What follows belongs to an exercise in optimizing a design on an open flow for small area; a production flow would make more cautious choices.
The RTL was checked by simulation tests, not by an equivalence proof against the original design.
Some runs may be left out. An edit can pass the tests and still lose a function that they never use.
Power is estimated from default activity; no workload was simulated.

`flow/run.sh`:
```
#!/bin/bash
# synth_recipe.tcl (not shown) runs the flow's synth.tcl, then flattens the netlist and writes it again
# the make line also repeats each setting of config.mk as NAME=value (left out here)
make -C /OpenROAD-flow-scripts/flow DESIGN_CONFIG=/design/flow/config.mk WORK_HOME=/design/flow/orfs CLKGATE_MAP_FILE= SYNTH_SCRIPT=/design/flow/synth_recipe.tcl finish
```
`flow/config.mk`:
```
export PLATFORM = sky130hd
export DESIGN_NAME = usb_top_level
export DESIGN_NICKNAME = usb_top_level
export VERILOG_FILES = /design/flow/design.v
export SDC_FILE = /design/flow/constraint.sdc
export NUM_CORES = 4
export LEC_CHECK = 0
export CAP_MARGIN = 20
export CORE_MARGIN = 2
export CORE_UTILIZATION = 45
export SLEW_MARGIN = 20
```
`flow/constraint.sdc`:
```
create_clock -name core_clock -period 10.0 [get_ports {clk}]
set_input_delay 2.0000 -clock core_clock [delete_from_list [all_inputs] [get_ports {clk}]]
set_output_delay 2.0000 -clock core_clock [all_outputs]
set_load 0.01 [all_outputs]
```
`flow/design.v`:
```
module sync_high (
    input wire clk,
    input wire n_rst,
    input wire async_in,
    output reg sync_out
);
reg meta;
always_ff @( posedge clk, negedge n_rst ) 
begin : RESET_HIGH_SYNCHRONIZER
    if(n_rst == 1'b0)
    begin
        meta <= 1'b1;
        sync_out <= 1'b1;
    end
    else
    begin
        meta <= async_in;
        sync_out <= meta;
    end
end
endmodule
module sync_low (
    input wire clk,
    input wire n_rst,
    input wire async_in,
    output reg sync_out
);
reg meta;
always_ff @( posedge clk, negedge n_rst ) 
begin : RESET_LOW_SYNCHRONIZER
    if(n_rst == 1'b0)
    begin
        meta <= 1'b0;
        sync_out <= 1'b0;
    end
    else
    begin
        meta <= async_in;
        sync_out <= meta;
    end
end
endmodule
module eop_detect
(
    input wire clk,
    input wire n_rst,
    input wire d_plus_sync,
    input wire d_minus_sync,
    input wire shift_enable,
    output reg eop
);
reg pmand;
reg nxt_eop;
always_comb begin: NXT_EOP
    if(shift_enable) begin
        nxt_eop = pmand;
    end
    else begin
        nxt_eop = eop;
    end
end
always_ff @(posedge clk, negedge n_rst) begin: REGISTER
    if(!n_rst) begin
        eop <= 1'b0;
    end
    else begin
        eop <= nxt_eop;
    end
end
assign pmand = ~(d_plus_sync | d_minus_sync);
endmodule
module decoder
(
    input wire clk,
    input wire n_rst,
    input wire d_plus_sync,
    input wire shift_enable,
    output reg d_orig
);
reg old_data;
reg new_data;
reg nxt_old;
reg nxt_new;
always_comb begin : NEXT_VALUE
    nxt_old = old_data;
    nxt_new = new_data;
    if(shift_enable) begin
       nxt_new = d_plus_sync;
       nxt_old = new_data; 
    end
end
always_ff @(posedge clk, negedge n_rst) begin
    if(!n_rst) begin
       new_data <= 1'b1;
       old_data <= 1'b1; 
    end
    else begin
        new_data <= nxt_new;
        old_data <= nxt_old; 
    end
end
assign d_orig = ~(new_data ^ old_data);
endmodule
module edge_detector
(
    input wire clk,
    input wire n_rst,
    input wire d_plus_sync,
    output reg d_edge
);
reg old_d_plus;
always_ff @(posedge clk, negedge n_rst) begin
    if(!n_rst) begin
        old_d_plus <= 1'b1;
    end
    else begin
        old_d_plus <= d_plus_sync;
    end
end
assign d_edge = (old_d_plus & (!d_plus_sync)) | ((!old_d_plus) & d_plus_sync);
endmodule
module flex_counter_rx #(
    NUM_CNT_BITS = 4
) (
    input reg clk,
    input reg n_rst,
    input reg clear,
    input reg count_enable,
    input reg [NUM_CNT_BITS-1:0] rollover_val,
    output reg [NUM_CNT_BITS-1:0] count_out,
    output reg rollover_flag
);
reg [NUM_CNT_BITS-1:0] next_output;
reg next_rollover_flag;
always_ff @(posedge clk, negedge n_rst) 
begin : OUTPUT
    if(n_rst == 0)  
    begin
        count_out <= 0;
        rollover_flag <= 0;
    end
    else
    begin
        count_out <= next_output;
        rollover_flag <= next_rollover_flag;
    end
end
always_comb 
begin : NEXT_STATE
    if(clear == 1)
    begin
      next_output = 0;
      next_rollover_flag = 0;
    end
    else if(count_enable == 1'b1)
    begin
        if(count_out == rollover_val)
        begin
            next_output = 1;
            next_rollover_flag = 0;
        end
        else if(count_out == rollover_val-1)
        begin
            next_output = count_out + 1;
            next_rollover_flag = 1;
        end
        else
        begin
            next_output = count_out + 1;
            next_rollover_flag = 0;
        end
    end
    else
    begin
        next_output = count_out;
        next_rollover_flag = rollover_flag;
    end
end
endmodule
module timer
(
    input wire clk,
    input wire n_rst,
    input wire d_edge,
    input wire disable_timer,
    output reg shift_enable,
    output reg byte_received
);
typedef enum logic [1:0] { STROBE_CLEAR, COUNT_TO_4, COUNT_TO_8 } statetype1;
typedef enum logic [2:0] { BYTE_IDLE, BYTE_CLEAR, BYTE_WAIT_ONE_BIT, BYTE_COUNT, BYTE_RESET } statetype2;
statetype1 state1;
statetype1 nxt_state1;
statetype2 state2;
statetype2 nxt_state2;
reg strobe_clear;
reg strobe_enable;
reg [3:0] strobe_rollovervalue;
reg [3:0] strobe_count;
reg shift_enable1;
reg byte_disable;
reg byte_enable;
reg byte_clear;
reg [3:0] byte_rollovervalue;
reg [3:0] byte_count;
always_comb begin: SHIFT_ENABLE_NEXT_STATE
    nxt_state1 = state1;
    case(state1)
        STROBE_CLEAR: begin
            nxt_state1 = COUNT_TO_4;
        end
        COUNT_TO_4: begin
            if(shift_enable)
                nxt_state1 = COUNT_TO_8;
        end
        COUNT_TO_8: begin
            if(d_edge)
                nxt_state1 = COUNT_TO_4;
        end
    endcase
end
always_ff @(posedge clk, negedge n_rst) begin: SHIFT_ENABLE_REGISTER
    if(!n_rst) begin
        state1 <= STROBE_CLEAR;
    end
    else begin
        state1 <= nxt_state1;
    end
end
always_comb begin:  SHIFT_ENABLE_OUTPUT_LOGIC
    strobe_clear = 1'b0;
    strobe_enable = 1'b0;
    strobe_rollovervalue = '0;
    case(state1)
        STROBE_CLEAR: begin
            strobe_clear = 1'b1;
        end
        COUNT_TO_4: begin
            strobe_enable = 1'b1;
            strobe_rollovervalue = 4'd1;
        end
        COUNT_TO_8: begin
            strobe_enable = 1'b1;
            strobe_rollovervalue = 4'd8;
        end
    endcase
    if(d_edge)
        strobe_clear = 1'b1;
end
flex_counter_rx
CORE1(
    .clk(clk),
    .n_rst(n_rst),
    .clear(strobe_clear),
    .count_enable(strobe_enable),
    .rollover_val(strobe_rollovervalue),
    .count_out(strobe_count),
    .rollover_flag(shift_enable1)
);
always_comb begin: SHIFT_ENABLE
    if(d_edge)
        shift_enable = 1'b0;
    else
        shift_enable = shift_enable1;
end
always_comb begin: BYTE_RECEIVED_NEXT_STATE
    nxt_state2 = state2;
    case(state2)
        BYTE_IDLE: begin
            if(d_edge)
                nxt_state2 = BYTE_CLEAR;
        end
        BYTE_CLEAR: begin
            nxt_state2 = BYTE_WAIT_ONE_BIT;
        end
        BYTE_WAIT_ONE_BIT: begin
            if(shift_enable)
                nxt_state2 = BYTE_COUNT;
        end
        BYTE_COUNT: begin
            if(disable_timer)
                nxt_state2 = BYTE_IDLE;
            else if(byte_received)
                nxt_state2 = BYTE_RESET;
        end
        BYTE_RESET: begin
            nxt_state2 = BYTE_COUNT;
        end
    endcase
end
always_ff @(posedge clk, negedge n_rst) begin: BYTE_RECEIVED_REGISTER
    if(!n_rst) begin
        state2 <= BYTE_IDLE;
    end
    else begin
        state2 <= nxt_state2;
    end
end
always_comb begin:  BYTE_RECEIVED_OUTPUT_LOGIC
    byte_disable = 1'b0;
    byte_clear = 1'b0;
    byte_rollovervalue = '0;
    case(state2)
        BYTE_IDLE: begin
            byte_disable = 1'b1;
        end
        BYTE_CLEAR: begin
            byte_clear = 1'b1;
        end
        BYTE_WAIT_ONE_BIT: begin
            byte_disable = 1'b1;
        end
        BYTE_COUNT: begin
            byte_rollovervalue = 4'd8;
        end
        BYTE_RESET: begin
            byte_clear = 1'b1;
        end
    endcase
end
always_comb begin: BYTE_TIMER_ENABLE_LOGIC
    byte_enable = 1'b0;
    if(byte_disable)
        byte_enable = 1'b0;
    else if(shift_enable)
        byte_enable = 1'b1;
end
flex_counter_rx
CORE2(
    .clk(clk),
    .n_rst(n_rst),
    .clear(byte_clear),
    .count_enable(byte_enable),
    .rollover_val(byte_rollovervalue),
    .count_out(byte_count),
    .rollover_flag(byte_received)
);
endmodule
module rcu
(
    input wire clk,
    input wire n_rst,
    input wire d_edge,
    input wire shift_enable,
    input wire byte_received,
    input wire [7:0] p_out,
    input wire [7:0] old_2_byte,
    input wire [7:0] new_2_byte,
    input wire eop,
    input wire done_2,
    input wire done_64,
    output reg disable_timer,
    output reg rcving,
    output reg flush,
    output reg r_error,
    output reg store_pid,
    output reg load_buf,
    output reg w_enable,
    output reg ready
);
typedef enum logic [4:0] { IDLE, EIDLE, RESET, READING_SYNC, CHECKING_SYNC, READ_PID, CHECKSTORE_PID,
                            READ_DATA, RECEIVED_DATA, STORE_DATA, WAIT_FOR_EOP, READ_ADRESS, RECEIVED_ADRESS,
                            ADRESS_DONE, ADRESS_CHECK, ADRESS_CORRECT, WAIT, EOP1, ERROR, ERROR_EOP1  
                            } statetype;
statetype state;
statetype nxt_state;
always_comb begin: NEXT_STATE
    nxt_state = state;
    case(state)
        IDLE: begin
            if(d_edge)
                nxt_state = RESET;
        end
        EIDLE: begin
            if(d_edge)
                nxt_state = RESET;
        end
        RESET: begin
            nxt_state = READING_SYNC;
        end
        READING_SYNC: begin
            if(byte_received)
                nxt_state = CHECKING_SYNC;
        end
        CHECKING_SYNC: begin
            if(p_out == 8'b10000000)
                nxt_state = READ_PID;
            else
                nxt_state = ERROR;
        end
        READ_PID: begin
            if(byte_received)
                nxt_state = CHECKSTORE_PID;
        end
        CHECKSTORE_PID: begin
            if((p_out == 8'b11010010) || (p_out == 8'b01011010) || (p_out == 8'b00011110))
                nxt_state = WAIT;
            else if((p_out == 8'b11100001) || (p_out == 8'b01101001))
                nxt_state = READ_ADRESS;
            else if((p_out == 8'b11000011) || (p_out == 8'b01001011))
                nxt_state = READ_DATA;
            else
                nxt_state = ERROR;
        end
        WAIT: begin
            if(eop && shift_enable)
                nxt_state = EOP1;
        end
        READ_ADRESS: begin
            if(byte_received)
                nxt_state = RECEIVED_ADRESS;
            else if(eop && shift_enable)
                nxt_state = ERROR_EOP1;
        end
        RECEIVED_ADRESS: begin
            nxt_state = ADRESS_DONE;
        end
        ADRESS_DONE: begin
            if(!done_2)
                nxt_state = READ_ADRESS;
            else
                nxt_state = ADRESS_CHECK;
        end
        ADRESS_CHECK: begin
            if((old_2_byte[6:0] == 7'b0000001) && ({new_2_byte[2:0], old_2_byte[7]} == 4'b0001))
                nxt_state = ADRESS_CORRECT;
            else
                nxt_state = ERROR;
        end
        ADRESS_CORRECT: begin
            if(eop && shift_enable)
                nxt_state = EOP1;
        end
        READ_DATA: begin
            if(byte_received)
                nxt_state = RECEIVED_DATA;
            else if(eop && shift_enable)
                nxt_state = ERROR_EOP1;
        end
        RECEIVED_DATA: begin
            if(!done_2)
                nxt_state = WAIT_FOR_EOP;
            else
                nxt_state = STORE_DATA;
        end
        STORE_DATA: begin
            if(!done_64)
                nxt_state = WAIT_FOR_EOP;
            else
                nxt_state = ERROR;
        end
        WAIT_FOR_EOP: begin
            if(!eop && shift_enable)
                nxt_state = READ_DATA;
            else if(eop && shift_enable && done_2)
                nxt_state = EOP1;
            else if(eop && shift_enable && !done_2)
                nxt_state = ERROR_EOP1;
        end
        EOP1: begin
            if(eop && shift_enable)
                nxt_state = IDLE;
        end
        ERROR: begin
            if(eop && shift_enable)
                nxt_state = ERROR_EOP1;
        end
        ERROR_EOP1: begin
            if(eop && shift_enable)
                nxt_state = EIDLE;
        end
    endcase
end
always_ff @(posedge clk, negedge n_rst) begin: STATE_REGISTER
    if(!n_rst)
        state <= IDLE;
    else
        state <= nxt_state;
end
always_comb begin: OUTPUT_LOGIC
    disable_timer = 1'b0;
    rcving = 1'b0;
    flush = 1'b0;
    r_error = 1'b0;
    store_pid = 1'b0;
    load_buf = 1'b0;
    w_enable = 1'b0;
    ready = 1'b0;
    case(state)
        IDLE: begin
            disable_timer = 1'b1;
        end
        EIDLE: begin
            r_error = 1'b1;
            disable_timer = 1'b1;
        end
        RESET: begin
            rcving = 1'b1;
            flush = 1'b1;
        end
        READING_SYNC: begin
            rcving = 1'b1;
        end
        CHECKING_SYNC: begin
            rcving = 1'b1;
        end
        READ_PID: begin
            rcving = 1'b1;
        end
        CHECKSTORE_PID: begin
            rcving = 1'b1;
            store_pid = 1'b1;
        end
        WAIT: begin
            rcving = 1'b1;
        end
        READ_ADRESS: begin
            rcving = 1'b1;
        end
        RECEIVED_ADRESS: begin
            rcving = 1'b1;
            load_buf = 1'b1;
        end
        ADRESS_DONE: begin
            rcving = 1'b1;
        end
        ADRESS_CHECK: begin
            rcving = 1'b1;
        end
        ADRESS_CORRECT: begin
            rcving = 1'b1;
        end
        READ_DATA: begin
            rcving = 1'b1;
        end
        RECEIVED_DATA: begin
            rcving = 1'b1;
            load_buf = 1'b1;
        end
        STORE_DATA: begin
            rcving = 1'b1;
            w_enable = 1'b1;
            ready = 1'b1;
        end
        WAIT_FOR_EOP: begin
            rcving = 1'b1;
        end
        ERROR: begin
            r_error = 1'b1;
            rcving = 1'b1;
        end
        ERROR_EOP1: begin
            r_error = 1'b1;
        end
    endcase
end
endmodule
module flex_stp_sr # (
    NUM_BITS = 4,
    SHIFT_MSB = 1
) (
    input wire clk,
    input wire n_rst,
    input wire shift_enable,
    input wire serial_in,
    output reg [NUM_BITS-1:0] parallel_out
);
reg [NUM_BITS-1:0] next_output;
always_ff @(posedge clk, negedge n_rst) 
begin : SHIFT_REG_FLIPFLOP
    if(n_rst == 0)
    begin
        parallel_out <= '1;
    end
    else
    begin
        parallel_out <= next_output;
    end
end
always_comb begin : NEXT_OUTPUT
    if(shift_enable)
    begin
        if(SHIFT_MSB)
        begin
            next_output = { parallel_out [NUM_BITS-2:0], serial_in};
        end
        else
        begin
            next_output = {serial_in,  parallel_out[NUM_BITS-1:1]};
        end
    end
    else
    begin
        next_output = parallel_out;
    end
end
endmodule
module stp_sr_8_lsb
(
  input wire clk,
  input wire n_rst,
  input wire d_orig,
  input wire shift_enable,
  output wire [7:0] p_out 
);
  flex_stp_sr #(
    .SHIFT_MSB(0),
    .NUM_BITS(8)
    )
  CORE(
    .clk(clk),
    .n_rst(n_rst),
    .serial_in(d_orig),
    .shift_enable(shift_enable),
    .parallel_out(p_out)
  );
endmodule
module rx_data_ready_reg
(
    input wire clk,
    input wire n_rst,
    input wire ready,
    input wire [6:0] buffer_occupancy,
    output reg rx_data_ready
);
typedef enum logic  { RIDLE, READY } statetype;
statetype nxt_state;
statetype state;
always_comb begin: NEXT_STATE_LOGIC
    nxt_state = state;
    case(state)
        RIDLE: begin
            if(ready)
                nxt_state = READY;
        end
        READY: begin
            if(buffer_occupancy == '0)
                nxt_state = RIDLE;
        end
    endcase
end
always_comb begin: OUTPUT_LOGIC
    rx_data_ready = 0;
    if(state == READY)
        rx_data_ready = 1;
end
always_ff @(posedge clk, negedge n_rst) begin : REGISTER
    if(!n_rst)
    begin
        state <= RIDLE;
    end
    else
    begin
        state <= nxt_state;
    end
end
endmodule
module rx_packet_reg
(
    input wire clk,
    input wire n_rst,
    input wire store_pid,
    input wire [7:0] p_out,
    output reg [3:0] rx_packet
);
reg [3:0] nxt_rx_packet;
always_comb begin : NXT_RX_PACKET
    nxt_rx_packet = rx_packet;
    if(store_pid) begin
        case (p_out)
        8'b11100001: begin  
            nxt_rx_packet = 4'b0001;
        end
        8'b01101001: begin  
            nxt_rx_packet = 4'b1001;
        end
        8'b11000011: begin  
            nxt_rx_packet = 4'b0011;
        end
        8'b01001011: begin  
            nxt_rx_packet = 4'b1011;
        end
        8'b11010010: begin  
            nxt_rx_packet = 4'b0010;
        end
        8'b01011010: begin  
            nxt_rx_packet = 4'b1010;
        end
        8'b00011110: begin  
            nxt_rx_packet = 4'b1110;
        end  
        endcase
    end
end
always_ff @(posedge clk, negedge n_rst) begin : REGISTER
    if(!n_rst)
    begin
        rx_packet <= '0;
    end
    else
    begin
        rx_packet <= nxt_rx_packet;
    end
end
endmodule
module store_2_byte_buffer
(
    input wire clk,
    input wire n_rst,
    input wire load_buf,
    input wire flush,
    input wire [7:0] p_out,
    output reg [7:0] new_2_byte,
    output reg [7:0] old_2_byte,
    output reg [7:0] rcv_data
);
reg [7:0] nxt_new_2_byte;
reg [7:0] nxt_old_2_byte;
reg [7:0] nxt_rcv_data;
always_comb begin: NXT_VALUE
    nxt_new_2_byte = new_2_byte;
    nxt_old_2_byte = old_2_byte;
    nxt_rcv_data = rcv_data;
    if(flush) begin
        nxt_new_2_byte = '0;
        nxt_old_2_byte = '0;
        nxt_rcv_data = '0;
    end
    else if(load_buf) begin
        nxt_new_2_byte = p_out;
        nxt_old_2_byte = new_2_byte;
        nxt_rcv_data = old_2_byte;
    end
end
always_ff @(posedge clk, negedge n_rst) begin: REGISTER
    if(!n_rst) begin
        new_2_byte <= '0;
        old_2_byte <= '0;
        rcv_data <= '0;
    end
    else begin
        new_2_byte <= nxt_new_2_byte;
        old_2_byte <= nxt_old_2_byte;
        rcv_data <= nxt_rcv_data;
    end
end
endmodule
module count_to_2
(
    input wire clk,
    input wire n_rst,
    input wire flush, 
    input wire load_buf,
    output reg done_2
);
reg [1:0] count;
reg [1:0] nxt_count;
always_comb begin: NEXT_COUNT
    nxt_count = count;
    if(flush)
        nxt_count = '0;
    else if(load_buf) begin
        if(count == 2'b10)
            nxt_count = count;
        else
            nxt_count = count + 1;
    end
end
always_ff @(posedge clk, negedge n_rst) begin: REGISTER
    if(!n_rst)
        count <= '0;
    else
        count <= nxt_count;
end
always_comb begin: OUTPUT_LOGIC
    if(count == 2'b10)
        done_2 = 1'b1;
    else
        done_2 = 1'b0;
end
endmodule
module count_to_64
(
    input wire clk,
    input wire n_rst,
    input wire flush,
    input wire w_enable,
    output reg done_64
);
reg [6:0] count;
reg [6:0] nxt_count;
always_comb begin: NEXT_COUNT
    nxt_count = count;
    if(flush)
        nxt_count = '0;
    else if(w_enable) begin
        if(count == 7'd64)
            nxt_count = count;
        else
            nxt_count = count + 1;
    end
end
always_ff @(posedge clk, negedge n_rst) begin: REGISTER
    if(!n_rst)
        count <= '0;
    else
        count <= nxt_count;
end
always_comb begin: OUTPUT_LOGIC
    if(count == 7'd64)
        done_64 = 1'b1;
    else
        done_64 = 1'b0;
end
endmodule
module rcv_block
(
    input wire clk,
    input wire n_rst,
    input wire d_plus,
    input wire d_minus,
    input wire [6:0] buffer_occupancy,
    output reg rx_error,
    output reg rx_transfer_active,
    output reg flush,
    output reg rx_data_ready,
    output reg [3:0] rx_packet,
    output reg w_enable,
    output reg [7:0] rcv_data
);
reg d_plus_sync;
reg d_minus_sync;
reg eop;
reg shift_enable;
reg byte_received;
reg d_orig;
reg d_edge;
reg disable_timer;
reg [7:0] p_out;
reg [7:0] new_2_byte;
reg [7:0] old_2_byte;
reg done_2;
reg done_64;
reg store_pid;
reg load_buf;
reg ready;
sync_high SYNC_HIGH(
    .clk(clk),
    .n_rst(n_rst),
    .async_in(d_plus),
    .sync_out(d_plus_sync)
);
sync_low SYNC_LOW(
    .clk(clk),
    .n_rst(n_rst),
    .async_in(d_minus),
    .sync_out(d_minus_sync)
);
eop_detect EOP_DETECTOR(
    .clk(clk),
    .n_rst(n_rst),
    .d_plus_sync(d_plus_sync),
    .d_minus_sync(d_minus_sync),
    .shift_enable(shift_enable),
    .eop(eop)
);
decoder DECODER(
    .clk(clk),
    .n_rst(n_rst),
    .d_plus_sync(d_plus_sync),
    .shift_enable(shift_enable),
    .d_orig(d_orig)
);
edge_detector EDGE_DETECTOR(
    .clk(clk),
    .n_rst(n_rst),
    .d_plus_sync(d_plus_sync),
    .d_edge(d_edge)
);
timer TIMER(
    .clk(clk),
    .n_rst(n_rst),
    .d_edge(d_edge),
    .disable_timer(disable_timer),
    .shift_enable(shift_enable),
    .byte_received(byte_received)
);
rcu RCU(
    .clk(clk),
    .n_rst(n_rst),
    .d_edge(d_edge),
    .shift_enable(shift_enable),
    .byte_received(byte_received),
    .p_out(p_out),
    .old_2_byte(old_2_byte),
    .new_2_byte(new_2_byte),
    .eop(eop),
    .done_2(done_2),
    .done_64(done_64),
    .disable_timer(disable_timer),
    .rcving(rx_transfer_active),
    .flush(flush),
    .r_error(rx_error),
    .store_pid(store_pid),
    .load_buf(load_buf),
    .w_enable(w_enable),
    .ready(ready)
);
stp_sr_8_lsb SHIFT_REGISTER(
    .clk(clk),
    .n_rst(n_rst),
    .d_orig(d_orig),
    .shift_enable(shift_enable),
    .p_out(p_out)
);
rx_data_ready_reg READY(
    .clk(clk),
    .n_rst(n_rst),
    .ready(ready),
    .buffer_occupancy(buffer_occupancy),
    .rx_data_ready(rx_data_ready)
);
rx_packet_reg PACKET(
    .clk(clk),
    .n_rst(n_rst),
    .store_pid(store_pid),
    .p_out(p_out),
    .rx_packet(rx_packet)
);
store_2_byte_buffer STORE_2_BYTE(
    .clk(clk),
    .n_rst(n_rst),
    .load_buf(load_buf),
    .flush(flush),
    .p_out(p_out),
    .new_2_byte(new_2_byte),
    .old_2_byte(old_2_byte),
    .rcv_data(rcv_data)
);
count_to_2 COUNT_TO_2(
    .clk(clk),
    .n_rst(n_rst),
    .flush(flush),
    .load_buf(load_buf),
    .done_2(done_2)
);
count_to_64 COUNT_TO_64(
    .clk(clk),
    .n_rst(n_rst),
    .flush(flush),
    .w_enable(w_enable),
    .done_64(done_64)
);
endmodule
module flex_counter #(
    parameter NUM_CNT_BITS = 4
)
(
    input logic clk,
    input logic n_rst,
    input logic clear,
    input logic count_enable,
    input logic [NUM_CNT_BITS - 1:0] rollover_val,
    output logic [NUM_CNT_BITS - 1:0] count_out,
    output logic rollover_flag
);
logic [NUM_CNT_BITS - 1:0] count_next;
logic rollover_flag_next;
always_ff @( posedge clk, negedge n_rst ) begin
    if (!n_rst) begin
        count_out <= '0;
        rollover_flag <= '0;
    end
    else begin
        count_out <= count_next;
        rollover_flag <= rollover_flag_next;
    end
end
always_comb begin
    if(clear) begin
        count_next = '0;
    end
    else if (count_enable) begin
        if (rollover_val == count_out) begin
            count_next = 4'b1;               
        end
        else begin
            count_next = count_out + 1;
        end
    end
    else begin
        count_next = count_out;
    end
    if (clear) begin
        rollover_flag_next = 0;
    end
    else if (rollover_val == count_next) begin
        rollover_flag_next = 1;  
    end          
    else begin
        rollover_flag_next = 0;
    end
end
endmodule
module flex_pts_sr #(
    parameter NUM_BITS = 4,
    parameter SHIFT_MSB = 1
) (
    input logic clk,
    input logic n_rst,
    input logic shift_enable,
    input logic load_enable,
    input logic [NUM_BITS - 1:0] parallel_in,
    output logic serial_out
);
    logic [NUM_BITS - 1:0] next_parallel_out;
    logic [NUM_BITS - 1:0] parallel_out;
    always_ff @( posedge clk, negedge n_rst ) begin
        if(!n_rst) begin
            parallel_out <= '1;
        end
        else begin
            parallel_out <= next_parallel_out;
        end
    end
    always_comb begin
        if (load_enable) begin
            next_parallel_out = parallel_in;
        end
        else if (shift_enable) begin
            if (SHIFT_MSB) begin
                next_parallel_out = {parallel_out[NUM_BITS - 2:0], 1'b1};
            end
            else begin
                next_parallel_out = {1'b1, parallel_out[NUM_BITS - 1:1]};
            end
        end
        else begin
            next_parallel_out = parallel_out;
        end
    end
    always_comb begin
        if(!n_rst) begin
            serial_out = '1;
        end
        else begin
            if (SHIFT_MSB) begin
                serial_out = parallel_out[NUM_BITS - 1];
            end
            else begin
                serial_out = parallel_out[0];
            end
        end
    end
endmodule
module pts_sr_8_lsb
(
  input logic clk,
  input logic n_rst,
  input logic strobe,
  input logic strobe_middle,
  input logic [7:0] d_par,
  input logic pts_load_enable,
  input logic pts_shift_enable,
  output logic d_orig 
);
  flex_pts_sr #(
    .NUM_BITS(8),
    .SHIFT_MSB(0)
  )
  CORE(
    .clk(clk),
    .n_rst(n_rst),
    .parallel_in(d_par),
    .load_enable(pts_load_enable),
    .shift_enable(strobe),
    .serial_out(d_orig)
  );
endmodule
module packet_selecter (
    input logic sync_start,
    input logic pid_start,
    input logic [7:0] tx_packet_data,
    input logic [3:0] tx_packet,
    input logic crc_start,
    output logic [7:0] d_par
);
always_comb begin : selecter
    d_par = tx_packet_data;
    if (pid_start) begin
        case (tx_packet)
            4'b0001: begin
                d_par = 8'b11100001;
            end
            4'b1001: begin
                d_par = 8'b01101001;
            end
            4'b0010: begin
                d_par = 8'b11010010;
            end
            4'b1010: begin
                d_par = 8'b01011010;
            end
            4'b1110: begin
                d_par = 8'b00011110;
            end
            4'b0011: begin
                d_par = 8'b11000011;
            end
        endcase
    end
    if (sync_start) begin
        d_par = 8'b10000000;
    end
    if (crc_start) begin
        d_par = 8'b00000000;
    end
end
endmodule
module encoder (
    input logic clk,
    input logic strobe_middle,
    input logic strobe,
    input logic n_rst,
    input logic d_orig,
    output logic d_encoded
);
logic next_d_encoded;
always_ff @( posedge clk, negedge n_rst ) begin
    if (!n_rst) begin
        d_encoded <= '1;
    end
    else begin
        d_encoded <= next_d_encoded;
    end
end
always_comb begin
    if(strobe_middle) begin
        if (d_orig) begin
            next_d_encoded = d_encoded;       
        end
        else begin
            next_d_encoded = !d_encoded;        
        end
    end
    else begin
        next_d_encoded = d_encoded;  
    end
end
endmodule
module d_plus_selecter (
    input logic d_encoded,
    input logic eop,
    input logic idle,
    output logic d_plus_out
);
always_comb begin
    if (eop) begin
        d_plus_out = 0;
    end
    else if (idle) begin
        d_plus_out = 1;
    end
    else begin
        d_plus_out = d_encoded;
    end
end
endmodule
module d_minus_selecter (
    input logic d_encoded,
    input logic eop,
    input logic idle,
    output logic d_minus_out
);
always_comb begin
    if (eop) begin
        d_minus_out = 0;
    end
    else if (idle) begin
        d_minus_out = 0;
    end
    else begin
        d_minus_out = !d_encoded;
    end
end
endmodule
module timer_transmit(
  input logic clk,
  input logic n_rst,
  input logic timer_enable,
  input logic timer_clear,
  input logic tx_transfer_active,
  output logic byte_transmitted,
  output logic strobe,
  output logic strobe_middle
);
logic rollover_flag_8;
logic rollover_flag_9;
logic timer1_enable;
logic timer2_enable;
logic timer_inner_clear;
logic [3:0] count_out_bit;
typedef enum bit [3:0] { IDLE, CT8_1, CT8_1_CLEAR, CT8_2, CT8_2_CLEAR, CT9, CT9_CLEAR } stateType;
stateType state;
stateType next_state;
always_ff @( posedge clk, negedge n_rst ) begin
    if (!n_rst) begin
        state <= IDLE;
    end
    else begin
        state <= next_state;
    end
end
assign byte_transmitted = (rollover_flag_8 || rollover_flag_9);
always_comb begin : NXT_LOGIC
    next_state = state;
      case (state)
          IDLE: begin
              next_state = CT8_1;
          end
          CT8_1: begin
              if (rollover_flag_8) begin
                  next_state = CT8_1_CLEAR;
              end
          end
          CT8_1_CLEAR: begin
            next_state = CT8_2;
          end
          CT8_2: begin
              if (rollover_flag_8) begin
                  next_state = CT8_2_CLEAR;
              end
          end
          CT8_2_CLEAR: begin
            next_state = CT9;
          end
          CT9: begin
              if (rollover_flag_9) begin
                  next_state = CT9_CLEAR;
              end
          end
          CT9_CLEAR: begin
            next_state = CT8_1;
          end
      endcase
end
always_comb begin : OUTPUT
  timer1_enable = 0;
  timer2_enable = 0;
  timer_inner_clear = 0;
  case (state)
      CT8_1: begin
          timer1_enable = 1;
      end
      CT8_1_CLEAR: begin
          timer_inner_clear = 1;
      end
      CT8_2: begin
          timer1_enable = 1;
      end
      CT8_2_CLEAR: begin
          timer_inner_clear = 1;
      end
      CT9: begin
          timer2_enable = 1;
      end
      CT9_CLEAR: begin
          timer_inner_clear = 1;
      end
  endcase
end
assign strobe_middle = tx_transfer_active ? (count_out_bit == 4'd4) : 0;
flex_counter #(
  .NUM_CNT_BITS(4)
) bit_counter_bit(
  .clk(clk),
  .n_rst(n_rst),
  .clear(timer_clear),
  .count_enable(timer1_enable || timer2_enable),
  .rollover_val(4'd8),
  .count_out(count_out_bit),
  .rollover_flag(strobe)
);
flex_counter #(
  .NUM_CNT_BITS(4)
) bit_counter_byte_8(
  .clk(clk),
  .n_rst(n_rst),
  .clear(timer_clear || timer_inner_clear),
  .count_enable(timer1_enable && strobe),
  .rollover_val(4'd8),
  .count_out(),
  .rollover_flag(rollover_flag_8)
);
flex_counter #(
  .NUM_CNT_BITS(4)
) bit_counter_byte_9(
  .clk(clk),
  .n_rst(n_rst),
  .clear(timer_clear || timer_inner_clear),
  .count_enable(timer2_enable && strobe),
  .rollover_val(4'd9),
  .count_out(),
  .rollover_flag(rollover_flag_9)
);
endmodule
module tmu (
    input logic clk,
    input logic n_rst,
    input logic strobe,
    input logic byte_transmitted,
    input logic [6:0] buffer_occupancy,
    input logic [3:0] tx_packet,
    output logic get_tx_packet_data,
    output logic tx_transfer_active,
    output logic tx_error,
    output logic timer_enable,
    output logic pid_start,
    output logic sync_start,
    output logic idle,
    output logic pts_load_enable,
    output logic pts_shift_enable,
    output logic timer_clear,
    output logic eop,
    output logic crc_start
);
    typedef enum bit [4:0] { IDLE, SYNC_load, SYNC, PID_load, PID, DATA_load, DATA, DATA_check, CRC_load_1, CRC_1, CRC_load_2, CRC_2, EOP_1, EOP_2, ERROR, IDLE_d_1, IDLE_d_2, IDLE_d_3} stateType;
    stateType state;
    stateType next_state;
    always_ff @( posedge clk, negedge n_rst ) begin
        if (!n_rst) begin
            state <= IDLE;
        end
        else begin
            state <= next_state;
        end
    end
    always_comb begin : NXT_LOGIC
    next_state = state;
        case (state)
            IDLE: begin
                if (tx_packet != 0) begin
                    if ((tx_packet == 4'b0011) && (!buffer_occupancy)) begin
                        next_state = ERROR;
                    end                    
                    else begin
                        next_state = SYNC_load; 
                    end 
                end
            end
            SYNC_load: begin
                next_state = SYNC;
            end
            SYNC: begin
                if (byte_transmitted) begin
                    next_state = PID_load;  
                end
            end
            PID_load: begin
                next_state = PID;
            end
            PID: begin
                if (byte_transmitted) begin
                    if ((tx_packet == 4'b0011) || (tx_packet == 4'b1011)) begin
                        next_state = DATA_load;
                    end
                    else if ((tx_packet == 4'b0001) || (tx_packet == 4'b1001)) begin
                        next_state = CRC_load_1;
                    end
                    else begin
                        next_state = EOP_1;
                    end
                end
            end
            DATA_load: begin
                next_state = DATA;
            end
            DATA: begin
                if (byte_transmitted) begin
                    next_state = DATA_check;
                end
            end
            DATA_check: begin
                if (buffer_occupancy) begin
                    next_state = DATA_load;
                end
                else begin
                    next_state = CRC_load_1;
                end
            end
            CRC_load_1: begin
                next_state = CRC_1;
            end
            CRC_1: begin
                if (byte_transmitted) begin
                    next_state = CRC_load_2;
                end
            end
            CRC_load_2: begin
                next_state = CRC_2;
            end
            CRC_2: begin
                if (byte_transmitted) begin
                    next_state = EOP_1;
                end
            end
            EOP_1: begin
                if (strobe) begin
                    next_state = EOP_2;
                end
            end
            EOP_2: begin
                if (strobe) begin
                    next_state = IDLE_d_1;
                end
            end
            IDLE_d_1: begin
                next_state = IDLE_d_2;
            end
            IDLE_d_2: begin
                next_state = IDLE_d_3;
            end
            IDLE_d_3: begin
                next_state = IDLE;
            end
            ERROR: begin
                if (byte_transmitted) begin
                    next_state = IDLE;
                end
            end
        endcase
    end
    always_comb begin : OUTPUT
        timer_enable = 0;
        timer_clear = 0;
        sync_start = 0;
        pid_start = 0;
        get_tx_packet_data = 0;
        tx_error = 0;
        eop = 0;
        tx_transfer_active = 0;
        pts_load_enable = 0;
        pts_shift_enable = 0;
        idle = 0;
        crc_start = 0;
        case (state)
            IDLE: begin
                timer_clear = 1;
                idle = 1;
            end
            SYNC_load: begin
                tx_transfer_active = 1;
                pts_load_enable = 1;
                sync_start = 1;
            end
            SYNC: begin
                timer_enable = 1;
                tx_transfer_active = 1;
                pts_shift_enable = 1;
            end
            PID_load: begin
                tx_transfer_active = 1;
                pts_load_enable = 1;
                pid_start = 1;
            end
            PID: begin
                timer_enable = 1;
                tx_transfer_active = 1;
                pts_shift_enable = 1;
            end
            DATA_load: begin
                tx_transfer_active = 1;
                pts_load_enable = 1;
            end
            DATA: begin
                tx_transfer_active = 1;
                pts_shift_enable = 1;
                timer_enable = 1;
            end
            DATA_check: begin
                get_tx_packet_data = 1;
                tx_transfer_active = 1;
            end
            CRC_load_1: begin
                tx_transfer_active = 1;
                pts_load_enable = 1;
                crc_start = 1;
            end
            CRC_1: begin
                timer_enable = 1;
                tx_transfer_active = 1;
                pts_shift_enable = 1;
            end
            CRC_load_2: begin
                tx_transfer_active = 1;
                pts_load_enable = 1;
                crc_start = 1;
            end
            CRC_2: begin
                timer_enable = 1;
                tx_transfer_active = 1;
                pts_shift_enable = 1;
            end
            EOP_1: begin
                eop = 1;
                tx_transfer_active = 1;
            end
            EOP_2: begin
                eop = 1;
                tx_transfer_active = 1;
            end
            ERROR: begin
                tx_error = 1;
                tx_transfer_active = 1;
                pts_load_enable = 1;
            end
            IDLE_d_1: begin
                idle = 1;
            end
            IDLE_d_2: begin
                idle = 1;
            end
            IDLE_d_3: begin
                idle = 1;
            end
        endcase
    end
endmodule
module usb_transmitter (
  input logic clk,
  input logic n_rst,
  input logic [6:0] buffer_occupancy,
  input logic [3:0] tx_packet,
  input logic [7:0] tx_packet_data,
  output logic get_tx_packet_data,
  output logic tx_transfer_active,
  output logic tx_error,
  output logic d_plus_out,
  output logic d_minus_out
);
  logic [7:0] d_par;
  logic d_orig;
  logic d_encoded;
  logic eop;
  logic timer_clear;
  logic timer_enable;
  logic byte_transmitted;
  logic strobe;
  logic sync_start;
  logic pid_start;
  logic idle;
  logic pts_load_enable;
  logic pts_shift_enable;
  logic crc_start;
  logic strobe_middle;
  packet_selecter packet_selecter (
    .sync_start(sync_start),
    .pid_start(pid_start),
    .tx_packet_data(tx_packet_data),
    .tx_packet(tx_packet),
    .d_par(d_par),
    .crc_start(crc_start)
  );
  pts_sr_8_lsb pts_sr_8_lsb (
    .clk(clk),
    .n_rst(n_rst),
    .strobe(strobe),
    .strobe_middle(strobe_middle),
    .pts_load_enable(pts_load_enable),
    .pts_shift_enable(pts_shift_enable),
    .d_par(d_par),
    .d_orig(d_orig)
  );
  encoder encoder (
    .clk(clk),
    .strobe(strobe),
    .strobe_middle(strobe_middle),
    .n_rst(n_rst),
    .d_orig(d_orig),
    .d_encoded(d_encoded)
  );
  d_plus_selecter d_plus_selecter (
    .eop(eop),
    .d_encoded(d_encoded),
    .d_plus_out(d_plus_out),
    .idle(idle)
  );
  d_minus_selecter d_minus_selecter (
    .eop(eop),
    .d_encoded(d_encoded),
    .d_minus_out(d_minus_out),
    .idle(idle)
  );
  timer_transmit timer(
    .clk(clk),
    .n_rst(n_rst),
    .timer_enable(timer_enable),
    .timer_clear(timer_clear),
    .tx_transfer_active(tx_transfer_active),
    .byte_transmitted(byte_transmitted),
    .strobe(strobe),
    .strobe_middle(strobe_middle)
  );
  tmu tmu(
    .clk(clk),
    .n_rst(n_rst),
    .byte_transmitted(byte_transmitted),
    .pts_load_enable(pts_load_enable),
    .pts_shift_enable(pts_shift_enable),
    .strobe(strobe),
    .buffer_occupancy(buffer_occupancy),
    .sync_start(sync_start),
    .pid_start(pid_start),
    .timer_enable(timer_enable),
    .timer_clear(timer_clear),
    .get_tx_packet_data(get_tx_packet_data),
    .tx_transfer_active(tx_transfer_active),
    .tx_error(tx_error),
    .eop(eop),
    .tx_packet(tx_packet),
    .idle(idle),
    .crc_start(crc_start)
  );
endmodule
module get_ptr_controller (
    input logic clk,
    input logic n_rst,
    input logic clr,
    input logic get_rx_data,
    input logic get_tx_packet_data,
    input logic [6:0] buffer_occupancy,
    output logic [6:0] get_ptr
);
    logic [6:0] next_get_ptr;
    always_ff @( posedge clk, negedge n_rst ) begin
        if (!n_rst) begin
            get_ptr <= 0;
        end
        else begin
            get_ptr <= next_get_ptr;
        end
    end
    always_comb begin
        if (clr) begin
            next_get_ptr = 0;
        end
        else if ((get_rx_data || get_tx_packet_data) && (get_ptr < 64) && (buffer_occupancy)) begin
            next_get_ptr = get_ptr + 1;
        end
        else begin
            next_get_ptr = get_ptr;
        end
    end
endmodule
module store_ptr_controller (
    input logic clk,
    input logic n_rst,
    input logic clr,
    input logic store_rx_packet_data,
    input logic store_tx_data,
    input logic [6:0] buffer_occupancy,
    output logic [6:0] store_ptr
);
    logic [6:0] next_store_ptr;
    always_ff @( posedge clk, negedge n_rst ) begin
        if (!n_rst) begin
            store_ptr <= 0;
        end
        else begin
            store_ptr <= next_store_ptr;
        end
    end
    always_comb begin
        if (clr) begin
            next_store_ptr = 0;
        end
        else if ((store_tx_data || store_rx_packet_data) && (store_ptr < 64)) begin
            next_store_ptr = store_ptr + 1;
        end
        else begin
            next_store_ptr = store_ptr;
        end
    end
endmodule
module fifo_ram (
    input logic clk,
    input logic n_rst,
    input logic [7:0] tx_data,
    input logic [7:0] rx_packet_data,
    input logic [6:0] store_ptr,
    input logic [6:0] get_ptr,
    input logic store_rx_packet_data,
    input logic store_tx_data,
    output logic [6:0] buffer_occupancy,
    output logic [7:0] tx_packet_data,
    output logic [7:0] rx_data
);
logic [7:0] FIFO_reg [63:0];
logic [7:0] next_FIFO_reg [63:0];
logic [6:0] buffer_count;
genvar i;
generate
    for (i = 0; i < 64; i++)
        always_ff @( posedge clk, negedge n_rst ) begin
            if (!n_rst) begin
                FIFO_reg[i] <= 0;
            end
            else begin
                FIFO_reg[i] <= next_FIFO_reg[i];
            end 
        end
endgenerate
generate
    for(i = 0; i< 64; i++)
        always_comb begin
            if ((store_rx_packet_data || store_tx_data) && (store_ptr[5:0] == i)) begin
                if (store_tx_data) begin
                    next_FIFO_reg[i] = tx_data;
                end
                else begin
                    next_FIFO_reg[i] = rx_packet_data;
                end
            end
            else begin
                next_FIFO_reg[i] = FIFO_reg[i];
            end
        end
endgenerate
always_comb begin
    rx_data = FIFO_reg[get_ptr[5:0]];
    tx_packet_data = FIFO_reg[get_ptr[5:0]];
    buffer_count = store_ptr - get_ptr;
    if (buffer_count == 64 || buffer_count == -64) begin
        buffer_occupancy = 64;
    end
    else begin
        buffer_occupancy = buffer_count % 64;
    end
end
endmodule
module buffer (
    input logic clk,
    input logic n_rst,
    input logic store_tx_data,
    input logic store_rx_packet_data,
    input logic get_rx_data,
    input logic get_tx_packet_data,
    input logic [7:0] tx_data,
    input logic [7:0] rx_packet_data,
    input logic clear,
    input logic flush,
    output logic [6:0] buffer_occupancy,
    output logic [7:0] rx_data,
    output logic [7:0] tx_packet_data
);
logic [6:0] store_ptr;
logic [6:0] get_ptr;
logic clr;
assign clr = (flush || clear);
store_ptr_controller store_ptr_controller (
    .clk(clk),
    .n_rst(n_rst),
    .clr(clr),
    .store_rx_packet_data(store_rx_packet_data),
    .store_tx_data(store_tx_data),
    .store_ptr(store_ptr),
    .buffer_occupancy(buffer_occupancy)
);
get_ptr_controller get_ptr_controller (
    .clk(clk),
    .n_rst(n_rst),
    .clr(clr),
    .get_rx_data(get_rx_data),
    .get_tx_packet_data(get_tx_packet_data),
    .get_ptr(get_ptr),
    .buffer_occupancy(buffer_occupancy)
);
fifo_ram fifo_ram (
    .clk(clk),
    .n_rst(n_rst),
    .tx_data(tx_data),
    .rx_packet_data(rx_packet_data),
    .store_ptr(store_ptr),
    .get_ptr(get_ptr),
    .store_rx_packet_data(store_rx_packet_data),
    .store_tx_data(store_tx_data),
    .buffer_occupancy(buffer_occupancy),
    .tx_packet_data(tx_packet_data),
    .rx_data(rx_data)
);
endmodule
module ahb_slave
(
  input logic clk,
  input logic n_rst,
  input  logic hsel,
  input  logic [3:0] haddr,
  input  logic [1:0] htrans,
  input  logic [1:0] hsize,
  input  logic hwrite,
  input  logic [31:0] hwdata,
  output logic [31:0] hrdata,
  output logic hresp,
  output logic hready,
  input  logic [3:0] rx_packet,
  input  logic rx_data_ready,
  input  logic rx_transfer_active,
  input  logic rx_error,
  output logic dmode,
  input  logic [6:0] buffer_occupancy,
  input  logic [7:0] rx_data,
  output logic get_rx_data,
  output logic store_tx_data,
  output logic [7:0] tx_data,
  output logic clear,
  output logic [3:0] tx_packet,
  input logic tx_transfer_active,
  input logic tx_error
);
  localparam OUT   = 4'b0001;  
  localparam IN    = 4'b1001;  
  localparam DATA0 = 4'b0011;  
  localparam DATA1 = 4'b1011;  
  localparam ACK   = 4'b0010;  
  localparam NAK   = 4'b1010;  
  localparam STALL = 4'b1110;  
  logic [13:0] [7:0] slavedata, next_slavedata;
  logic [31:0] next_hrdata;
  logic [3:0]  next_haddr;
  logic [3:0] next_address;
  logic [3:0] addr;
  logic next_hwrite;
  logic next_hsize;
  logic read, write;
  logic next_read, next_write;
  typedef enum {DATA_IDLE, READ, DATA_WRITE, BYTE1, BYTE2, BYTE3, BYTE4} stateTYPE;
  stateTYPE data_state, next_data_state;
  typedef enum {IDLE, WRITE, CHECK, CLEAR} state;
  state tx_state, next_state_tx;
  state flush_state, next_state_flush;
  assign hready = (hresp) ? 1'b0: 1'b1;
  always_comb begin : D_MODE
    dmode = 1'b0;
    if (rx_transfer_active) begin
      dmode = 1'b1;
    end
  end
  always_comb begin : FLUSH_BUFFER_CONTROL_REGISTER
      next_state_flush = flush_state;
      case (flush_state)
          IDLE: begin
            if (haddr == 13 && hwrite && hsel && !hresp) begin 
              next_state_flush = WRITE;
            end
          end
          WRITE: begin
            next_state_flush = CHECK;
          end
          CHECK: begin
            if (buffer_occupancy == '0) begin
              next_state_flush = CLEAR;
            end
          end
          CLEAR: begin 
            next_state_flush = IDLE;
          end
      endcase
  end
  assign clear = slavedata[13][0];
  always_comb begin : TX_PACKET_CONTROL_REGISTER
      next_state_tx = tx_state;
      case (tx_state)
          IDLE  : if (hsel && hwrite && !hresp && haddr == 12) next_state_tx = WRITE;
          WRITE : if (tx_transfer_active) next_state_tx = CHECK;
          CHECK: if (!tx_transfer_active) next_state_tx = CLEAR;
          CLEAR : next_state_tx = IDLE;
      endcase
  end
  always_comb begin : TX_PACKET_OUTPUT
    tx_packet = 0;
    if(slavedata[12] == 1) begin  
      tx_packet = DATA0;
    end else if(slavedata[12] == 2) begin
      tx_packet = ACK;
    end else if(slavedata[12] == 3) begin
      tx_packet = NAK;
    end else if(slavedata[12] == 4) begin
      tx_packet = STALL; 
    end else begin
      tx_packet = '0;
    end
  end
    always_comb begin : DB_STATE
      next_data_state = data_state;
      next_read = read;
      next_write = write;
      case (data_state)
        DATA_IDLE : begin 
          if (next_slavedata[10][0]) begin
            next_data_state = READ;
          end else if (!hresp && hsel && hwrite && (next_address == 0)) begin
            next_data_state = DATA_WRITE;
          end
        end
        DATA_WRITE : begin
          next_data_state = BYTE1;
          next_write = 1;
        end
        READ  : begin
          next_data_state = BYTE1;
          next_read = 1;
        end
        BYTE1 : begin 
            next_data_state = (slavedata[11][0]) ? DATA_IDLE:BYTE2;
            next_read = (slavedata[11][0])? 0:read;
            next_write = (slavedata[11][0])? 0:write;
        end
        BYTE2 : begin 
            next_data_state = (slavedata[11][1]) ? DATA_IDLE:BYTE3;
            next_read = (slavedata[11][1])? 0:read;
            next_write = (slavedata[11][1])? 0:write;
        end
        BYTE3 : next_data_state = BYTE4;
        BYTE4 : begin 
            next_data_state = DATA_IDLE;
            next_read = 0;
            next_write = 0;
        end
        default: next_data_state = DATA_IDLE;
      endcase
    end
  always_comb begin : WRITE_DATA_OUTPUT
    tx_data       = '0;
    store_tx_data = '0;
    if (write)
      store_tx_data = 1'b1;
    if(write) begin
      case (data_state)
        BYTE1 : tx_data = slavedata[0];
        BYTE2 : tx_data = slavedata[1];
        BYTE3 : tx_data = slavedata[2];
        BYTE4 : tx_data = slavedata[3];
      endcase
    end
  end
  assign get_rx_data = read;
  always_comb begin : ADDRESS_MAPPING
    hresp = 0;
    next_address = addr;
    if (hsel) begin
      if ((hwrite && (haddr < 10) && (haddr > 3)) || (haddr > 13) || (hsize == 3))  
        hresp = 1; 
      else
        case (hsize)
          2'd0 : next_address = haddr;  
          2'd1 : next_address = haddr & ~2'd1;  
          2'd2 : next_address = haddr & ~2'd3;  
        endcase
    end
  end
  always_comb begin : RECEIVE_DATA  
    next_hrdata = hrdata;
    if (hsel && !hwrite && !hresp) begin  
      if ((!hwrite && next_hwrite) && (next_haddr == haddr))  
        next_hrdata = hwdata;  
      else begin
        case (hsize)
          0: begin  
            case (haddr[1:0])
              2'd0: next_hrdata = {24'd0, slavedata[next_address]};
              2'd1: next_hrdata = {16'd0, slavedata[next_address],  8'd0};
              2'd2: next_hrdata = { 8'd0, slavedata[next_address], 16'd0};
              2'd3: next_hrdata = {slavedata[next_address], 24'd0};
            endcase
          end 
          1: begin  
            case (haddr[1:0])
              2'd0, 2'd1: next_hrdata = {16'd0, slavedata[next_address + 4'd1], slavedata[next_address]};
              2'd2, 2'd3: next_hrdata = {slavedata[next_address + 4'd1], slavedata[next_address], 16'd0};
            endcase
          end
          2: begin
          next_hrdata = {(next_address < 4'd12) ? slavedata[next_address + 4'd3] : 8'h00,
                         (next_address < 4'd12) ? slavedata[next_address + 4'd2] : 8'h00,
                         slavedata[next_address + 4'd1], slavedata[next_address]};  
          end
        endcase
      end
    end
  end
  always_comb begin : WRITE_FROM_AHB
    next_slavedata[8]  = {1'b0,buffer_occupancy};  
    next_slavedata[13:9] = slavedata[13:9];  
    if (tx_state == CLEAR) begin 
      next_slavedata[12] = '0; 
    end
    if (flush_state == CLEAR) begin
      next_slavedata[13] = '0;  
    end
    next_slavedata[7:6] = '0;  
    if (rx_error) begin
      next_slavedata[6] = 1;
    end
    if (tx_error) begin
      next_slavedata[7] = 1;
    end
    next_slavedata[5:4] = '0;  
    if (rx_transfer_active) begin
      next_slavedata[5][0] = 1'b1;
    end
    if (tx_transfer_active) begin
      next_slavedata[5][1] = 1'b1;
    end
    if (rx_data_ready) begin
      next_slavedata[4][0] = 1'b1;
    end
    case (rx_packet)
      IN: begin
        next_slavedata[4][1] = 1'b1;
      end
      OUT: begin
        next_slavedata[4][2] = 1'b1;
      end
      ACK: begin
        next_slavedata[4][3] = 1'b1;
      end
      NAK: begin
        next_slavedata[4][4] = 1'b1;
      end
    endcase
  next_slavedata[3:0]= slavedata[3:0];  
    if(write)begin
      case (data_state)
        DATA_WRITE, BYTE1, BYTE2, BYTE3: next_slavedata[9] = 8'h1;
        BYTE4: next_slavedata[9] = 8'h0;
      endcase
    end
    if (data_state == DATA_WRITE)
      next_slavedata[3:0] = hwdata;
    if(read) begin
    case (data_state)
      BYTE1 : begin
        next_slavedata[0] = rx_data;
        if (slavedata[11][0]) begin
          next_slavedata[10] = '0;
        end
      end
      BYTE2 : 
      begin
        next_slavedata[1] = rx_data;
        if (slavedata[11][1]) begin
          next_slavedata[10] = '0;
        end
      end
      BYTE3 : next_slavedata[2] = rx_data;
      BYTE4 : 
        begin 
          next_slavedata[3] = rx_data;
          next_slavedata[10] = '0;
        end
    endcase
    end
    if (hsel && (htrans != 2'b00)) begin
      case (hsize)
        0 : next_slavedata[11] = 1;
        1 : next_slavedata[11] = 2;
        2 : next_slavedata[11] = 4;
      endcase
    end
    if (hsel & next_hwrite && (addr > 9)) begin  
      case (next_hsize)
        0: begin
          case (addr[1:0])
            2'd0 : next_slavedata[addr] = hwdata[7:0];
            2'd1 : next_slavedata[addr] = hwdata[15:8];
            2'd2 : next_slavedata[addr] = hwdata[23:16];
            2'd3 : next_slavedata[addr] = hwdata[31:24];
          endcase
        end 
        1: begin
          case (addr[1:0])
            2'd0, 2'd1: begin
              if (addr < 4'd13) next_slavedata[addr + 4'd1] = hwdata[15:8];
              next_slavedata[addr] = hwdata[7:0];
            end
            2'd2: begin
              next_slavedata[addr + 4'd1] = hwdata[31:24];
              next_slavedata[addr] = hwdata[23:16];
            end
          endcase
        end
        2: begin
          {next_slavedata[addr+3],next_slavedata[addr+2],next_slavedata[addr+1],next_slavedata[addr]} = hwdata;
        end
      endcase
    end
  end
  always_ff @( posedge clk, negedge n_rst ) begin : FLIP_FLOPS_FOR_ALL
      if (!n_rst) begin
        tx_state <= IDLE;
        flush_state <= IDLE;
        data_state <= DATA_IDLE;
        slavedata <= '0;
        read  <= '0;
        write <= '0;
        addr <= '0;
        hrdata <= '0;
        next_haddr  <= '0;
        next_hwrite <= '0;
        next_hsize <= '0;
      end else begin
        data_state <= next_data_state;
        tx_state <= next_state_tx;
        flush_state <= next_state_flush;
        slavedata <= next_slavedata;
        read  <= next_read;
        write <= next_write;
        addr <= next_address;
        hrdata <= next_hrdata;
        next_haddr  <= haddr;
        next_hwrite <= hwrite;
        next_hsize <= hsize;
      end
  end
endmodule
module usb_top_level(
    input logic clk,
    input logic n_rst,
    input logic hsel,
    input logic [3:0] haddr,
    input logic [1:0] htrans,
    input logic  [1:0] hsize,
    input logic hwrite,
    input logic [31:0] hwdata,
    output logic [31:0] hrdata,
    output logic hresp,
    output logic hready,
    output logic d_mode,
    input logic d_plus_in,
    input logic d_minus_in,
    output logic d_plus_out,
    output logic d_minus_out,
    output logic [6:0] buffer_occupancy,
    output logic get_rx_data,
    output logic [3:0] tx_packet,
    output logic tx_transfer_active
);
logic [3:0] rx_packet;
logic rx_data_ready;
logic rx_transfer_active;
logic rx_error;
logic store_rx_packet_data;
logic [7:0] rx_packet_data;
logic flush;
logic [7:0] rx_data;
logic store_tx_data;
logic [7:0] tx_data;
logic clear;
logic tx_error;
logic get_tx_packet_data;
logic [7:0] tx_packet_data;
ahb_slave AHB_SLAVE(
    .clk(clk),
    .n_rst(n_rst),
    .hsel(hsel),
    .hwrite(hwrite),
    .hsize(hsize),
    .haddr(haddr),
    .htrans(htrans),
    .hwdata(hwdata),
    .hrdata(hrdata),
    .hresp(hresp),
    .hready(hready),
    .dmode(d_mode),
    .rx_packet(rx_packet),
    .rx_data_ready(rx_data_ready),
    .rx_transfer_active(rx_transfer_active),
    .rx_error(rx_error),
    .buffer_occupancy(buffer_occupancy),
    .rx_data(rx_data),
    .get_rx_data(get_rx_data),
    .store_tx_data(store_tx_data),
    .tx_data(tx_data),
    .clear(clear),
    .tx_packet(tx_packet),
    .tx_transfer_active(tx_transfer_active),
    .tx_error(tx_error)
);
buffer BUFFER(
    .clk(clk),
    .n_rst(n_rst),
    .store_tx_data(store_tx_data),
    .store_rx_packet_data(store_rx_packet_data),
    .get_rx_data(get_rx_data),
    .get_tx_packet_data(get_tx_packet_data),
    .tx_data(tx_data),
    .rx_packet_data(rx_packet_data),
    .clear(clear),
    .flush(flush),
    .buffer_occupancy(buffer_occupancy),
    .rx_data(rx_data),
    .tx_packet_data(tx_packet_data)
);
usb_transmitter TRANSMITTER(
    .clk(clk),
    .n_rst(n_rst),
    .buffer_occupancy(buffer_occupancy),
    .tx_packet(tx_packet),
    .tx_packet_data(tx_packet_data),
    .get_tx_packet_data(get_tx_packet_data),
    .tx_transfer_active(tx_transfer_active),
    .tx_error(tx_error),
    .d_plus_out(d_plus_out),
    .d_minus_out(d_minus_out)
);
rcv_block RECEIVER(
    .clk(clk),
    .n_rst(n_rst),
    .d_plus(d_plus_in),
    .d_minus(d_minus_in),
    .buffer_occupancy(buffer_occupancy),
    .rx_error(rx_error),
    .rx_transfer_active(rx_transfer_active),
    .flush(flush),
    .rx_data_ready(rx_data_ready),
    .rx_packet(rx_packet),
    .w_enable(store_rx_packet_data),
    .rcv_data(rx_packet_data)
);
endmodule
```
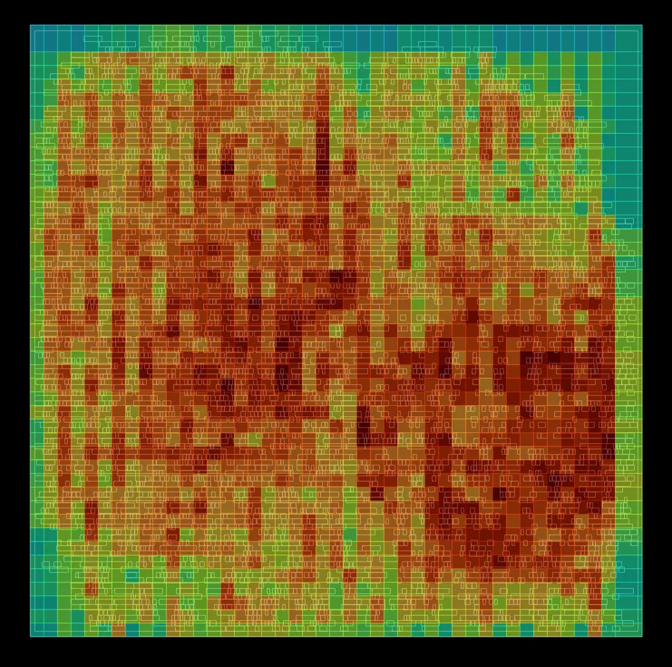
Fig. 1. Track usage over the die (run 1).
global routing usage on met2: 56.3%
Final Core Density: 51.1%

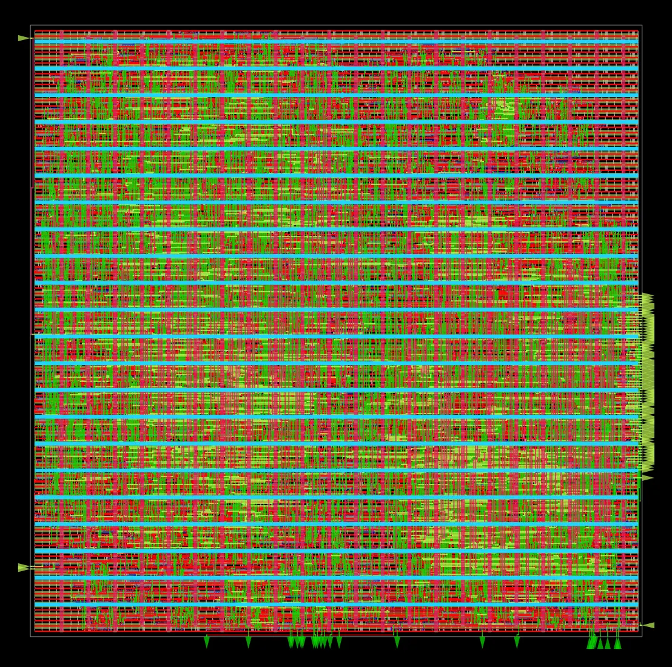
Fig. 2. The whole layout, all layers (run 1).
standard-cell row count: 112
Ports: 96
WL final: 183,000 µm

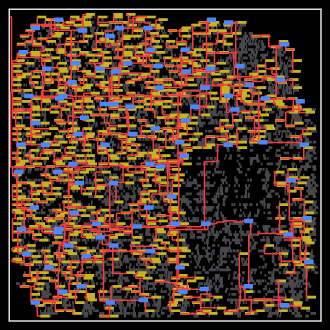
Fig. 3. Routed clock nets over the placement (run 1).
(1 px per µm)
- clock wires: red (length 11,200 µm)
- clock drivers: blue (count 91)
- flip-flops: yellow (count 795)
- routed clock nets: 92
- flops lie: all over the die

==> flow_summary_export.csv, run 1 <==
group,metric,value,unit
synthesis,avgSynthCellArea,8.48,µm²
sta,slew_violations,0,
place,dp_cells,6056,
synthesis,synth.cell_area,42200,µm²
synthesis,synthFlopType,"dfrtp_1",
synthesis,synth.distinct_cells,100,
power,seq_power,4.45,mW
power,total_power,12.1,mW
power,power.switching,4.93,mW
routing,drt_iter0_drc,5406,
critical_path,required,8000,ps
clock_network,cts_tree,"built",
global_routing,grt_max_degree,173,
power,p_per_area,253,nW/µm²
synthesis,synth_seq_cells,795,
layout,final_common_cell,"dfrtp_1",
layout,layout-drive-gt1-share,8.71,%
routing,drtAntennaViolNets,0,
clock_network,cts-resized-gates,0,
sta,fin_tns_setup,0,ps
critical_path,cp_max_fo,23,
critical_path,cp.depth,5,
critical_path,worstSetupStartpointType,"primary input",
critical_path,crit_path_end,"hready",
floorplan,initial_core_util,45.3,%
min_path,hp-class,"register to register",
layout,nets,4987,
power,swShare,40.9,%
power,powerComb,4.15,mW
sta,relSlewSlack,17.6,%
synthesis,yosys.area.top_type_share,45.8,%
critical_path,critical_path.max_stage_delay,730,ps
global_routing,grt.total_usage,37.8,%
clock_network,cts_buffer_depth,3,
global_routing,grt_pass1_vias,37300,
power,clock_power,3.47,mW
sta,rsz0062_at_grt,"false",
synthesis,synthTopCellsByArea,"dfrtp_1 (46%), nand3_1 (6.0%), a21oi_1 (5.6%), nand2_1 (5.5%), o21ai_0 (5.4%)",
critical_path,critPathArrivalTime,4570,ps
critical_path,cp_slowest_cell,"clkdlybuf4s50_1",
sta,max_freq,152,MHz
place,placed_area,44500,µm²
min_path,hold_depth,0,
critical_path,reg2reg_depth,11,
sta,holdWs,388,ps
power,intPower,7.13,mW
clock_network,cts.sinks,795,
min_path,worstHoldStart,"RECEIVER.READY.state$_DFF_PN0_",
place,routabilityCongestion,1.02,
layout,layout.cells.non_filler,6229,
place,port_buffers,95,
routing,viasPerCell,6.40,
power,combPwrFrac,34.4,%
floorplan,die-area,96300,µm²
power,peakVddDrop,0.000238,V
routing,wire_per_inst,29.3,µm
routing,drc,0,
power,power.share.clock,28.7,%
min_path,whs_endpoint,"AHB_SLAVE.slavedata[32]$_DFF_PN0_",
synthesis,ys_seq_area_share,47.2,%
synthesis,synth_edf_count,0,
critical_path,path_cells,"clkdlybuf4s50_1 > and4bb_4 > a311o_2 > o21ai_0 > clkdlybuf4s50_1",
clock_network,numCtsBuffers,91,
sta,fin_ws,3430,ps
clock_network,holdBufCountCts,0,
critical_path,rr_startpoint,"BUFFER.get_ptr_controller.get_ptr[1]$_DFFE_PN0P_",
clock_network,htreeDepth,3,
clock_network,clk_latency,700,ps
routing,routed-via-count,39900,
critical_path,reg2reg_to,"TRANSMITTER.pts_sr_8_lsb.CORE.parallel_out[4]$_DFFE_PN1P_",
sta,fin_crit,6570,ps
routing,drt_first_pass_iters,6,
clock_network,postCtsSetupBuffers,0,
floorplan,die_y,310,µm
place,post-dp-hpwl,121000,µm
sta,fin_skew,38.7,ps
layout,largest_reg_flops,512,
sta,worstMarginPinSlew,1230,ps
synthesis,synth-async-reset-ratio,100,%
critical_path,cpMostUsedCell,"clkdlybuf4s50_1",
synthesis,syn_inst,4979,
power,top_power_group,"sequential cells",
layout,post-route-cell-area,47600,µm²
clock_network,root_buffer,"clkbuf_16",
place,pre_cts_ws,3060,ps
outcome,outcome,"complete, no violations",
power,pwr-share-seq,36.9,%
critical_path,r2r_slack,5260,ps
critical_path,worst-path-buf-inv,2,
layout,layout_common_cells,"dfrtp_1 (773), nand2_1 (615), nand3_1 (506)",
critical_path,startpoint,"haddr[1]",
global_routing,gr-total-overflow,0,
synthesis,yosys_warnings,31,
synthesis,synth_top_area_cell,"dfrtp_1",
power,p_leak,20.2,nW
run 1: synth_stat cells (all sizes together), types with 51 or more instances:
library cell  instances
a211oi               53
a21oi               478
a32oi                51
and3                 69
buf                  68
clkbuf              349
dfrtp               773
inv                  72
mux2i                53
nand2               616
nand3               511
nand4               125
nor2                456
nor3                 80
o21ai               472
run 1: cell families after synthesis:
group / count (synthesis) / synth area share (%)
flip-flops: 795 / 47.2
other: 1 / 0.00888
buffers and inverters: 494 / 4.54
AO/OA/AOI/OAI: 1429 / 20.7
multiplexers: 92 / 2.30
adder cells (fa/ha/maj): 43 / 1.29
XOR/XNOR: 34 / 0.705
AND/OR/NAND/NOR: 2091 / 23.3
run 1: area by class of cell:
class / instances / area, µm²
clock buffers: 140 / 2700
inverters: 77 / 290
well taps: 1254 / 1570
repair buffers: 220 / 1970
multi-input cells: 3713 / 20800
fillers: 8914 / 45500
flip-flops and latches: 795 / 19900
clock inverters: 26 / 374
diodes: 4 / 10.0
run 1: layer usage:
metal	track usage [%]	vias to the layer above	share of wire, %
li1	-	17700	-
met1	49.2	19400	39
met2	56.3	2180	43
met3	7.74	589	8.8
met4	27.2	0	8.6
met5	0	-	0
## Run 2: files that changed since run 1, shown whole
==> flow/design.v <==
module rcv_block
(
    input  wire clk,
    input  wire n_rst,
    input  wire d_plus,
    input  wire d_minus,
    input  wire [6:0] buffer_occupancy,
    output reg  rx_error,
    output reg  rx_transfer_active,
    output reg  flush,
    output reg  rx_data_ready,
    output reg  [3:0] rx_packet,
    output reg  w_enable,
    output reg  [7:0] rcv_data
);
localparam logic [4:0]
    IDLE = 5'd0, EIDLE = 5'd1, RESET = 5'd2, READING_SYNC = 5'd3, CHECKING_SYNC = 5'd4,
    READ_PID = 5'd5, CHECKSTORE_PID = 5'd6, READ_DATA = 5'd7, RECEIVED_DATA = 5'd8,
    STORE_DATA = 5'd9, WAIT_FOR_EOP = 5'd10, READ_ADRESS = 5'd11, RECEIVED_ADRESS = 5'd12,
    ADRESS_DONE = 5'd13, ADRESS_CHECK = 5'd14, ADRESS_CORRECT = 5'd15, WAIT = 5'd16,
    EOP1 = 5'd17, ERROR = 5'd18, ERROR_EOP1 = 5'd19;
reg dp_meta, dp_sync, dm_meta, dm_sync, dp_old;
reg new_data, old_data, eop;
wire d_edge = dp_old ^ dp_sync;
wire shift_enable;
wire d_orig = ~(new_data ^ old_data);
always_ff @(posedge clk, negedge n_rst) begin
    if (!n_rst) begin
        dp_meta <= 1'b1; dp_sync <= 1'b1;
        dm_meta <= 1'b0; dm_sync <= 1'b0;
        dp_old <= 1'b1;
        new_data <= 1'b1; old_data <= 1'b1;
        eop <= 1'b0;
    end else begin
        dp_meta <= d_plus;  dp_sync <= dp_meta;
        dm_meta <= d_minus; dm_sync <= dm_meta;
        dp_old <= dp_sync;
        if (shift_enable) begin
            new_data <= dp_sync;
            old_data <= new_data;
            eop <= ~(dp_sync | dm_sync);
        end
    end
end
reg [1:0] s1;
reg [3:0] c1;
reg f1;
assign shift_enable = f1 & ~d_edge;
always_ff @(posedge clk, negedge n_rst) begin
    if (!n_rst) begin
        s1 <= 2'd0; c1 <= 4'd0; f1 <= 1'b0;
    end else begin
        case (s1)
            2'd0: s1 <= 2'd1;
            2'd1: if (shift_enable) s1 <= 2'd2;
            default: if (d_edge) s1 <= 2'd1;
        endcase
        if (s1 == 2'd0 || d_edge) begin
            c1 <= 4'd0; f1 <= 1'b0;
        end else if (s1 == 2'd1) begin
            if (c1 == 4'd1)      begin c1 <= 4'd1; f1 <= 1'b0; end
            else if (c1 == 4'd0) begin c1 <= 4'd1; f1 <= 1'b1; end
            else                 begin c1 <= c1 + 4'd1; f1 <= 1'b0; end
        end else begin
            if (c1 == 4'd8)      begin c1 <= 4'd1; f1 <= 1'b0; end
            else if (c1 == 4'd7) begin c1 <= 4'd8; f1 <= 1'b1; end
            else                 begin c1 <= c1 + 4'd1; f1 <= 1'b0; end
        end
    end
end
reg [2:0] s2;
reg [3:0] c2;
reg byte_received;
wire disable_timer;
always_ff @(posedge clk, negedge n_rst) begin
    if (!n_rst) begin
        s2 <= 3'd0; c2 <= 4'd0; byte_received <= 1'b0;
    end else begin
        case (s2)
            3'd0: if (d_edge) s2 <= 3'd1;
            3'd1: s2 <= 3'd2;
            3'd2: if (shift_enable) s2 <= 3'd3;
            3'd3: if (disable_timer) s2 <= 3'd0; else if (byte_received) s2 <= 3'd4;
            default: s2 <= 3'd3;
        endcase
        if (s2 == 3'd1 || s2 == 3'd4) begin
            c2 <= 4'd0; byte_received <= 1'b0;
        end else if (s2 == 3'd3 && shift_enable) begin
            if (c2 == 4'd8)      begin c2 <= 4'd1; byte_received <= 1'b0; end
            else if (c2 == 4'd7) begin c2 <= 4'd8; byte_received <= 1'b1; end
            else                 begin c2 <= c2 + 4'd1; byte_received <= 1'b0; end
        end
    end
end
reg [7:0] p_out;
always_ff @(posedge clk, negedge n_rst) begin
    if (!n_rst)
        p_out <= 8'hff;
    else if (shift_enable)
        p_out <= {d_orig, p_out[7:1]};
end
reg [4:0] state, nxt;
reg done_2, done_64;
reg [7:0] new_2_byte, old_2_byte;
wire es = eop & shift_enable;
always_comb begin
    nxt = state;
    case (state)
        IDLE, EIDLE:     if (d_edge) nxt = RESET;
        RESET:           nxt = READING_SYNC;
        READING_SYNC:    if (byte_received) nxt = CHECKING_SYNC;
        CHECKING_SYNC:   nxt = (p_out == 8'b10000000) ? READ_PID : ERROR;
        READ_PID:        if (byte_received) nxt = CHECKSTORE_PID;
        CHECKSTORE_PID: begin
            if (p_out == 8'b11010010 || p_out == 8'b01011010 || p_out == 8'b00011110)
                nxt = WAIT;
            else if (p_out == 8'b11100001 || p_out == 8'b01101001)
                nxt = READ_ADRESS;
            else if (p_out == 8'b11000011 || p_out == 8'b01001011)
                nxt = READ_DATA;
            else
                nxt = ERROR;
        end
        WAIT, ADRESS_CORRECT: if (es) nxt = EOP1;
        READ_ADRESS: begin
            if (byte_received) nxt = RECEIVED_ADRESS;
            else if (es) nxt = ERROR_EOP1;
        end
        RECEIVED_ADRESS: nxt = ADRESS_DONE;
        ADRESS_DONE:     nxt = done_2 ? ADRESS_CHECK : READ_ADRESS;
        ADRESS_CHECK:    nxt = (old_2_byte[6:0] == 7'b0000001 && {new_2_byte[2:0], old_2_byte[7]} == 4'b0001)
                               ? ADRESS_CORRECT : ERROR;
        READ_DATA: begin
            if (byte_received) nxt = RECEIVED_DATA;
            else if (es) nxt = ERROR_EOP1;
        end
        RECEIVED_DATA:   nxt = done_2 ? STORE_DATA : WAIT_FOR_EOP;
        STORE_DATA:      nxt = done_64 ? ERROR : WAIT_FOR_EOP;
        WAIT_FOR_EOP: begin
            if (!eop && shift_enable) nxt = READ_DATA;
            else if (es) nxt = done_2 ? EOP1 : ERROR_EOP1;
        end
        EOP1:            if (es) nxt = IDLE;
        ERROR:           if (es) nxt = ERROR_EOP1;
        ERROR_EOP1:      if (es) nxt = EIDLE;
        default: ;
    endcase
end
wire load_buf  = (state == RECEIVED_ADRESS) | (state == RECEIVED_DATA);
wire store_pid = (state == CHECKSTORE_PID);
assign disable_timer = (state == IDLE) | (state == EIDLE);
always_comb begin
    flush    = (state == RESET);
    w_enable = (state == STORE_DATA);
    rx_error = (state == EIDLE) | (state == ERROR) | (state == ERROR_EOP1);
    rx_transfer_active = (state >= RESET) & (state <= ERROR) & (state != EOP1);
end
reg [1:0] n2;
reg [6:0] n64;
assign done_2  = n2[1];
assign done_64 = n64[6];
reg rdy;
assign rx_data_ready = rdy;
always_ff @(posedge clk, negedge n_rst) begin
    if (!n_rst) begin
        state <= IDLE;
        n2 <= 2'd0;
        n64 <= 7'd0;
        rdy <= 1'b0;
        rx_packet <= 4'd0;
    end else begin
        state <= nxt;
        if (flush) n2 <= 2'd0;
        else if (load_buf && !n2[1]) n2 <= n2 + 2'd1;
        if (flush) n64 <= 7'd0;
        else if (w_enable && !n64[6]) n64 <= n64 + 7'd1;
        if (!rdy) begin
            if (w_enable) rdy <= 1'b1;
        end else if (buffer_occupancy == 7'd0)
            rdy <= 1'b0;
        if (store_pid) begin
            case (p_out)
                8'b11100001: rx_packet <= 4'b0001;
                8'b01101001: rx_packet <= 4'b1001;
                8'b11000011: rx_packet <= 4'b0011;
                8'b01001011: rx_packet <= 4'b1011;
                8'b11010010: rx_packet <= 4'b0010;
                8'b01011010: rx_packet <= 4'b1010;
                8'b00011110: rx_packet <= 4'b1110;
                default: ;
            endcase
        end
    end
end
always_ff @(posedge clk) begin
    if (load_buf) begin
        new_2_byte <= p_out;
        old_2_byte <= new_2_byte;
        rcv_data   <= old_2_byte;
    end
end
endmodule
module usb_transmitter (
  input  logic clk,
  input  logic n_rst,
  input  logic [6:0] buffer_occupancy,
  input  logic [3:0] tx_packet,
  input  logic [7:0] tx_packet_data,
  output logic get_tx_packet_data,
  output logic tx_transfer_active,
  output logic tx_error,
  output logic d_plus_out,
  output logic d_minus_out
);
  typedef enum logic [4:0] { IDLE, SYNC_load, SYNC, PID_load, PID, DATA_load, DATA, DATA_check,
                             CRC_load_1, CRC_1, CRC_load_2, CRC_2, EOP_1, EOP_2, ERROR,
                             IDLE_d_1, IDLE_d_2, IDLE_d_3 } stateType;
  stateType state, next_state;
  logic byte_transmitted, strobe;
  logic [3:0] cbit;           
  logic [3:0] cbyte;          
  logic [2:0] ts;             
  logic [7:0] sr;
  logic d_encoded;
  logic timer_clear, load, sync_start, pid_start, crc_start, eop, idle;
  always_comb begin
    timer_clear = (state == IDLE);
    load        = (state == SYNC_load) | (state == PID_load) | (state == DATA_load) |
                  (state == CRC_load_1) | (state == CRC_load_2) | (state == ERROR);
    sync_start  = (state == SYNC_load);
    pid_start   = (state == PID_load);
    crc_start   = (state == CRC_load_1) | (state == CRC_load_2);
    eop         = (state == EOP_1) | (state == EOP_2);
    idle        = (state == IDLE) | (state == IDLE_d_1) | (state == IDLE_d_2) | (state == IDLE_d_3);
    get_tx_packet_data = (state == DATA_check);
    tx_error    = (state == ERROR);
    tx_transfer_active = ~idle;
  end
  always_comb begin
    next_state = state;
    case (state)
      IDLE: begin
        if (tx_packet != 4'd0) begin
          if (tx_packet == 4'b0011 && buffer_occupancy == 7'd0) next_state = ERROR;
          else next_state = SYNC_load;
        end
      end
      SYNC_load:  next_state = SYNC;
      SYNC:       if (byte_transmitted) next_state = PID_load;
      PID_load:   next_state = PID;
      PID: begin
        if (byte_transmitted) begin
          if (tx_packet == 4'b0011 || tx_packet == 4'b1011) next_state = DATA_load;
          else if (tx_packet == 4'b0001 || tx_packet == 4'b1001) next_state = CRC_load_1;
          else next_state = EOP_1;
        end
      end
      DATA_load:  next_state = DATA;
      DATA:       if (byte_transmitted) next_state = DATA_check;
      DATA_check: next_state = (buffer_occupancy != 7'd0) ? DATA_load : CRC_load_1;
      CRC_load_1: next_state = CRC_1;
      CRC_1:      if (byte_transmitted) next_state = CRC_load_2;
      CRC_load_2: next_state = CRC_2;
      CRC_2:      if (byte_transmitted) next_state = EOP_1;
      EOP_1:      if (strobe) next_state = EOP_2;
      EOP_2:      if (strobe) next_state = IDLE_d_1;
      IDLE_d_1:   next_state = IDLE_d_2;
      IDLE_d_2:   next_state = IDLE_d_3;
      IDLE_d_3:   next_state = IDLE;
      ERROR:      if (byte_transmitted) next_state = IDLE;
      default: ;
    endcase
  end
  logic [7:0] d_par;
  always_comb begin
    d_par = tx_packet_data;
    if (pid_start) begin
      case (tx_packet)
        4'b0001: d_par = 8'b11100001;
        4'b1001: d_par = 8'b01101001;
        4'b0010: d_par = 8'b11010010;
        4'b1010: d_par = 8'b01011010;
        4'b1110: d_par = 8'b00011110;
        4'b0011: d_par = 8'b11000011;
        default: ;
      endcase
    end
    if (sync_start) d_par = 8'b10000000;
    if (crc_start)  d_par = 8'b00000000;
  end
  logic counting, ct9, tclr;
  assign counting = (ts == 3'd1) | (ts == 3'd3) | (ts == 3'd5);
  assign ct9  = (ts == 3'd5);
  assign tclr = (ts == 3'd2) | (ts == 3'd4) | (ts == 3'd6);
  logic [3:0] cbit_n, cbyte_n;
  always_comb begin
    if (timer_clear) cbit_n = 4'd0;
    else if (counting) cbit_n = (cbit == 4'd8) ? 4'd1 : cbit + 4'd1;
    else cbit_n = cbit;
    if (timer_clear || tclr) cbyte_n = 4'd0;
    else if (counting && strobe) cbyte_n = (cbyte == {1'b1, 2'b00, ct9}) ? 4'd1 : cbyte + 4'd1;
    else cbyte_n = cbyte;
  end
  always_ff @(posedge clk, negedge n_rst) begin
    if (!n_rst) begin
      state <= IDLE;
      ts <= 3'd0;
      cbit <= 4'd0;
      strobe <= 1'b0;
      cbyte <= 4'd0;
      byte_transmitted <= 1'b0;
      d_encoded <= 1'b1;
    end else begin
      state <= next_state;
      case (ts)
        3'd0: ts <= 3'd1;
        3'd1, 3'd3, 3'd5: if (byte_transmitted) ts <= ts + 3'd1;
        3'd2, 3'd4: ts <= ts + 3'd1;
        default: ts <= 3'd1;
      endcase
      cbit <= cbit_n;
      strobe <= ~timer_clear & (cbit_n == 4'd8);
      cbyte <= cbyte_n;
      byte_transmitted <= ~(timer_clear | tclr) & (cbyte_n == {1'b1, 2'b00, ct9});
      if (tx_transfer_active && cbit == 4'd4 && !sr[0])
        d_encoded <= ~d_encoded;
    end
  end
  always_ff @(posedge clk) begin
    if (load) sr <= d_par;
    else if (strobe) sr <= {1'b1, sr[7:1]};
  end
  assign d_plus_out  = ~eop & (idle | d_encoded);
  assign d_minus_out = ~eop & ~idle & ~d_encoded;
endmodule
module buffer (
    input logic clk,
    input logic n_rst,
    input logic store_tx_data,
    input logic store_rx_packet_data,
    input logic get_rx_data,
    input logic get_tx_packet_data,
    input logic [7:0] tx_data,
    input logic [7:0] rx_packet_data,
    input logic clear,
    input logic flush,
    output logic [6:0] buffer_occupancy,
    output logic [7:0] rx_data,
    output logic [7:0] tx_packet_data
);
logic [6:0] store_ptr, get_ptr;
logic [6:0] hw;           
logic [7:0] mem [63:0];   
logic clr, we;
logic [7:0] wd;
assign clr = flush | clear;
assign we  = store_rx_packet_data | store_tx_data;
assign wd  = store_tx_data ? tx_data : rx_packet_data;
always_ff @(posedge clk, negedge n_rst) begin
    if (!n_rst) begin
        store_ptr <= '0;
        get_ptr <= '0;
        hw <= '0;
    end else begin
        if (clr)
            store_ptr <= '0;
        else if (we && !store_ptr[6])
            store_ptr <= store_ptr + 7'd1;
        if (clr)
            get_ptr <= '0;
        else if ((get_rx_data || get_tx_packet_data) && !get_ptr[6] && buffer_occupancy != 7'd0)
            get_ptr <= get_ptr + 7'd1;
        if (we && !hw[6] && store_ptr[5:0] == hw[5:0])
            hw <= hw + 7'd1;
    end
end
always_ff @(posedge clk) begin
    if (we)
        mem[store_ptr[5:0]] <= wd;
end
logic [63:0] sel;
always_comb begin
    sel = '0;
    sel[get_ptr[5:0]] = (get_ptr[5:0] != hw[5:0]) | hw[6];
end
always_comb begin
    rx_data = '0;
    for (int i = 0; i < 64; i++)
        rx_data = rx_data | ({8{sel[i]}} & mem[i]);
end
assign tx_packet_data = rx_data;
logic [6:0] diff;
assign diff = store_ptr - get_ptr;
assign buffer_occupancy = (diff == 7'd64) ? 7'd64 : {1'b0, diff[5:0]};
endmodule
module ahb_slave
(
  input  logic clk,
  input  logic n_rst,
  input  logic hsel,
  input  logic [3:0] haddr,
  input  logic [1:0] htrans,
  input  logic [1:0] hsize,
  input  logic hwrite,
  input  logic [31:0] hwdata,
  output logic [31:0] hrdata,
  output logic hresp,
  output logic hready,
  input  logic [3:0] rx_packet,
  input  logic rx_data_ready,
  input  logic rx_transfer_active,
  input  logic rx_error,
  output logic dmode,
  input  logic [6:0] buffer_occupancy,
  input  logic [7:0] rx_data,
  output logic get_rx_data,
  output logic store_tx_data,
  output logic [7:0] tx_data,
  output logic clear,
  output logic [3:0] tx_packet,
  input  logic tx_transfer_active,
  input  logic tx_error
);
  localparam logic [2:0] D_IDLE = 3'b000, D_WR = 3'b001, D_RD = 3'b010,
                         D_B1 = 3'b100, D_B2 = 3'b101, D_B3 = 3'b110, D_B4 = 3'b111;
  logic [7:0] sd0, sd1, sd2, sd3;      
  logic [4:0] st4;                     
  logic [1:0] st5;                     
  logic       er6, er7;                
  logic [6:0] oc8;                     
  logic       ws9;                     
  logic [7:0] sd10, sd11, sd12, sd13;
  logic [2:0] ds;
  logic       read, write;
  logic [1:0] txs, fls;                
  logic       a_hi;                    
  logic [1:0] a_lo;                    
  logic [3:0] p_haddr;
  logic       p_hwrite, p_hsize;
  assign hresp  = hsel & ((hwrite & (haddr[3:2] == 2'b01 | haddr[3:1] == 3'b100)) |
                          (haddr[3:1] == 3'b111) | (hsize == 2'b11));
  assign hready = ~hresp;
  assign dmode  = rx_transfer_active;
  assign clear  = sd13[0];
  assign get_rx_data   = read;
  assign store_tx_data = write;
  always_comb begin
    case (sd12)
      8'd1:    tx_packet = 4'b0011;
      8'd2:    tx_packet = 4'b0010;
      8'd3:    tx_packet = 4'b1010;
      8'd4:    tx_packet = 4'b1110;
      default: tx_packet = 4'b0000;
    endcase
  end
  always_comb begin
    case (ds[1:0])
      2'd0: tx_data = sd0;
      2'd1: tx_data = sd1;
      2'd2: tx_data = sd2;
      default: tx_data = sd3;
    endcase
  end
  logic ok;           
  logic [3:0] na;     
  assign ok = hsel & ~hresp;
  always_comb begin
    na = haddr;
    if (hsize[0]) na[0] = 1'b0;
    if (hsize[1]) na[1:0] = 2'b00;
  end
  logic wr;
  logic w10, w11, w12, w13;
  logic [7:0] d13;
  assign wr  = hsel & p_hwrite & a_hi;
  assign w10 = wr & (a_lo == 2'd2);
  assign w11 = wr & (a_lo == 2'd3) & ~p_hsize | wr & (a_lo == 2'd2) & p_hsize;
  assign w12 = wr & (a_lo == 2'd0);
  assign w13 = wr & (a_lo == 2'd1) | wr & (a_lo == 2'd0) & p_hsize;
  assign d13 = (p_hsize & (a_lo == 2'd1)) ? hwdata[7:0] : hwdata[15:8];
  logic [7:0] n10;
  always_comb begin
    n10 = sd10;
    if (read && ((ds == D_B1 && sd11[0]) || (ds == D_B2 && sd11[1]) || ds == D_B4))
      n10 = '0;
    if (w10) n10 = hwdata[23:16];
  end
  logic [7:0] l0, l1, l2, l3;
  always_comb begin
    case (haddr[3:2])
      2'd0: begin l0 = sd0; l1 = sd1; l2 = sd2; l3 = sd3; end
      2'd1: begin l0 = {3'b0, st4}; l1 = {6'b0, st5}; l2 = {7'b0, er6}; l3 = {7'b0, er7}; end
      2'd2: begin l0 = {1'b0, oc8}; l1 = {7'b0, ws9}; l2 = sd10; l3 = sd11; end
      default: begin l0 = sd12; l1 = sd13; l2 = 8'd0; l3 = 8'd0; end
    endcase
  end
  logic [3:0] len;
  always_comb begin
    case (hsize)
      2'd0: len = 4'b0001 << haddr[1:0];
      2'd1: len = haddr[1] ? 4'b1100 : 4'b0011;
      default: len = 4'b1111;
    endcase
  end
  always_ff @(posedge clk, negedge n_rst) begin
    if (!n_rst) begin
      sd0 <= '0; sd1 <= '0; sd2 <= '0; sd3 <= '0;
      st4 <= '0; st5 <= '0; er6 <= 1'b0; er7 <= 1'b0; oc8 <= '0; ws9 <= 1'b0;
      sd10 <= '0; sd11 <= '0; sd12 <= '0; sd13 <= '0;
      ds <= D_IDLE; read <= 1'b0; write <= 1'b0;
      txs <= 2'd0; fls <= 2'd0;
      a_hi <= 1'b0; a_lo <= 2'd0;
      p_haddr <= '0; p_hwrite <= 1'b0; p_hsize <= 1'b0;
      hrdata <= '0;
    end else begin
      p_haddr  <= haddr;
      p_hwrite <= hwrite;
      p_hsize  <= hsize[0];
      if (ok) begin
        a_hi <= (na > 4'd9);
        a_lo <= na[1:0];
      end
      st4 <= {rx_packet == 4'b1010, rx_packet == 4'b0010, rx_packet == 4'b0001,
              rx_packet == 4'b1001, rx_data_ready};
      st5 <= {tx_transfer_active, rx_transfer_active};
      er6 <= rx_error;
      er7 <= tx_error;
      oc8 <= buffer_occupancy;
      if (write) ws9 <= (ds != D_B4);
      if (ds == D_WR) begin
        {sd3, sd2, sd1, sd0} <= hwdata;
      end
      if (read) begin
        case (ds[1:0])
          2'd0: sd0 <= rx_data;
          2'd1: sd1 <= rx_data;
          2'd2: sd2 <= rx_data;
          default: sd3 <= rx_data;
        endcase
      end
      sd10 <= n10;
      if (w11) sd11 <= hwdata[31:24];
      else if (hsel && htrans != 2'b00 && hsize != 2'b11) sd11 <= {5'b0, hsize == 2'd2, hsize == 2'd1, hsize == 2'd0};
      if (w12) sd12 <= hwdata[7:0];
      else if (txs == 2'd3) sd12 <= '0;
      if (w13) sd13 <= d13;
      else if (fls == 2'd3) sd13 <= '0;
      case (txs)
        2'd0: if (ok && hwrite && haddr == 4'd12) txs <= 2'd1;
        2'd1: if (tx_transfer_active) txs <= 2'd2;
        2'd2: if (!tx_transfer_active) txs <= 2'd3;
        default: txs <= 2'd0;
      endcase
      case (fls)
        2'd0: if (ok && hwrite && haddr == 4'd13) fls <= 2'd1;
        2'd1: fls <= 2'd2;
        2'd2: if (buffer_occupancy == 7'd0) fls <= 2'd3;
        default: fls <= 2'd0;
      endcase
      case (ds)
        D_IDLE: begin
          if (n10[0]) ds <= D_RD;
          else if (ok && hwrite && na == 4'd0) ds <= D_WR;
        end
        D_WR: begin ds <= D_B1; write <= 1'b1; end
        D_RD: begin ds <= D_B1; read <= 1'b1; end
        D_B1: begin
          ds <= sd11[0] ? D_IDLE : D_B2;
          if (sd11[0]) begin read <= 1'b0; write <= 1'b0; end
        end
        D_B2: begin
          ds <= sd11[1] ? D_IDLE : D_B3;
          if (sd11[1]) begin read <= 1'b0; write <= 1'b0; end
        end
        D_B3: ds <= D_B4;
        default: begin ds <= D_IDLE; read <= 1'b0; write <= 1'b0; end
      endcase
      if (ok && !hwrite) begin
        if (p_hwrite && p_haddr == haddr)
          hrdata <= hwdata;
        else
          hrdata <= {len[3] ? l3 : 8'd0, len[2] ? l2 : 8'd0, len[1] ? l1 : 8'd0, len[0] ? l0 : 8'd0};
      end
    end
  end
endmodule
module usb_top_level(
    input logic clk,
    input logic n_rst,
    input logic hsel,
    input logic [3:0] haddr,
    input logic [1:0] htrans,
    input logic  [1:0] hsize,
    input logic hwrite,
    input logic [31:0] hwdata,
    output logic [31:0] hrdata,
    output logic hresp,
    output logic hready,
    output logic d_mode,
    input logic d_plus_in,
    input logic d_minus_in,
    output logic d_plus_out,
    output logic d_minus_out,
    output logic [6:0] buffer_occupancy,
    output logic get_rx_data,
    output logic [3:0] tx_packet,
    output logic tx_transfer_active
);
logic [3:0] rx_packet;
logic rx_data_ready;
logic rx_transfer_active;
logic rx_error;
logic store_rx_packet_data;
logic [7:0] rx_packet_data;
logic flush;
logic [7:0] rx_data;
logic store_tx_data;
logic [7:0] tx_data;
logic clear;
logic tx_error;
logic get_tx_packet_data;
logic [7:0] tx_packet_data;
ahb_slave AHB_SLAVE(
    .clk(clk),
    .n_rst(n_rst),
    .hsel(hsel),
    .hwrite(hwrite),
    .hsize(hsize),
    .haddr(haddr),
    .htrans(htrans),
    .hwdata(hwdata),
    .hrdata(hrdata),
    .hresp(hresp),
    .hready(hready),
    .dmode(d_mode),
    .rx_packet(rx_packet),
    .rx_data_ready(rx_data_ready),
    .rx_transfer_active(rx_transfer_active),
    .rx_error(rx_error),
    .buffer_occupancy(buffer_occupancy),
    .rx_data(rx_data),
    .get_rx_data(get_rx_data),
    .store_tx_data(store_tx_data),
    .tx_data(tx_data),
    .clear(clear),
    .tx_packet(tx_packet),
    .tx_transfer_active(tx_transfer_active),
    .tx_error(tx_error)
);
buffer BUFFER(
    .clk(clk),
    .n_rst(n_rst),
    .store_tx_data(store_tx_data),
    .store_rx_packet_data(store_rx_packet_data),
    .get_rx_data(get_rx_data),
    .get_tx_packet_data(get_tx_packet_data),
    .tx_data(tx_data),
    .rx_packet_data(rx_packet_data),
    .clear(clear),
    .flush(flush),
    .buffer_occupancy(buffer_occupancy),
    .rx_data(rx_data),
    .tx_packet_data(tx_packet_data)
);
usb_transmitter TRANSMITTER(
    .clk(clk),
    .n_rst(n_rst),
    .buffer_occupancy(buffer_occupancy),
    .tx_packet(tx_packet),
    .tx_packet_data(tx_packet_data),
    .get_tx_packet_data(get_tx_packet_data),
    .tx_transfer_active(tx_transfer_active),
    .tx_error(tx_error),
    .d_plus_out(d_plus_out),
    .d_minus_out(d_minus_out)
);
rcv_block RECEIVER(
    .clk(clk),
    .n_rst(n_rst),
    .d_plus(d_plus_in),
    .d_minus(d_minus_in),
    .buffer_occupancy(buffer_occupancy),
    .rx_error(rx_error),
    .rx_transfer_active(rx_transfer_active),
    .flush(flush),
    .rx_data_ready(rx_data_ready),
    .rx_packet(rx_packet),
    .w_enable(store_rx_packet_data),
    .rcv_data(rx_packet_data)
);
endmodule
==> run 2 against run 1 <==
- design area fell by 18%
- area after synthesis down 19%
- routed wire length fell by 34%
- critical path depth increased by 5
- first-iteration DRC count decreased by 24%
- sequential share of layout area is 14 points higher
- clock skew up 7.9 ps
- clock power decreased by 7.5%
- non-clock buffer count fell by 51
- critical endpoint is now buffer_occupancy[6]
- largest power group is now combinational logic
==> flow_summary_export.csv, run 2 <==
group,metric,value,unit
outcome,outcome,"complete, no violations",
critical_path,required,8000,ps
clock_network,cts_buffer_depth,3,
power,combPwrFrac,37.1,%
power,power.switching,4.99,mW
power,pwr-share-seq,36.9,%
layout,nets,2934,
power,powerComb,4.58,mW
layout,layout_common_cells,"edfxtp_1 (544), nor2_1 (252), dfrtp_1 (205)",
critical_path,critPathArrivalTime,4400,ps
global_routing,grt_pass1_vias,24600,
critical_path,r2r_slack,3890,ps
synthesis,synth_edf_count,544,
sta,max_freq,156,MHz
clock_network,cts_tree,"built",
power,total_power,12.3,mW
min_path,worstHoldStart,"RECEIVER.dm_meta$_DFF_PN0_",
min_path,hold_depth,0,
sta,worstMarginPinSlew,1200,ps
min_path,whs_endpoint,"RECEIVER.dm_sync$_DFF_PN0_",
critical_path,reg2reg_to,"TRANSMITTER.sr[3]$_DFFE_PP_",
synthesis,synthTopCellsByArea,"edfxtp_1 (48%), dfrtp_1 (15%), nor2_1 (3.0%), a22oi_1 (2.5%), a21oi_1 (2.3%)",
power,swShare,40.4,%
synthesis,synth-async-reset-ratio,28.9,%
layout,fillCellCount,6458,
power,seq_power,4.56,mW
layout,final_util,52.0,%
clock_network,numCtsBuffers,84,
floorplan,die-area,78200,µm²
power,intPower,7.36,mW
synthesis,synth.distinct_cells,94,
power,top_power_group,"combinational logic",
global_routing,grt.total_usage,30.4,%
critical_path,cp.depth,10,
global_routing,gr-total-overflow,0,
floorplan,die_y,280,µm
sta,holdWs,351,ps
critical_path,startpoint,"BUFFER.get_ptr[2]$_DFFE_PN0P_",
synthesis,synth_seq_cells,765,
clock_network,cts-resized-gates,0,
sta,slew_violations,0,
critical_path,cp_slowest_cell,"dfrtp_1",
clock_network,htreeDepth,3,
routing,routed-via-count,25600,
floorplan,num_rows,101,
power,p_per_area,314,nW/µm²
layout,post-route-cell-area,39300,µm²
synthesis,synth.cell_area,34200,µm²
routing,drc,0,
routing,drt_wl_total,120000,µm
critical_path,worst-path-buf-inv,2,
place,placed_area,36400,µm²
layout,layout.cells.non_filler,3899,
place,pre_cts_ws,3900,ps
routing,drtAntennaViolNets,0,
sta,relSlewSlack,19.6,%
synthesis,ys_seq_area_share,64.0,%
critical_path,worstSetupStartpointType,"register",
clock_network,postCtsSetupBuffers,0,
synthesis,yosys.area.top_type_share,47.8,%
synthesis,yosys_warnings,7,
critical_path,crit_path_end,"buffer_occupancy[6]",
synthesis,synth_top_area_cell,"edfxtp_1",
global_routing,grt_max_degree,80,
power,peakVddDrop,0.000181,V
clock_network,holdBufCountCts,0,
place,dp_cells,3747,
critical_path,cp_max_fo,19,
clock_network,clk_latency,680,ps
sta,rsz0062_at_grt,"false",
critical_path,rr_startpoint,"BUFFER.get_ptr[0]$_DFFE_PN0P_",
floorplan,top_level_ports,96,
synthesis,yosys.cell_count.top_type,"edfxtp_1",
sta,fin_tns_setup,0,ps
clock_network,root_buffer,"clkbuf_16",
sta,fin_crit,6400,ps
place,post-dp-hpwl,81700,µm
layout,layout-drive-gt1-share,12.2,%
power,p_leak,13.6,nW
place,port_buffers,95,
place,routabilityCongestion,1.02,
run 2: cell count changes in the layout (fill, tap and decap cells not counted), sizes merged, moves of 318 or more:
cell and change:
dfrtp -566, nand2 -453, nand3 -415, a21oi -318
edfxtp +544, o21ai -331
run 2: final cells by class:
type | instances | area (µm²) | share of cell area (%)
Clock buffer | 103 | 2210 | 5.64
Clock inverter | 48 | 639 | 1.63
Inverter | 57 | 214 | 0.545
Multi-Input combinational cell | 1779 | 11600 | 29.5
Sequential cell | 765 | 21900 | 55.7
Tap cell | 978 | 1220 | 3.12
Timing Repair Buffer | 169 | 1530 | 3.91
run 2: cells by family (layout without fill, tap and decap cells):
family / Yosys count / after routing / synth area share (%)
multiplexers: 125 / 125 / 4.35
AND/OR/NAND/NOR: 855 / 855 / 12.3
buffers and inverters: 214 / 377 / 2.55
adder cells (fa/ha/maj): 33 / 33 / 1.22
AO/OA/AOI/OAI: 712 / 712 / 14.2
flip-flops: 765 / 765 / 64.0
XOR/XNOR: 54 / 54 / 1.38
run 2: layer usage:
metal	part of all wire, %	up-vias	global-route usage [%]
li1	-	10800	-
met1	39	12700	40.8
met2	44	1771	46.1
met3	12	352	7.89
met4	5.4	0	14.4
met5	0	-	0
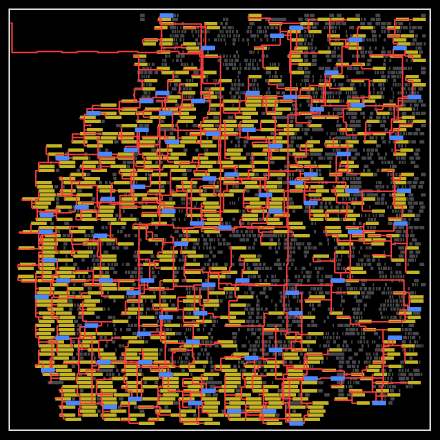
Fig. 4. Routed clock nets over the placement (run 2).
(1.5 px per µm)
Final Skew: 46.6 ps
clock network power: 3.21 mW

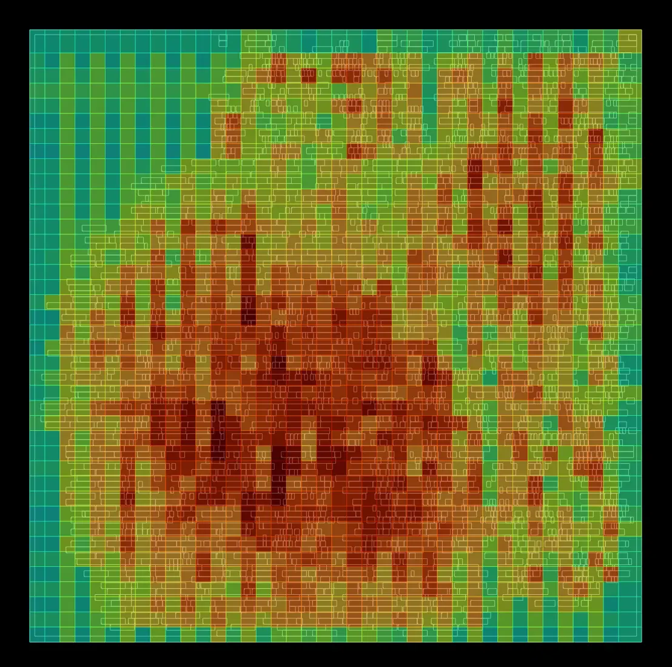
Fig. 5. Track usage over the die (run 2).
global routing usage on met2: 46.1%
WL/cell: 30.8 µm
GR Util met1: 40.8%
GR Util met3: 7.89%
global route hottest layer: met2

==> run 2 -> run 3 <==
==> flow/flow/run.sh (new file) <==
#!/bin/bash
# Layout flow: the standard synthesis, then an area-oriented re-mapping of
# the combinational logic (registers untouched), then the standard ORFS flow
# with single-drive-strength port buffers and a clock tree built from larger
# sink clusters without dummy loads.
set -euo pipefail
W=$PWD
F=$W/flow
RES=$W/orfs/results/sky130hd/usb_top_level/base
LIB=$FLOW_HOME/platforms/sky130hd/lib/sky130_fd_sc_hd__tt_025C_1v80.lib
YOSYS=$(command -v yosys || echo $FLOW_HOME/../tools/install/yosys/bin/yosys)

bash standard.sh synth > $W/synth.log 2>&1
cp $RES/1_2_yosys.v $W/std_synth.v

DU=""
for c in $(awk '/^export DONT_USE_CELLS/{f=1} f{print} f&&!/\\$/{f=0}' $FLOW_HOME/platforms/sky130hd/config.mk | grep -o 'sky130_fd_sc_hd__[a-z0-9_]*'); do
  DU="$DU -dont_use $c"
done
cat > $W/remap.ys <<EOF
read_liberty -ignore_miss_func $LIB
read_verilog $W/std_synth.v
hierarchy -top usb_top_level
setattr -mod -set keep_hierarchy 1 sky130_fd_sc_hd__df* sky130_fd_sc_hd__edf*
flatten
opt_clean
setundef -zero
abc -liberty $LIB $DU -script $F/remap.abc
opt_clean -purge
hilomap -singleton -hicell sky130_fd_sc_hd__conb_1 HI -locell sky130_fd_sc_hd__conb_1 LO
insbuf -buf sky130_fd_sc_hd__buf_4 A X
splitnets
opt_clean -purge
select usb_top_level
write_verilog -noattr -noexpr -nohex -nodec -selected $W/remap.v
EOF
$YOSYS -l $W/remap.log -q $W/remap.ys > /dev/null 2>&1
cp $W/remap.v $RES/1_2_yosys.v
rm -f $RES/1_synth.odb $RES/1_synth.sdc

export BUFFER_PORTS_ARGS="-buffer_cell sky130_fd_sc_hd__buf_1"
export CTS_ARGS="-sink_clustering_enable -repair_clock_nets -dont_use_dummy_load -buf_list sky130_fd_sc_hd__clkbuf_16 -sink_clustering_size 20 -sink_clustering_max_diameter 100"
bash standard.sh > $W/layout.log 2>&1
==> flow/flow/remap.abc (new file) <==
&get -n
&st
&deepsyn -T 60
&dch -f
&nf -a
&st
&deepsyn -T 60
&dch -f
&nf -a
&put
==> flow/standard.sh (new file) <==
#!/bin/bash
# synth_recipe.tcl (not shown) runs the flow's synth.tcl, then flattens the netlist and writes it again
# the make line also repeats each setting of config.mk as NAME=value (left out here)
make -C /OpenROAD-flow-scripts/flow DESIGN_CONFIG=/design/flow/config.mk WORK_HOME=/design/flow/orfs CLKGATE_MAP_FILE= SYNTH_SCRIPT=/design/flow/synth_recipe.tcl "${@:-finish}"
removed: flow/run.sh
==> run 3 against run 2 <==
- worst hold slack better by 1.6 ps
- synthesized cell count is 22% lower
- largest cell class unchanged
- global-route usage is 4.2 points lower
- critical path depth is 3 lower
- sequential share of layout area is 10 points higher
- final cell count is 18% lower
- routed wire length is 24% lower
- clock power is 45% lower
- combinational power is 58% lower
- area after synthesis is 12% lower
- die area is 12% lower
==> flow_summary_export.csv, run 3 <==
group,metric,value,unit
synthesis,yosys_warnings,7,
outcome,outcome,"complete, no violations",
power,combPwrFrac,24.1,%
layout,layout.buffer.nonclock.area_share,2.60,%
power,swShare,33.5,%
sta,worstMarginPinSlew,1300,ps
place,routabilityCongestion,0.904,
global_routing,grt_use_met2,41.6,%
critical_path,critPathArrivalTime,3470,ps
power,pwr-share-seq,53.8,%
layout,multi_input_area_share,24.2,%
layout,largest_class,"registers",
floorplan,num_rows,94,
critical_path,cp_max_fo,14,
power,p_leak,11.3,nW
power,peakVddDrop,0.000111,V
routing,routed-via-count,20600,
power,powerComb,1.93,mW
power,total_power,7.99,mW
layout,num-multi-input-gates,1326,
clock_network,postCtsSetupBuffers,0,
sta,fin_crit,5470,ps
global_routing,grt_pass1_vias,20100,
floorplan,die-area,69000,µm²
synthesis,synth.cell_area,30100,µm²
place,post-dp-hpwl,61000,µm
layout,layout-drive-gt1-share,7.03,%
global_routing,grt_max_degree,65,
routing,drtAntennaViolNets,0,
layout,layout.cells.non_filler,3197,
global_routing,grt.total_usage,26.1,%
global_routing,grtUsageMet1,36.8,%
sta,fin_tns_setup,0,ps
routing,viasPerCell,6.44,
layout,final_util,50.1,%
place,dp_cells,3151,
routing,wire_per_inst,28.6,µm
sta,slew_violations,0,
min_path,hold_depth,0,
critical_path,worstSetupStartpointType,"primary input",
routing,highest_layer,"met4",
layout,clkCellAreaFrac,3.33,%
sta,max_freq,183,MHz
clock_network,cts-resized-gates,0,
clock_network,cts_tree,"built",
layout,inverters_excl_clock,36,
layout,nClkBuffers,44,
power,p_per_area,242,nW/µm²
layout,post-route-cell-area,33100,µm²
layout,multi_input_area,8000,µm²
layout,numSequentialCells,765,
power,seq_power,4.30,mW
clock_network,numCtsBuffers,44,
sta,fin_skew,72.3,ps
sta,rsz0062_at_grt,"false",
global_routing,gr-total-overflow,0,
layout,seq-cell-share,66.2,%
clock_network,htreeDepth,2,
clock_network,holdBufCountCts,0,
power,top_power_group,"sequential cells",
power,intPower,5.31,mW
routing,wl_met1,37300,µm
routing,wl_met2,43000,µm
clock_network,cts_buffer_depth,3,
floorplan,taps,864,
floorplan,die_y,263,µm
critical_path,required,8000,ps
routing,drt_wl_total,91300,µm
routing,drc,0,
routing,wl_met3,8570,µm
layout,nets,2380,
layout,layout_common_cells,"edfxtp_1 (544), nor2_1 (229), dfrtp_1 (207)",
place,placed_area,31900,µm²
place,port_buffers,95,
floorplan,top_level_ports,96,
layout,n_all_buffers,161,
power,power.switching,2.68,mW
clock_network,clk_latency,630,ps
[run 3: through the flow]
| stage | hold slack (ps) | setup WS, ps |
|---|---|---|
| floorplan | 331 | 3850 |
| global placement | 333 | 4670 |
| detailed placement | 337 | 4570 |
| CTS | 356 | 4570 |
| global route | 356 | 4390 |
| finish | 353 | 4530 |
[run 3: final timing paths]
| path | end | startpoint | slack, ps |
|---|---|---|---|
| max | hready | haddr[3] | 4530 |
| min | RECEIVER.dm_sync$_DFF_PN0_ | RECEIVER.dm_meta$_DFF_PN0_ | 350 |
| max reg2reg | TRANSMITTER.sr[6]$_DFFE_PP_ | BUFFER.get_ptr[3]$_DFFE_PN0P_ | 4870 |
| min reg2reg | RECEIVER.dm_sync$_DFF_PN0_ | RECEIVER.dm_meta$_DFF_PN0_ | 350 |
| max in group asynchronous | AHB_SLAVE.a_lo[0]$_DFFE_PN0P_ | n_rst | 6660 |
| min in group asynchronous | TRANSMITTER.state[3]$_DFFE_PN0P_ | n_rst | 1530 |
[run 3: critical path: stages]
cell and delay, ps:
buf_1 420, nand2b_1 260, o21ai_0 250, nand2_1 100, a21oi_1 210, clkinv_1 90, buf_1 130
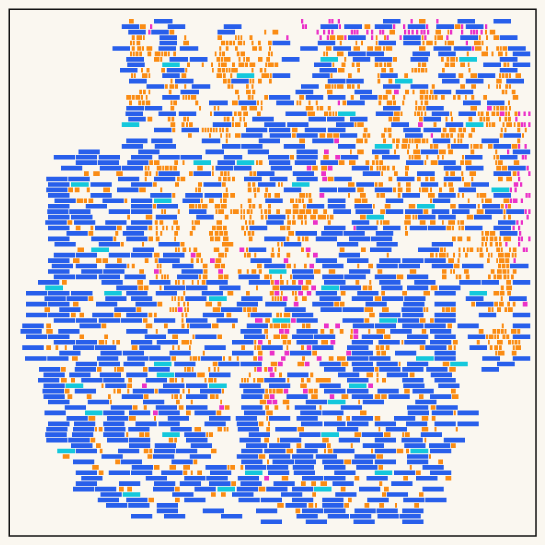
Fig. 6. Cell classes on the final placement (run 3).
(2 px per µm)
- clock drivers: cyan (cells 44; share of their area 3.4%)
- flops: blue (cells 765; share of their area 68%)
- other buffers and delay cells: magenta (cells 161; share of their area 2.7%)
- combinational and other logic: orange (cells 1,362; share of their area 25%)

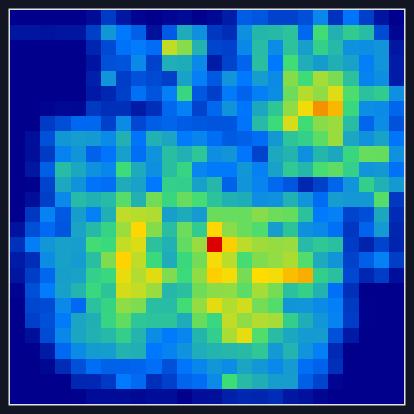
Fig. 7. Routed metal per tile (run 3).
(1.5 px per µm) The die is cut into 26 by 26 equal tiles; dark blue is low, red is high, scaled to the fullest tile. Values are wire area over tile area, all layers added.
- tiles over half the peak: 16%
- fullest tile: 0.76
- emptiest ninth of the die: top left
- nearly empty tiles: 14%
- densest ninth of the die: middle

==> run 3 -> run 4 <==
--- a/flow/flow/run.sh
+++ b/flow/flow/run.sh
@@ -27,3 +27,3 @@
 setundef -zero
-abc -liberty $LIB $DU -script $F/remap.abc
+abc -liberty $LIB $DU -script $F/remap.abc usb_top_level
 opt_clean -purge
@@ -41,3 +41,3 @@
 export BUFFER_PORTS_ARGS="-buffer_cell sky130_fd_sc_hd__buf_1"
-export CTS_ARGS="-sink_clustering_enable -repair_clock_nets -dont_use_dummy_load -buf_list sky130_fd_sc_hd__clkbuf_16 -sink_clustering_size 20 -sink_clustering_max_diameter 100"
+export CTS_ARGS="-sink_clustering_enable -repair_clock_nets -dont_use_dummy_load -buf_list sky130_fd_sc_hd__clkbuf_4 -sink_clustering_size 10 -sink_clustering_max_diameter 40"
 bash standard.sh > $W/layout.log 2>&1
==> flow/flow/remap.abc (replaced) <==
&get -n
&st
&deepsyn -T 60
&dch -f
&nf -a -R 20 -C 32
&st
&deepsyn -T 60
&dch -f
&nf -a -R 20 -C 32
&put
==> run 4 against run 3 <==
- critical path type is now register to primary output
- fmax is 3.7% lower
- design area is 1.9% lower
- utilization is 0.87 points lower
- clock-buffer cell count is 62 higher
- non-clock buffer count is 13 lower
- setup slack worse by 210 ps
- via count is 1.4% higher
- die area is 0.44% lower
- sequential cell count stayed put
- global-route usage is 0.099 points lower
- critical path depth is 1 higher
- worst hold slack better by 11 ps
- critical endpoint is now buffer_occupancy[6]
==> flow_summary_export.csv, run 4 <==
group,metric,value,unit
sta,fin_tns_setup,0,ps
critical_path,cp_top_family,"compound AO/OA/AOI/OAI gates",
routing,drc,0,
power,p_leak,11.2,nW
layout,layout-drive-gt1-share,8.24,%
routing,viasPerCell,6.46,
clock_network,clk_latency,920,ps
critical_path,startpoint,"BUFFER.get_ptr[1]$_DFFE_PN0P_",
global_routing,gr-total-overflow,0,
routing,routed-via-count,20900,
place,routabilityCongestion,0.930,
floorplan,die_y,262,µm
power,powerComb,1.75,mW
synthesis,synth.cell_area,30000,µm²
routing,drt_wl_total,89700,µm
critical_path,rr_startpoint,"BUFFER.get_ptr[5]$_DFFE_PN0P_",
routing,drtAntennaViolNets,0,
min_path,whs_endpoint,"RECEIVER.dp_sync$_DFF_PN1_",
clock_network,numCtsBuffers,106,
min_path,worstHoldStart,"RECEIVER.dp_meta$_DFF_PN1_",
place,post-dp-hpwl,59500,µm
sta,slew_violations,0,
place,placed_area,31600,µm²
power,seq_power,4.33,mW
floorplan,die-area,68700,µm²
outcome,outcome,"complete, no violations",
sta,fin_skew,98.4,ps
power,swShare,34.1,%
power,intPower,4.98,mW
sta,fin_crit,5680,ps
critical_path,critPathArrivalTime,3680,ps
critical_path,worst-path-buf-inv,2,
sta,rsz0062_at_grt,"false",
min_path,hold_depth,0,
floorplan,num_rows,94,
routing,wire_per_inst,27.7,µm
synthesis,yosys_warnings,7,
power,top_power_group,"sequential cells",
clock_network,cts_buffer_depth,3,
layout,post-route-cell-area,32400,µm²
critical_path,path_cells,"clkinv_1 > o21ai_0 > a311oi_1 > o21ai_0 > o21ai_0 > xnor2_1 > nor4_1 > buf_1",
global_routing,grt.total_usage,26.0,%
critical_path,reg2reg_to,"AHB_SLAVE.sd1[5]$_DFF_PN0_",
power,combPwrFrac,23.2,%
critical_path,cpMostUsedCell,"o21ai_0",
clock_network,holdBufCountCts,0,
layout,multi_input_area,7740,µm²
power,pwr-share-seq,57.4,%
critical_path,critical_path.max_stage_delay,690,ps
place,dp_cells,3124,
power,peakVddDrop,0.0000825,V
global_routing,grt_pass1_vias,19800,
clock_network,postCtsSetupBuffers,0,
critical_path,cp_slowest_cell,"nor4_1",
layout,final_util,49.2,%
critical_path,r2r_slack,4910,ps
critical_path,cp.depth,8,
power,p_per_area,233,nW/µm²
floorplan,top_level_ports,96,
critical_path,worstSetupStartpointType,"register",
place,port_buffers,95,
[run 4: changes by cell type in the layout (fill, tap and decap cells not counted), sizes merged, moves of 9 or more]
cell,before,now
a21oi,82,64
a222oi,94,129
a22oi,143,102
buf,160,147
clkbuf,45,107
clkinv,36,45
nand2,198,209
nand4,31,41
nor2,242,288
nor3,67,47
o21ai,67,54
[run 4: through the flow]
| step | power (mW) | worst slack, ps |
|---|---|---|
| final | 7.55 | 4320 |
| after global routing | 7.90 | 4100 |
| after CTS | 7.55 | 4210 |
| after detailed placement | 6.12 | 4500 |
| after global placement | 6.07 | 4590 |
| after floorplan | 5.35 | 5090 |
[run 4: metal layers]
metal  track usage, %  wire, µm  share of wire, %  vias to the layer above
met2             40.2     41300                46                     1248
met5                0         0                 0                        -
met3             4.95      8860               9.9                      239
met1             36.7     36100                40                    10500
met4             10.3      3500               3.9                        0
li1                 -         -                 -                     8928
[run 4: final cells by class]
cell class / instances / area share, %
diodes: 2 / 0.0154
clock buffers: 106 / 2.45
inverters: 45 / 0.521
multi-input cells: 1303 / 23.9
flip-flops and latches: 765 / 67.5
well taps: 864 / 3.33
repair buffers: 148 / 2.36
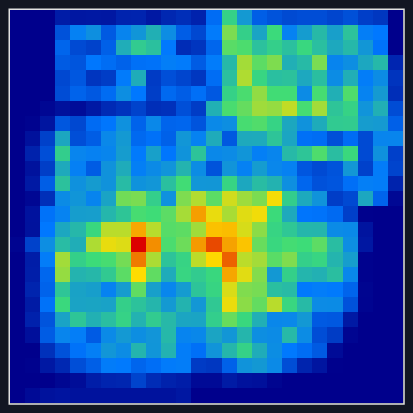
Fig. 8. Routed metal per tile (run 4).
(1.5 px per µm) The die is cut into 26 by 26 equal tiles; dark blue is low, red is high, scaled to the fullest tile. Values are wire area over tile area, all layers added.
- nearly empty tiles: 16%
- fullest tile: 0.79
- densest ninth of the die: middle

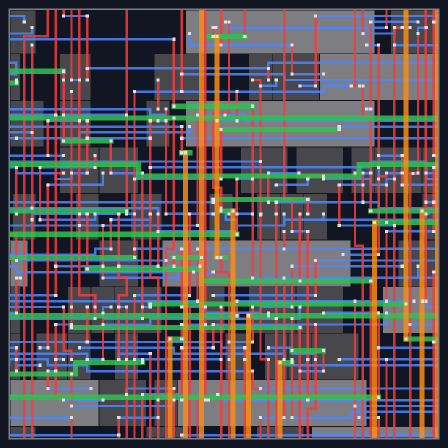
Fig. 9. Zoomed window (run 4).
Region (119, 119) to (144, 144) µm. Cells in grey, sequential cells in the stronger grey; small squares are vias.
- metal 2: red
- metal 3: green
- metal 1: blue
- metal 4: orange
- most frequent: nor2_1 (17), buf_4 (8), edfxtp_1 (5)
- netlist names of flops here include: BUFFER.mem (5)
- cells with their middle in the window: 46
- sequential cells in the window: 5

==> run 4 -> run 5 <==
--- a/flow/design.v
+++ b/flow/design.v
@@ -380,12 +380,12 @@
 end
-logic [63:0] sel;
-always_comb begin
-    sel = '0;
-    sel[get_ptr[5:0]] = (get_ptr[5:0] != hw[5:0]) | hw[6];
-end
-always_comb begin
-    rx_data = '0;
+logic [511:0] mflat;
+always_comb
     for (int i = 0; i < 64; i++)
-        rx_data = rx_data | ({8{sel[i]}} & mem[i]);
-end
+        mflat[i * 8 +: 8] = mem[i];
+buffer_rd RD (
+    .m(mflat),
+    .g(get_ptr[5:0]),
+    .v((get_ptr[5:0] != hw[5:0]) | hw[6]),
+    .rx(rx_data)
+);
 assign tx_packet_data = rx_data;
@@ -395,2 +395,10 @@
 endmodule
+module buffer_rd (
+    input  logic [511:0] m,
+    input  logic [5:0] g,
+    input  logic v,
+    output logic [7:0] rx
+);
+assign rx = v ? m[g * 8 +: 8] : 8'd0;
+endmodule
 module ahb_slave
--- a/flow/flow/run.sh
+++ b/flow/flow/run.sh
@@ -15,2 +15,22 @@
 
+# Second synthesis of the same design with the buffer's read multiplexer
+# (buffer_rd, no registers) replaced by a hand-placed cell netlist. It is used
+# only if it keeps exactly the standard synthesis's registers.
+NET=$W/std_synth.v
+if python3 $F/gen_rd.py > $W/rd_gates.v 2> $W/gen_rd.log &&
+   python3 $F/swap_rd.py $W/design.v $W/rd_gates.v $W/design_rd.v > $W/swap_rd.log 2>&1; then
+  sed "s#$W/design.v#$W/design_rd.v#" $W/config.mk > $W/config_rd.mk
+  sed -e "s#DESIGN_CONFIG=$W/config.mk#DESIGN_CONFIG=$W/config_rd.mk#" -e "s#WORK_HOME=$W/orfs #WORK_HOME=$W/orfs_rd #" standard.sh > $W/standard_rd.sh
+  if bash $W/standard_rd.sh synth > $W/synth_rd.log 2>&1; then
+    RD=$W/orfs_rd/results/sky130hd/usb_top_level/base/1_2_yosys.v
+    python3 $F/regs.py $W/std_synth.v > $W/regs_std.txt
+    python3 $F/regs.py $RD > $W/regs_rd.txt
+    if cmp -s $W/regs_std.txt $W/regs_rd.txt && [ -s $W/regs_std.txt ]; then
+      cp $RD $W/rd_synth.v
+      NET=$W/rd_synth.v
+    fi
+  fi
+fi
+echo "remap input: $NET" > $W/remap_input.log
+
 DU=""
@@ -21,4 +41,6 @@
 read_liberty -ignore_miss_func $LIB
-read_verilog $W/std_synth.v
+read_verilog -lib $F/keep_stubs.v
+read_verilog $NET
 hierarchy -top usb_top_level
+chtype -map sky130_fd_sc_hd__inv_1 KEEP_inv_1 -map sky130_fd_sc_hd__nand2_1 KEEP_nand2_1 -map sky130_fd_sc_hd__nand3_1 KEEP_nand3_1 -map sky130_fd_sc_hd__nand4_1 KEEP_nand4_1 -map sky130_fd_sc_hd__nor2_1 KEEP_nor2_1 -map sky130_fd_sc_hd__nor3_1 KEEP_nor3_1 -map sky130_fd_sc_hd__a222oi_1 KEEP_a222oi_1 usb_top_level/c:BUFFER.RD.rdg_*
 setattr -mod -set keep_hierarchy 1 sky130_fd_sc_hd__df* sky130_fd_sc_hd__edf*
@@ -33,2 +55,3 @@
 opt_clean -purge
+chtype -map KEEP_inv_1 sky130_fd_sc_hd__inv_1 -map KEEP_nand2_1 sky130_fd_sc_hd__nand2_1 -map KEEP_nand3_1 sky130_fd_sc_hd__nand3_1 -map KEEP_nand4_1 sky130_fd_sc_hd__nand4_1 -map KEEP_nor2_1 sky130_fd_sc_hd__nor2_1 -map KEEP_nor3_1 sky130_fd_sc_hd__nor3_1 -map KEEP_a222oi_1 sky130_fd_sc_hd__a222oi_1 usb_top_level
 select usb_top_level
==> flow/flow/gen_rd.py (new file) <==
#!/usr/bin/env python3
"""Write a gate-level buffer_rd (the 64-to-1 byte read multiplexer) in
sky130_fd_sc_hd cells: one-hot select from predecoded pointer halves, then
per bit an AND-OR tree of a222oi cells.  Same function as the RTL module:
rx = v ? m[g*8 +: 8] : 0."""
import sys

P = 'sky130_fd_sc_hd__'
out = []
n = [0]


def cell(typ, pins):
    n[0] += 1
    conn = ', '.join('.%s(%s)' % (k, v) for k, v in pins)
    out.append('  %s%s rdg_%d (%s);' % (P, typ, n[0], conn))


def wire(name, width=None):
    out.append('  wire %s%s;' % ('[%d:0] ' % (width - 1) if width else '', name))


out.append('module buffer_rd (m, g, v, rx);')
out.append('  input [511:0] m;')
out.append('  input [5:0] g;')
out.append('  input v;')
out.append('  output [7:0] rx;')
wire('gn', 6)
wire('lo_n', 8)
wire('hi_n', 8)
wire('sel', 64)
for k in range(6):
    cell('inv_1', [('A', 'g[%d]' % k), ('Y', 'gn[%d]' % k)])


def lit(k, bit):
    return ('g[%d]' % k) if bit else ('gn[%d]' % k)


for j in range(8):
    cell('nand3_1', [('A', lit(0, j & 1)), ('B', lit(1, j >> 1 & 1)), ('C', lit(2, j >> 2 & 1)),
                     ('Y', 'lo_n[%d]' % j)])
    cell('nand4_1', [('A', lit(3, j & 1)), ('B', lit(4, j >> 1 & 1)), ('C', lit(5, j >> 2 & 1)),
                     ('D', 'v'), ('Y', 'hi_n[%d]' % j)])
for i in range(64):
    cell('nor2_1', [('A', 'lo_n[%d]' % (i % 8)), ('B', 'hi_n[%d]' % (i // 8)), ('Y', 'sel[%d]' % i)])

for b in range(8):
    y = 'y%d' % b
    z = 'z%d' % b
    wire(y, 22)
    wire(z, 6)
    wire('w%d' % b, 2)
    for k in range(21):
        e = [3 * k, 3 * k + 1, 3 * k + 2]
        cell('a222oi_1', [('A1', 'sel[%d]' % e[0]), ('A2', 'm[%d]' % (e[0] * 8 + b)),
                          ('B1', 'sel[%d]' % e[1]), ('B2', 'm[%d]' % (e[1] * 8 + b)),
                          ('C1', 'sel[%d]' % e[2]), ('C2', 'm[%d]' % (e[2] * 8 + b)),
                          ('Y', '%s[%d]' % (y, k))])
    cell('nand2_1', [('A', 'sel[63]'), ('B', 'm[%d]' % (63 * 8 + b)), ('Y', '%s[21]' % y)])
    for q in range(5):
        cell('nand4_1', [('A', '%s[%d]' % (y, 4 * q)), ('B', '%s[%d]' % (y, 4 * q + 1)),
                         ('C', '%s[%d]' % (y, 4 * q + 2)), ('D', '%s[%d]' % (y, 4 * q + 3)),
                         ('Y', '%s[%d]' % (z, q))])
    cell('nand2_1', [('A', '%s[20]' % y), ('B', '%s[21]' % y), ('Y', '%s[5]' % z)])
    cell('nor3_1', [('A', '%s[0]' % z), ('B', '%s[1]' % z), ('C', '%s[2]' % z), ('Y', 'w%d[0]' % b)])
    cell('nor3_1', [('A', '%s[3]' % z), ('B', '%s[4]' % z), ('C', '%s[5]' % z), ('Y', 'w%d[1]' % b)])
    cell('nand2_1', [('A', 'w%d[0]' % b), ('B', 'w%d[1]' % b), ('Y', 'rx[%d]' % b)])
out.append('endmodule')
sys.stdout.write('\n'.join(out) + '\n')
==> flow/flow/keep_stubs.v (new file) <==
module KEEP_inv_1(input A, output Y); endmodule
module KEEP_nand2_1(input A, input B, output Y); endmodule
module KEEP_nand3_1(input A, input B, input C, output Y); endmodule
module KEEP_nand4_1(input A, input B, input C, input D, output Y); endmodule
module KEEP_nor2_1(input A, input B, output Y); endmodule
module KEEP_nor3_1(input A, input B, input C, output Y); endmodule
module KEEP_a222oi_1(input A1, input A2, input B1, input B2, input C1, input C2, output Y); endmodule
==> flow/flow/regs.py (new file) <==
#!/usr/bin/env python3
"""List the flip-flops of a netlist as sorted 'type name' lines."""
import re, sys
t = open(sys.argv[1]).read()
regs = re.findall(r'^\s*(sky130_fd_sc_hd__(?:df|edf|sdf|dl)\w*)\s+(\S+(?: \S+)?)\s*\(', t, re.M)
for typ, name in sorted(set((a, b.strip()) for a, b in regs), key=lambda x: x[1]):
    print(typ, name)
==> flow/flow/swap_rd.py (new file) <==
#!/usr/bin/env python3
"""Replace module buffer_rd in the design with the gate-level one."""
import re, sys
d = open(sys.argv[1]).read()
g = open(sys.argv[2]).read()
m = re.search(r'^module buffer_rd\b.*?^endmodule\b', d, re.S | re.M)
if not m:
    sys.exit('buffer_rd not found')
open(sys.argv[3], 'w').write(d[:m.start()] + g + d[m.end():])
print('swapped buffer_rd')
==> run 5 against run 4 <==
- largest power group unchanged
- area after synthesis down 1.2%
- utilization down 0.57 points
- critical path depth unchanged
- via count down 5.4%
- design area down 1.9%
- register-to-register slack worse by 120 ps
- clock skew up 13 ps
- worst hold slack worse by 10 ps
- clock-buffer cell count up 2
- critical endpoint unchanged
- synthesized cell count down 4.8%
- largest cell class unchanged
- still clean on timing, DRC and antenna
- sequential power up 6.2%
- first-iteration DRC count down 9.3%
==> flow_summary_export.csv, run 5 <==
group,metric,value,unit
clock_network,postCtsSetupBuffers,0,
min_path,whs_endpoint,"RECEIVER.dp_sync$_DFF_PN1_",
layout,multi_input_area,7400,µm²
floorplan,top_level_ports,96,
critical_path,critPathKind,"register to primary output",
layout,n_all_buffers,113,
place,port_buffers,95,
layout,multi_input_area_share,23.2,%
routing,wire_per_inst,25.8,µm
clock_network,cts_buffer_depth,3,
clock_network,clk_latency,930,ps
power,p_per_area,259,nW/µm²
floorplan,die_y,261,µm
routing,routed-via-count,19800,
clock_network,clk_pin_slew,110,ps
critical_path,reg2reg_to,"TRANSMITTER.sr[3]$_DFFE_PP_",
routing,highest_layer,"met5",
global_routing,gr-total-overflow,0,
routing,drt_first_pass_iters,9,
layout,inverters_excl_clock,40,
clock_network,root_buffer,"clkbuf_4",
routing,drt_wl_total,79900,µm
layout,layout.buffer.nonclock.area_share,1.60,%
routing,wl_met3,6910,µm
layout,num-multi-input-gates,1204,
synthesis,avgSynthCellArea,14.5,µm²
critical_path,cp_max_fo,12,
sta,fin_crit,6000,ps
critical_path,cp_slowest_cell,"dfrtp_1",
layout,final_util,48.7,%
synthesis,yosys_warnings,7,
synthesis,syn_inst,2041,
critical_path,required,8000,ps
critical_path,cp_top_family,"adder cells",
sta,fin_crit_sh,60.0,%
layout,layout-drive-gt1-share,6.77,%
min_path,hp-class,"register to register",
critical_path,path_cells,"nor2b_1 > a21oi_1 > maj3_1 > maj3_1 > maj3_1 > xnor2_1 > nor3b_1 > buf_1",
sta,max_freq,167,MHz
critical_path,critical_path.max_stage_delay,580,ps
layout,largest_reg_flops,512,
global_routing,busiest_layer,"met2",
power,p_leak,10.9,nW
layout,largest_class,"registers",
clock_network,htreeDepth,3,
layout,fillCellCount,5719,
sta,worstMarginPinSlew,1060,ps
routing,wl_met2,37300,µm
critical_path,critPathArrivalTime,4000,ps
critical_path,rr_startpoint,"BUFFER.get_ptr[1]$_DFFE_PN0P_",
place,routabilityCongestion,0.904,
outcome,outcome,"complete, no violations",
sta,fin_tns_setup,0,ps
global_routing,grt_max_degree,175,
routing,wl_met1,32900,µm
routing,drt_iter0_drc,2961,
critical_path,worstSetupStartpointType,"register",
global_routing,grt_use_met2,35.7,%
critical_path,r2r_slack,4790,ps
floorplan,initial_core_util,45.3,%
sta,relSlewSlack,29.5,%
critical_path,worst_setup_path_end_kind,"primary output",
layout,layout_common_cells,"edfxtp_1 (544), nor2_1 (289), a222oi_1 (219)",
routing,drc,0,
sta,setup_violations,0,
sta,slew_violations,0,
layout,seq-cell-share,68.7,%
layout,nets,2278,
global_routing,grt_pass1_wl,118000,µm
clock_network,cts_tree,"built",
clock_network,cts.sinks,765,
layout,clkCellAreaFrac,2.55,%
layout,layout.cells.non_filler,3095,
layout,numSequentialCells,765,
routing,drtAntennaViolNets,0,
clock_network,numCtsBuffers,108,
min_path,hold_depth,0,
clock_network,holdBufCountCts,0,
floorplan,die_x,261,µm
layout,seqCellArea,21900,µm²
global_routing,grt.total_usage,23.2,%
job,max-cap-violations,0,
layout,nClkBuffers,108,
power,total_power,8.25,mW
sta,hold_violations,0,
place,dp_cells,2986,
critical_path,reg2reg_depth,11,
power,peakVddDrop,0.000165,V
critical_path,worst-path-buf-inv,1,
min_path,worstHoldStart,"RECEIVER.dp_meta$_DFF_PN1_",
critical_path,cpMostUsedCell,"maj3_1",
sta,fin_skew,111,ps
synthesis,synth.cell_area,29600,µm²
layout,diodes,1,
layout,final_common_cell,"edfxtp_1",
clock_network,cts-resized-gates,0,
global_routing,grtUsageMet1,33.0,%
place,post-dp-hpwl,51800,µm
layout,area_delta_synth_final,7.52,%
global_routing,met3_usage,4.09,%
global_routing,grt_pass1_vias,18800,
global_routing,antenna_found_initial,2,
sta,rsz0062_at_grt,"false",
routing,viasPerCell,6.39,
floorplan,taps,864,
-- run 5: worst max-delay path by stage --
| stage | startpoint | end | slack, ps | depth (start not counted) |
|---|---|---|---|---|
| after global routing | BUFFER.get_ptr[0]$_DFFE_PN0P_ | buffer_occupancy[6] | 3660 | 8 |
| after CTS | BUFFER.get_ptr[0]$_DFFE_PN0P_ | buffer_occupancy[6] | 3880 | 8 |
| after floorplan | haddr[2] | AHB_SLAVE.hrdata[9]$_DFFE_PN0P_ | 5140 | 8 |
| after global placement | haddr[3] | hready | 4430 | 7 |
| final | BUFFER.get_ptr[0]$_DFFE_PN0P_ | buffer_occupancy[6] | 4000 | 8 |
| after detailed placement | haddr[3] | AHB_SLAVE.hrdata[3]$_DFFE_PN0P_ | 4340 | 11 |
-- run 5: metrics by stage --
stage	worst slack [ps]	hold slack, ps	area [µm²]
6_report	4000	353	31800
5_1_grt	3660	370	31800
3_3_place_gp	4430	336	31000
3_5_place_dp	4340	344	31000
4_1_cts	3880	365	31800
2_1_floorplan	5140	331	29600
-- run 5: power breakdown --
group	switching (mW)	internal (mW)	total, mW
logic	1.61	0.584	2.19
registers	0.424	4.17	4.60
clock network	0.975	0.491	1.47
total	3.00	5.25	8.25
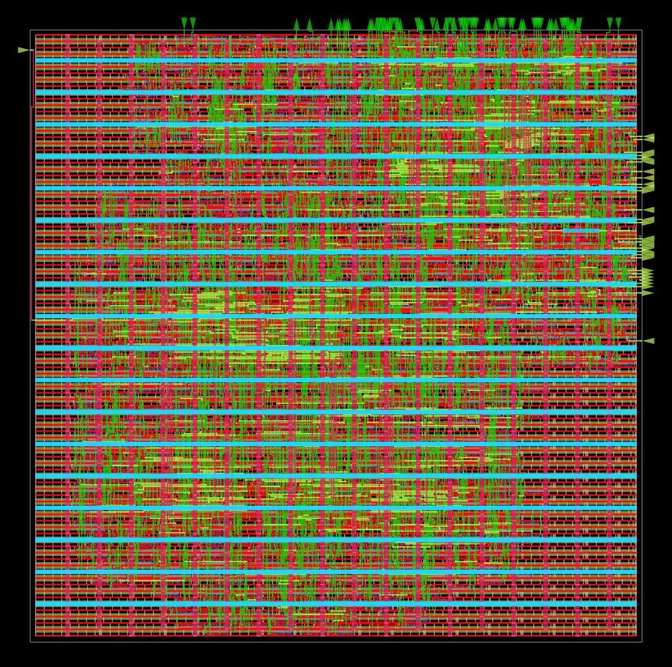
Fig. 10. The whole layout, all layers (run 5).
cell area after layout: 31,800 µm²
Die ar.: 67,900 µm²

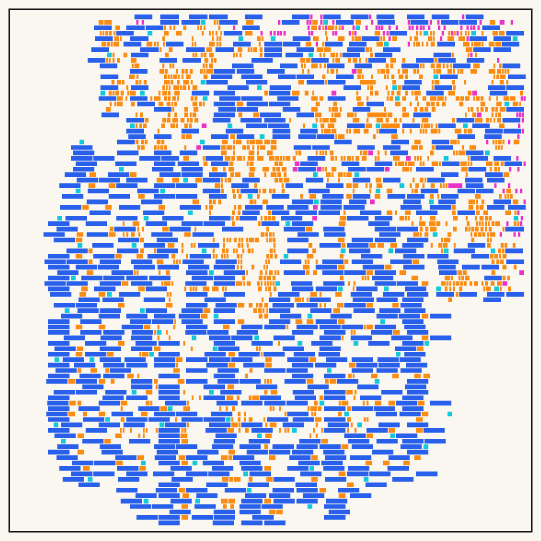
Fig. 11. Cell classes on the final placement (run 5).
(2 px per µm)
standard-cell row count: 94
Placeable Area: 65,400 µm²

==> run 5 -> run 6 <==
--- a/flow/design.v
+++ b/flow/design.v
@@ -194,9 +194,16 @@
 end
+reg pend;
+always_ff @(posedge clk, negedge n_rst) begin
+    if (!n_rst)
+        pend <= 1'b0;
+    else
+        pend <= load_buf;
+end
 always_ff @(posedge clk) begin
-    if (load_buf) begin
+    if (pend) begin
         new_2_byte <= p_out;
         old_2_byte <= new_2_byte;
-        rcv_data   <= old_2_byte;
     end
 end
+assign rcv_data = old_2_byte;
 endmodule
==> run 6 against run 5 <==
- combinational power down 8%
- still clean
- via count down 0.56%
- clock power about the same
- largest power group unchanged
==> flow_summary_export.csv, run 6 <==
group,metric,value,unit
clock_network,clk_latency,980,ps
sta,fin_crit,5740,ps
sta,max_freq,174,MHz
layout,largest_class,"registers",
clock_network,cts_buffer_depth,3,
layout,area_delta_synth_final,7.59,%
layout,clkCellAreaFrac,2.64,%
critical_path,worst_setup_path_end_kind,"primary output",
power,p_leak,10.8,nW
floorplan,initial_core_util,45.5,%
layout,diodes,2,
critical_path,required,8000,ps
sta,slew_violations,0,
critical_path,cpMostUsedCell,"maj3_1",
sta,fin_skew,178,ps
global_routing,gr-total-overflow,0,
sta,holdWs,342,ps
sta,fin_ws,4260,ps
place,routabilityCongestion,0.928,
power,p_per_area,252,nW/µm²
outcome,outcome,"complete, no violations",
routing,viasPerCell,6.39,
floorplan,taps,855,
floorplan,core,64500,µm²
critical_path,cp_top_family,"adder cells",
critical_path,cp_slowest_cell,"dfrtp_1",
routing,wl_met3,8550,µm
place,dp_cells,2961,
layout,layout-drive-gt1-share,6.77,%
layout,nClkBuffers,111,
floorplan,die-area,67300,µm²
layout,n_all_buffers,109,
sta,fin_tns_setup,0,ps
critical_path,critPathKind,"register to primary output",
layout,multi_input_area_share,23.2,%
routing,drtAntennaViolNets,0,
global_routing,grt_use_met2,37.3,%
min_path,hp-class,"register to register",
sta,setup_violations,0,
routing,highest_layer,"met4",
routing,drt_iter0_drc,3236,
synthesis,syn_inst,2029,
critical_path,critical_path.max_stage_delay,510,ps
clock_network,cts_tree,"built",
critical_path,cp_max_fo,9,
layout,fillCellCount,5575,
critical_path,critPathArrivalTime,3740,ps
global_routing,busiest_layer,"met2",
place,placed_area,30700,µm²
routing,wl_met1,32100,µm
sta,hold_violations,0,
routing,drt_first_pass_iters,13,
sta,worstMarginPinSlew,1030,ps
clock_network,clk_pin_slew,110,ps
layout,layout.buffer.nonclock.area_share,1.51,%
sta,rsz0062_at_grt,"false",
layout,seq-cell-share,68.6,%
job,max-cap-violations,0,
critical_path,worst-path-buf-inv,1,
layout,final_common_cell,"edfxtp_1",
place,pre_cts_ws,4460,ps
floorplan,die_y,259,µm
layout,largest_reg_flops,512,
synthesis,yosys_warnings,8,
global_routing,antenna_found_initial,1,
layout,layout.cells.non_filler,3074,
layout,post-route-cell-area,31600,µm²
critical_path,path_cells,"nand2b_1 > o21ba_1 > maj3_1 > maj3_1 > o21ai_0 > xnor2_1 > nor3b_1 > buf_1",
routing,drc,0,
synthesis,avgSynthCellArea,14.5,µm²
layout,multi_input_area,7320,µm²
sta,fin_crit_sh,57.4,%
floorplan,die_x,259,µm
global_routing,grt_max_degree,173,
global_routing,grtUsageMet1,32.9,%
routing,wire_per_inst,26.2,µm
clock_network,root_buffer,"clkbuf_4",
global_routing,met3_usage,4.99,%
global_routing,grt_pass1_wl,120000,µm
layout,numSequentialCells,758,
clock_network,htreeDepth,3,
routing,wl_met2,37500,µm
synthesis,synth.cell_area,29300,µm²
floorplan,num_rows,93,
global_routing,grt_pass1_vias,19300,
global_routing,grt.total_usage,23.7,%
clock_network,holdBufCountCts,0,
clock_network,numCtsBuffers,111,
layout,seqCellArea,21700,µm²
floorplan,top_level_ports,96,
layout,layout_common_cells,"edfxtp_1 (536), nor2_1 (269), a222oi_1 (213)",
power,total_power,7.96,mW
place,post-dp-hpwl,52800,µm
layout,num-multi-input-gates,1187,
routing,routed-via-count,19700,
place,port_buffers,95,
clock_network,cts-resized-gates,0,
sta,relSlewSlack,29.3,%
clock_network,cts.sinks,758,
clock_network,postCtsSetupBuffers,0,
layout,nets,2265,
critical_path,worstSetupStartpointType,"register",
power,peakVddDrop,0.000156,V
layout,inverters_excl_clock,52,
## run 6: final timing paths
path | slack [ps] | cells after the start | endpoint | startpoint
worst max-delay path | 4260 | 8 | buffer_occupancy[6] | BUFFER.store_ptr[0]$_DFFE_PN0P_
worst min-delay path | 340 | 0 | RECEIVER.old_2_byte[5]$_DFFE_PP_ | RECEIVER.new_2_byte[5]$_DFFE_PP_
worst max register to register | 5200 | 10 | TRANSMITTER.sr[4]$_DFFE_PP_ | BUFFER.get_ptr[0]$_DFFE_PN0P_
worst min register to register | 340 | 0 | RECEIVER.old_2_byte[5]$_DFFE_PP_ | RECEIVER.new_2_byte[5]$_DFFE_PP_
max in group asynchronous | 7350 | 2 | RECEIVER.n64[2]$_DFFE_PN0P_ | n_rst
min in group asynchronous | 1150 | 1 | TRANSMITTER.cbit[3]$_DFF_PN0_ | n_rst
## run 6: power breakdown
part | switching, mW | total [mW] | internal, mW
clock | 0.974 | 1.48 | 0.504
combinational | 1.47 | 2.01 | 0.536
sequential | 0.391 | 4.47 | 4.08
total | 2.84 | 7.95 | 5.12
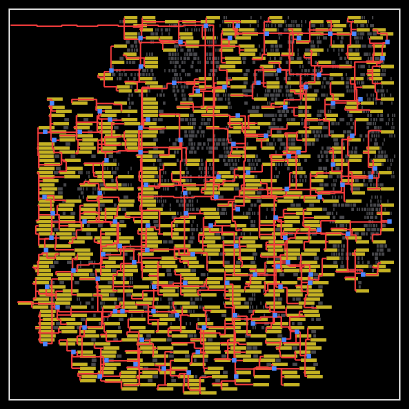
Fig. 12. Routed clock nets over the placement (run 6).
(1.5 px per µm)
- flip-flops: yellow (count 758)
- clock drivers: blue (count 111)
- clock wires: red (length 8,660 µm)
- routed clock nets: 112

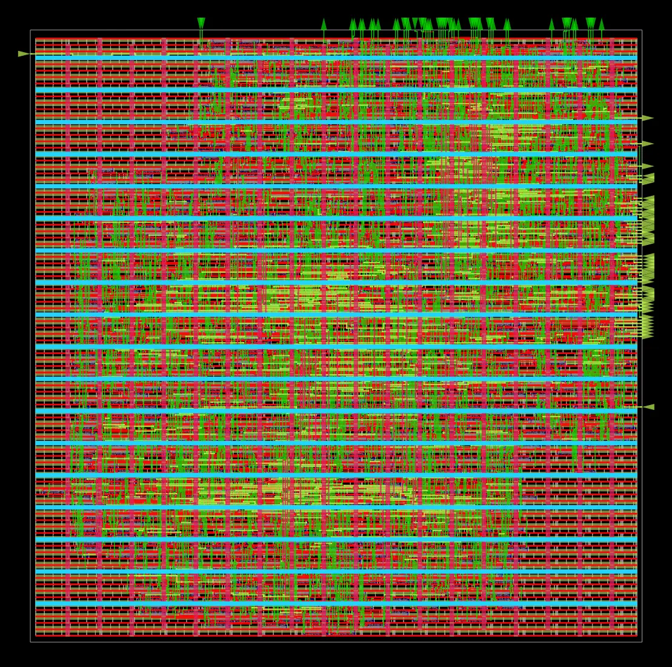
Fig. 13. The whole layout, all layers (run 6).
Final Core Density: 49.0%
WL final: 80,600 µm

-- static timing again, ports no longer ideal --
Ports are ideal in the flow. The routed layouts listed here were re-timed in OpenROAD. Step 1: set_driving_cell puts a clkbuf_16 on clk and a buf_2 on each other input, an assumption about the parent block. Step 2 adds t to the input delays and takes it off the output delays; t is the mean of the earliest and latest rising clock arrival at the registers after step 1. Input paths then give back, and output paths get back, about the clock's delay inside the block. Three values: no drivers, after step 1, after step 2; two values: the first two.
run | shift t [ns] | slack for setup (ns) | worst hold slack (ns) | clock arrival spread, ns | slew at the worst register clock pin (ns)
run 1 | 0.754 | 3.425 / 3.402 / 2.922 | 0.388 / 0.388 / 0.388 | 0.050 / 0.049 | 0.07 / 0.07
run 2 | 0.722 | 3.596 / 3.530 / 3.858 | 0.351 / 0.351 / 0.351 | 0.048 / 0.047 | 0.07 / 0.07
run 3 | 0.651 | 4.535 / 4.505 / 4.505 | 0.353 / 0.353 / 0.353 | 0.079 / 0.079 | 0.09 / 0.09
run 4 | 0.919 | 4.322 / 4.265 / 4.562 | 0.364 / 0.364 / 0.364 | 0.115 / 0.115 | 0.11 / 0.11
run 5 | 0.925 | 4.000 / 3.943 / 4.283 | 0.353 / 0.353 / 0.353 | 0.123 / 0.123 | 0.11 / 0.11
run 6 | 0.931 | 4.259 / 4.201 / 4.457 | 0.342 / 0.342 / 0.342 | 0.215 / 0.216 | 0.11 / 0.11
After both steps setup and hold are still met in every run listed. For run 1, which loses most, drivers alone change the setup slack by -0.023 ns; drivers and shift together by -0.503 ns.
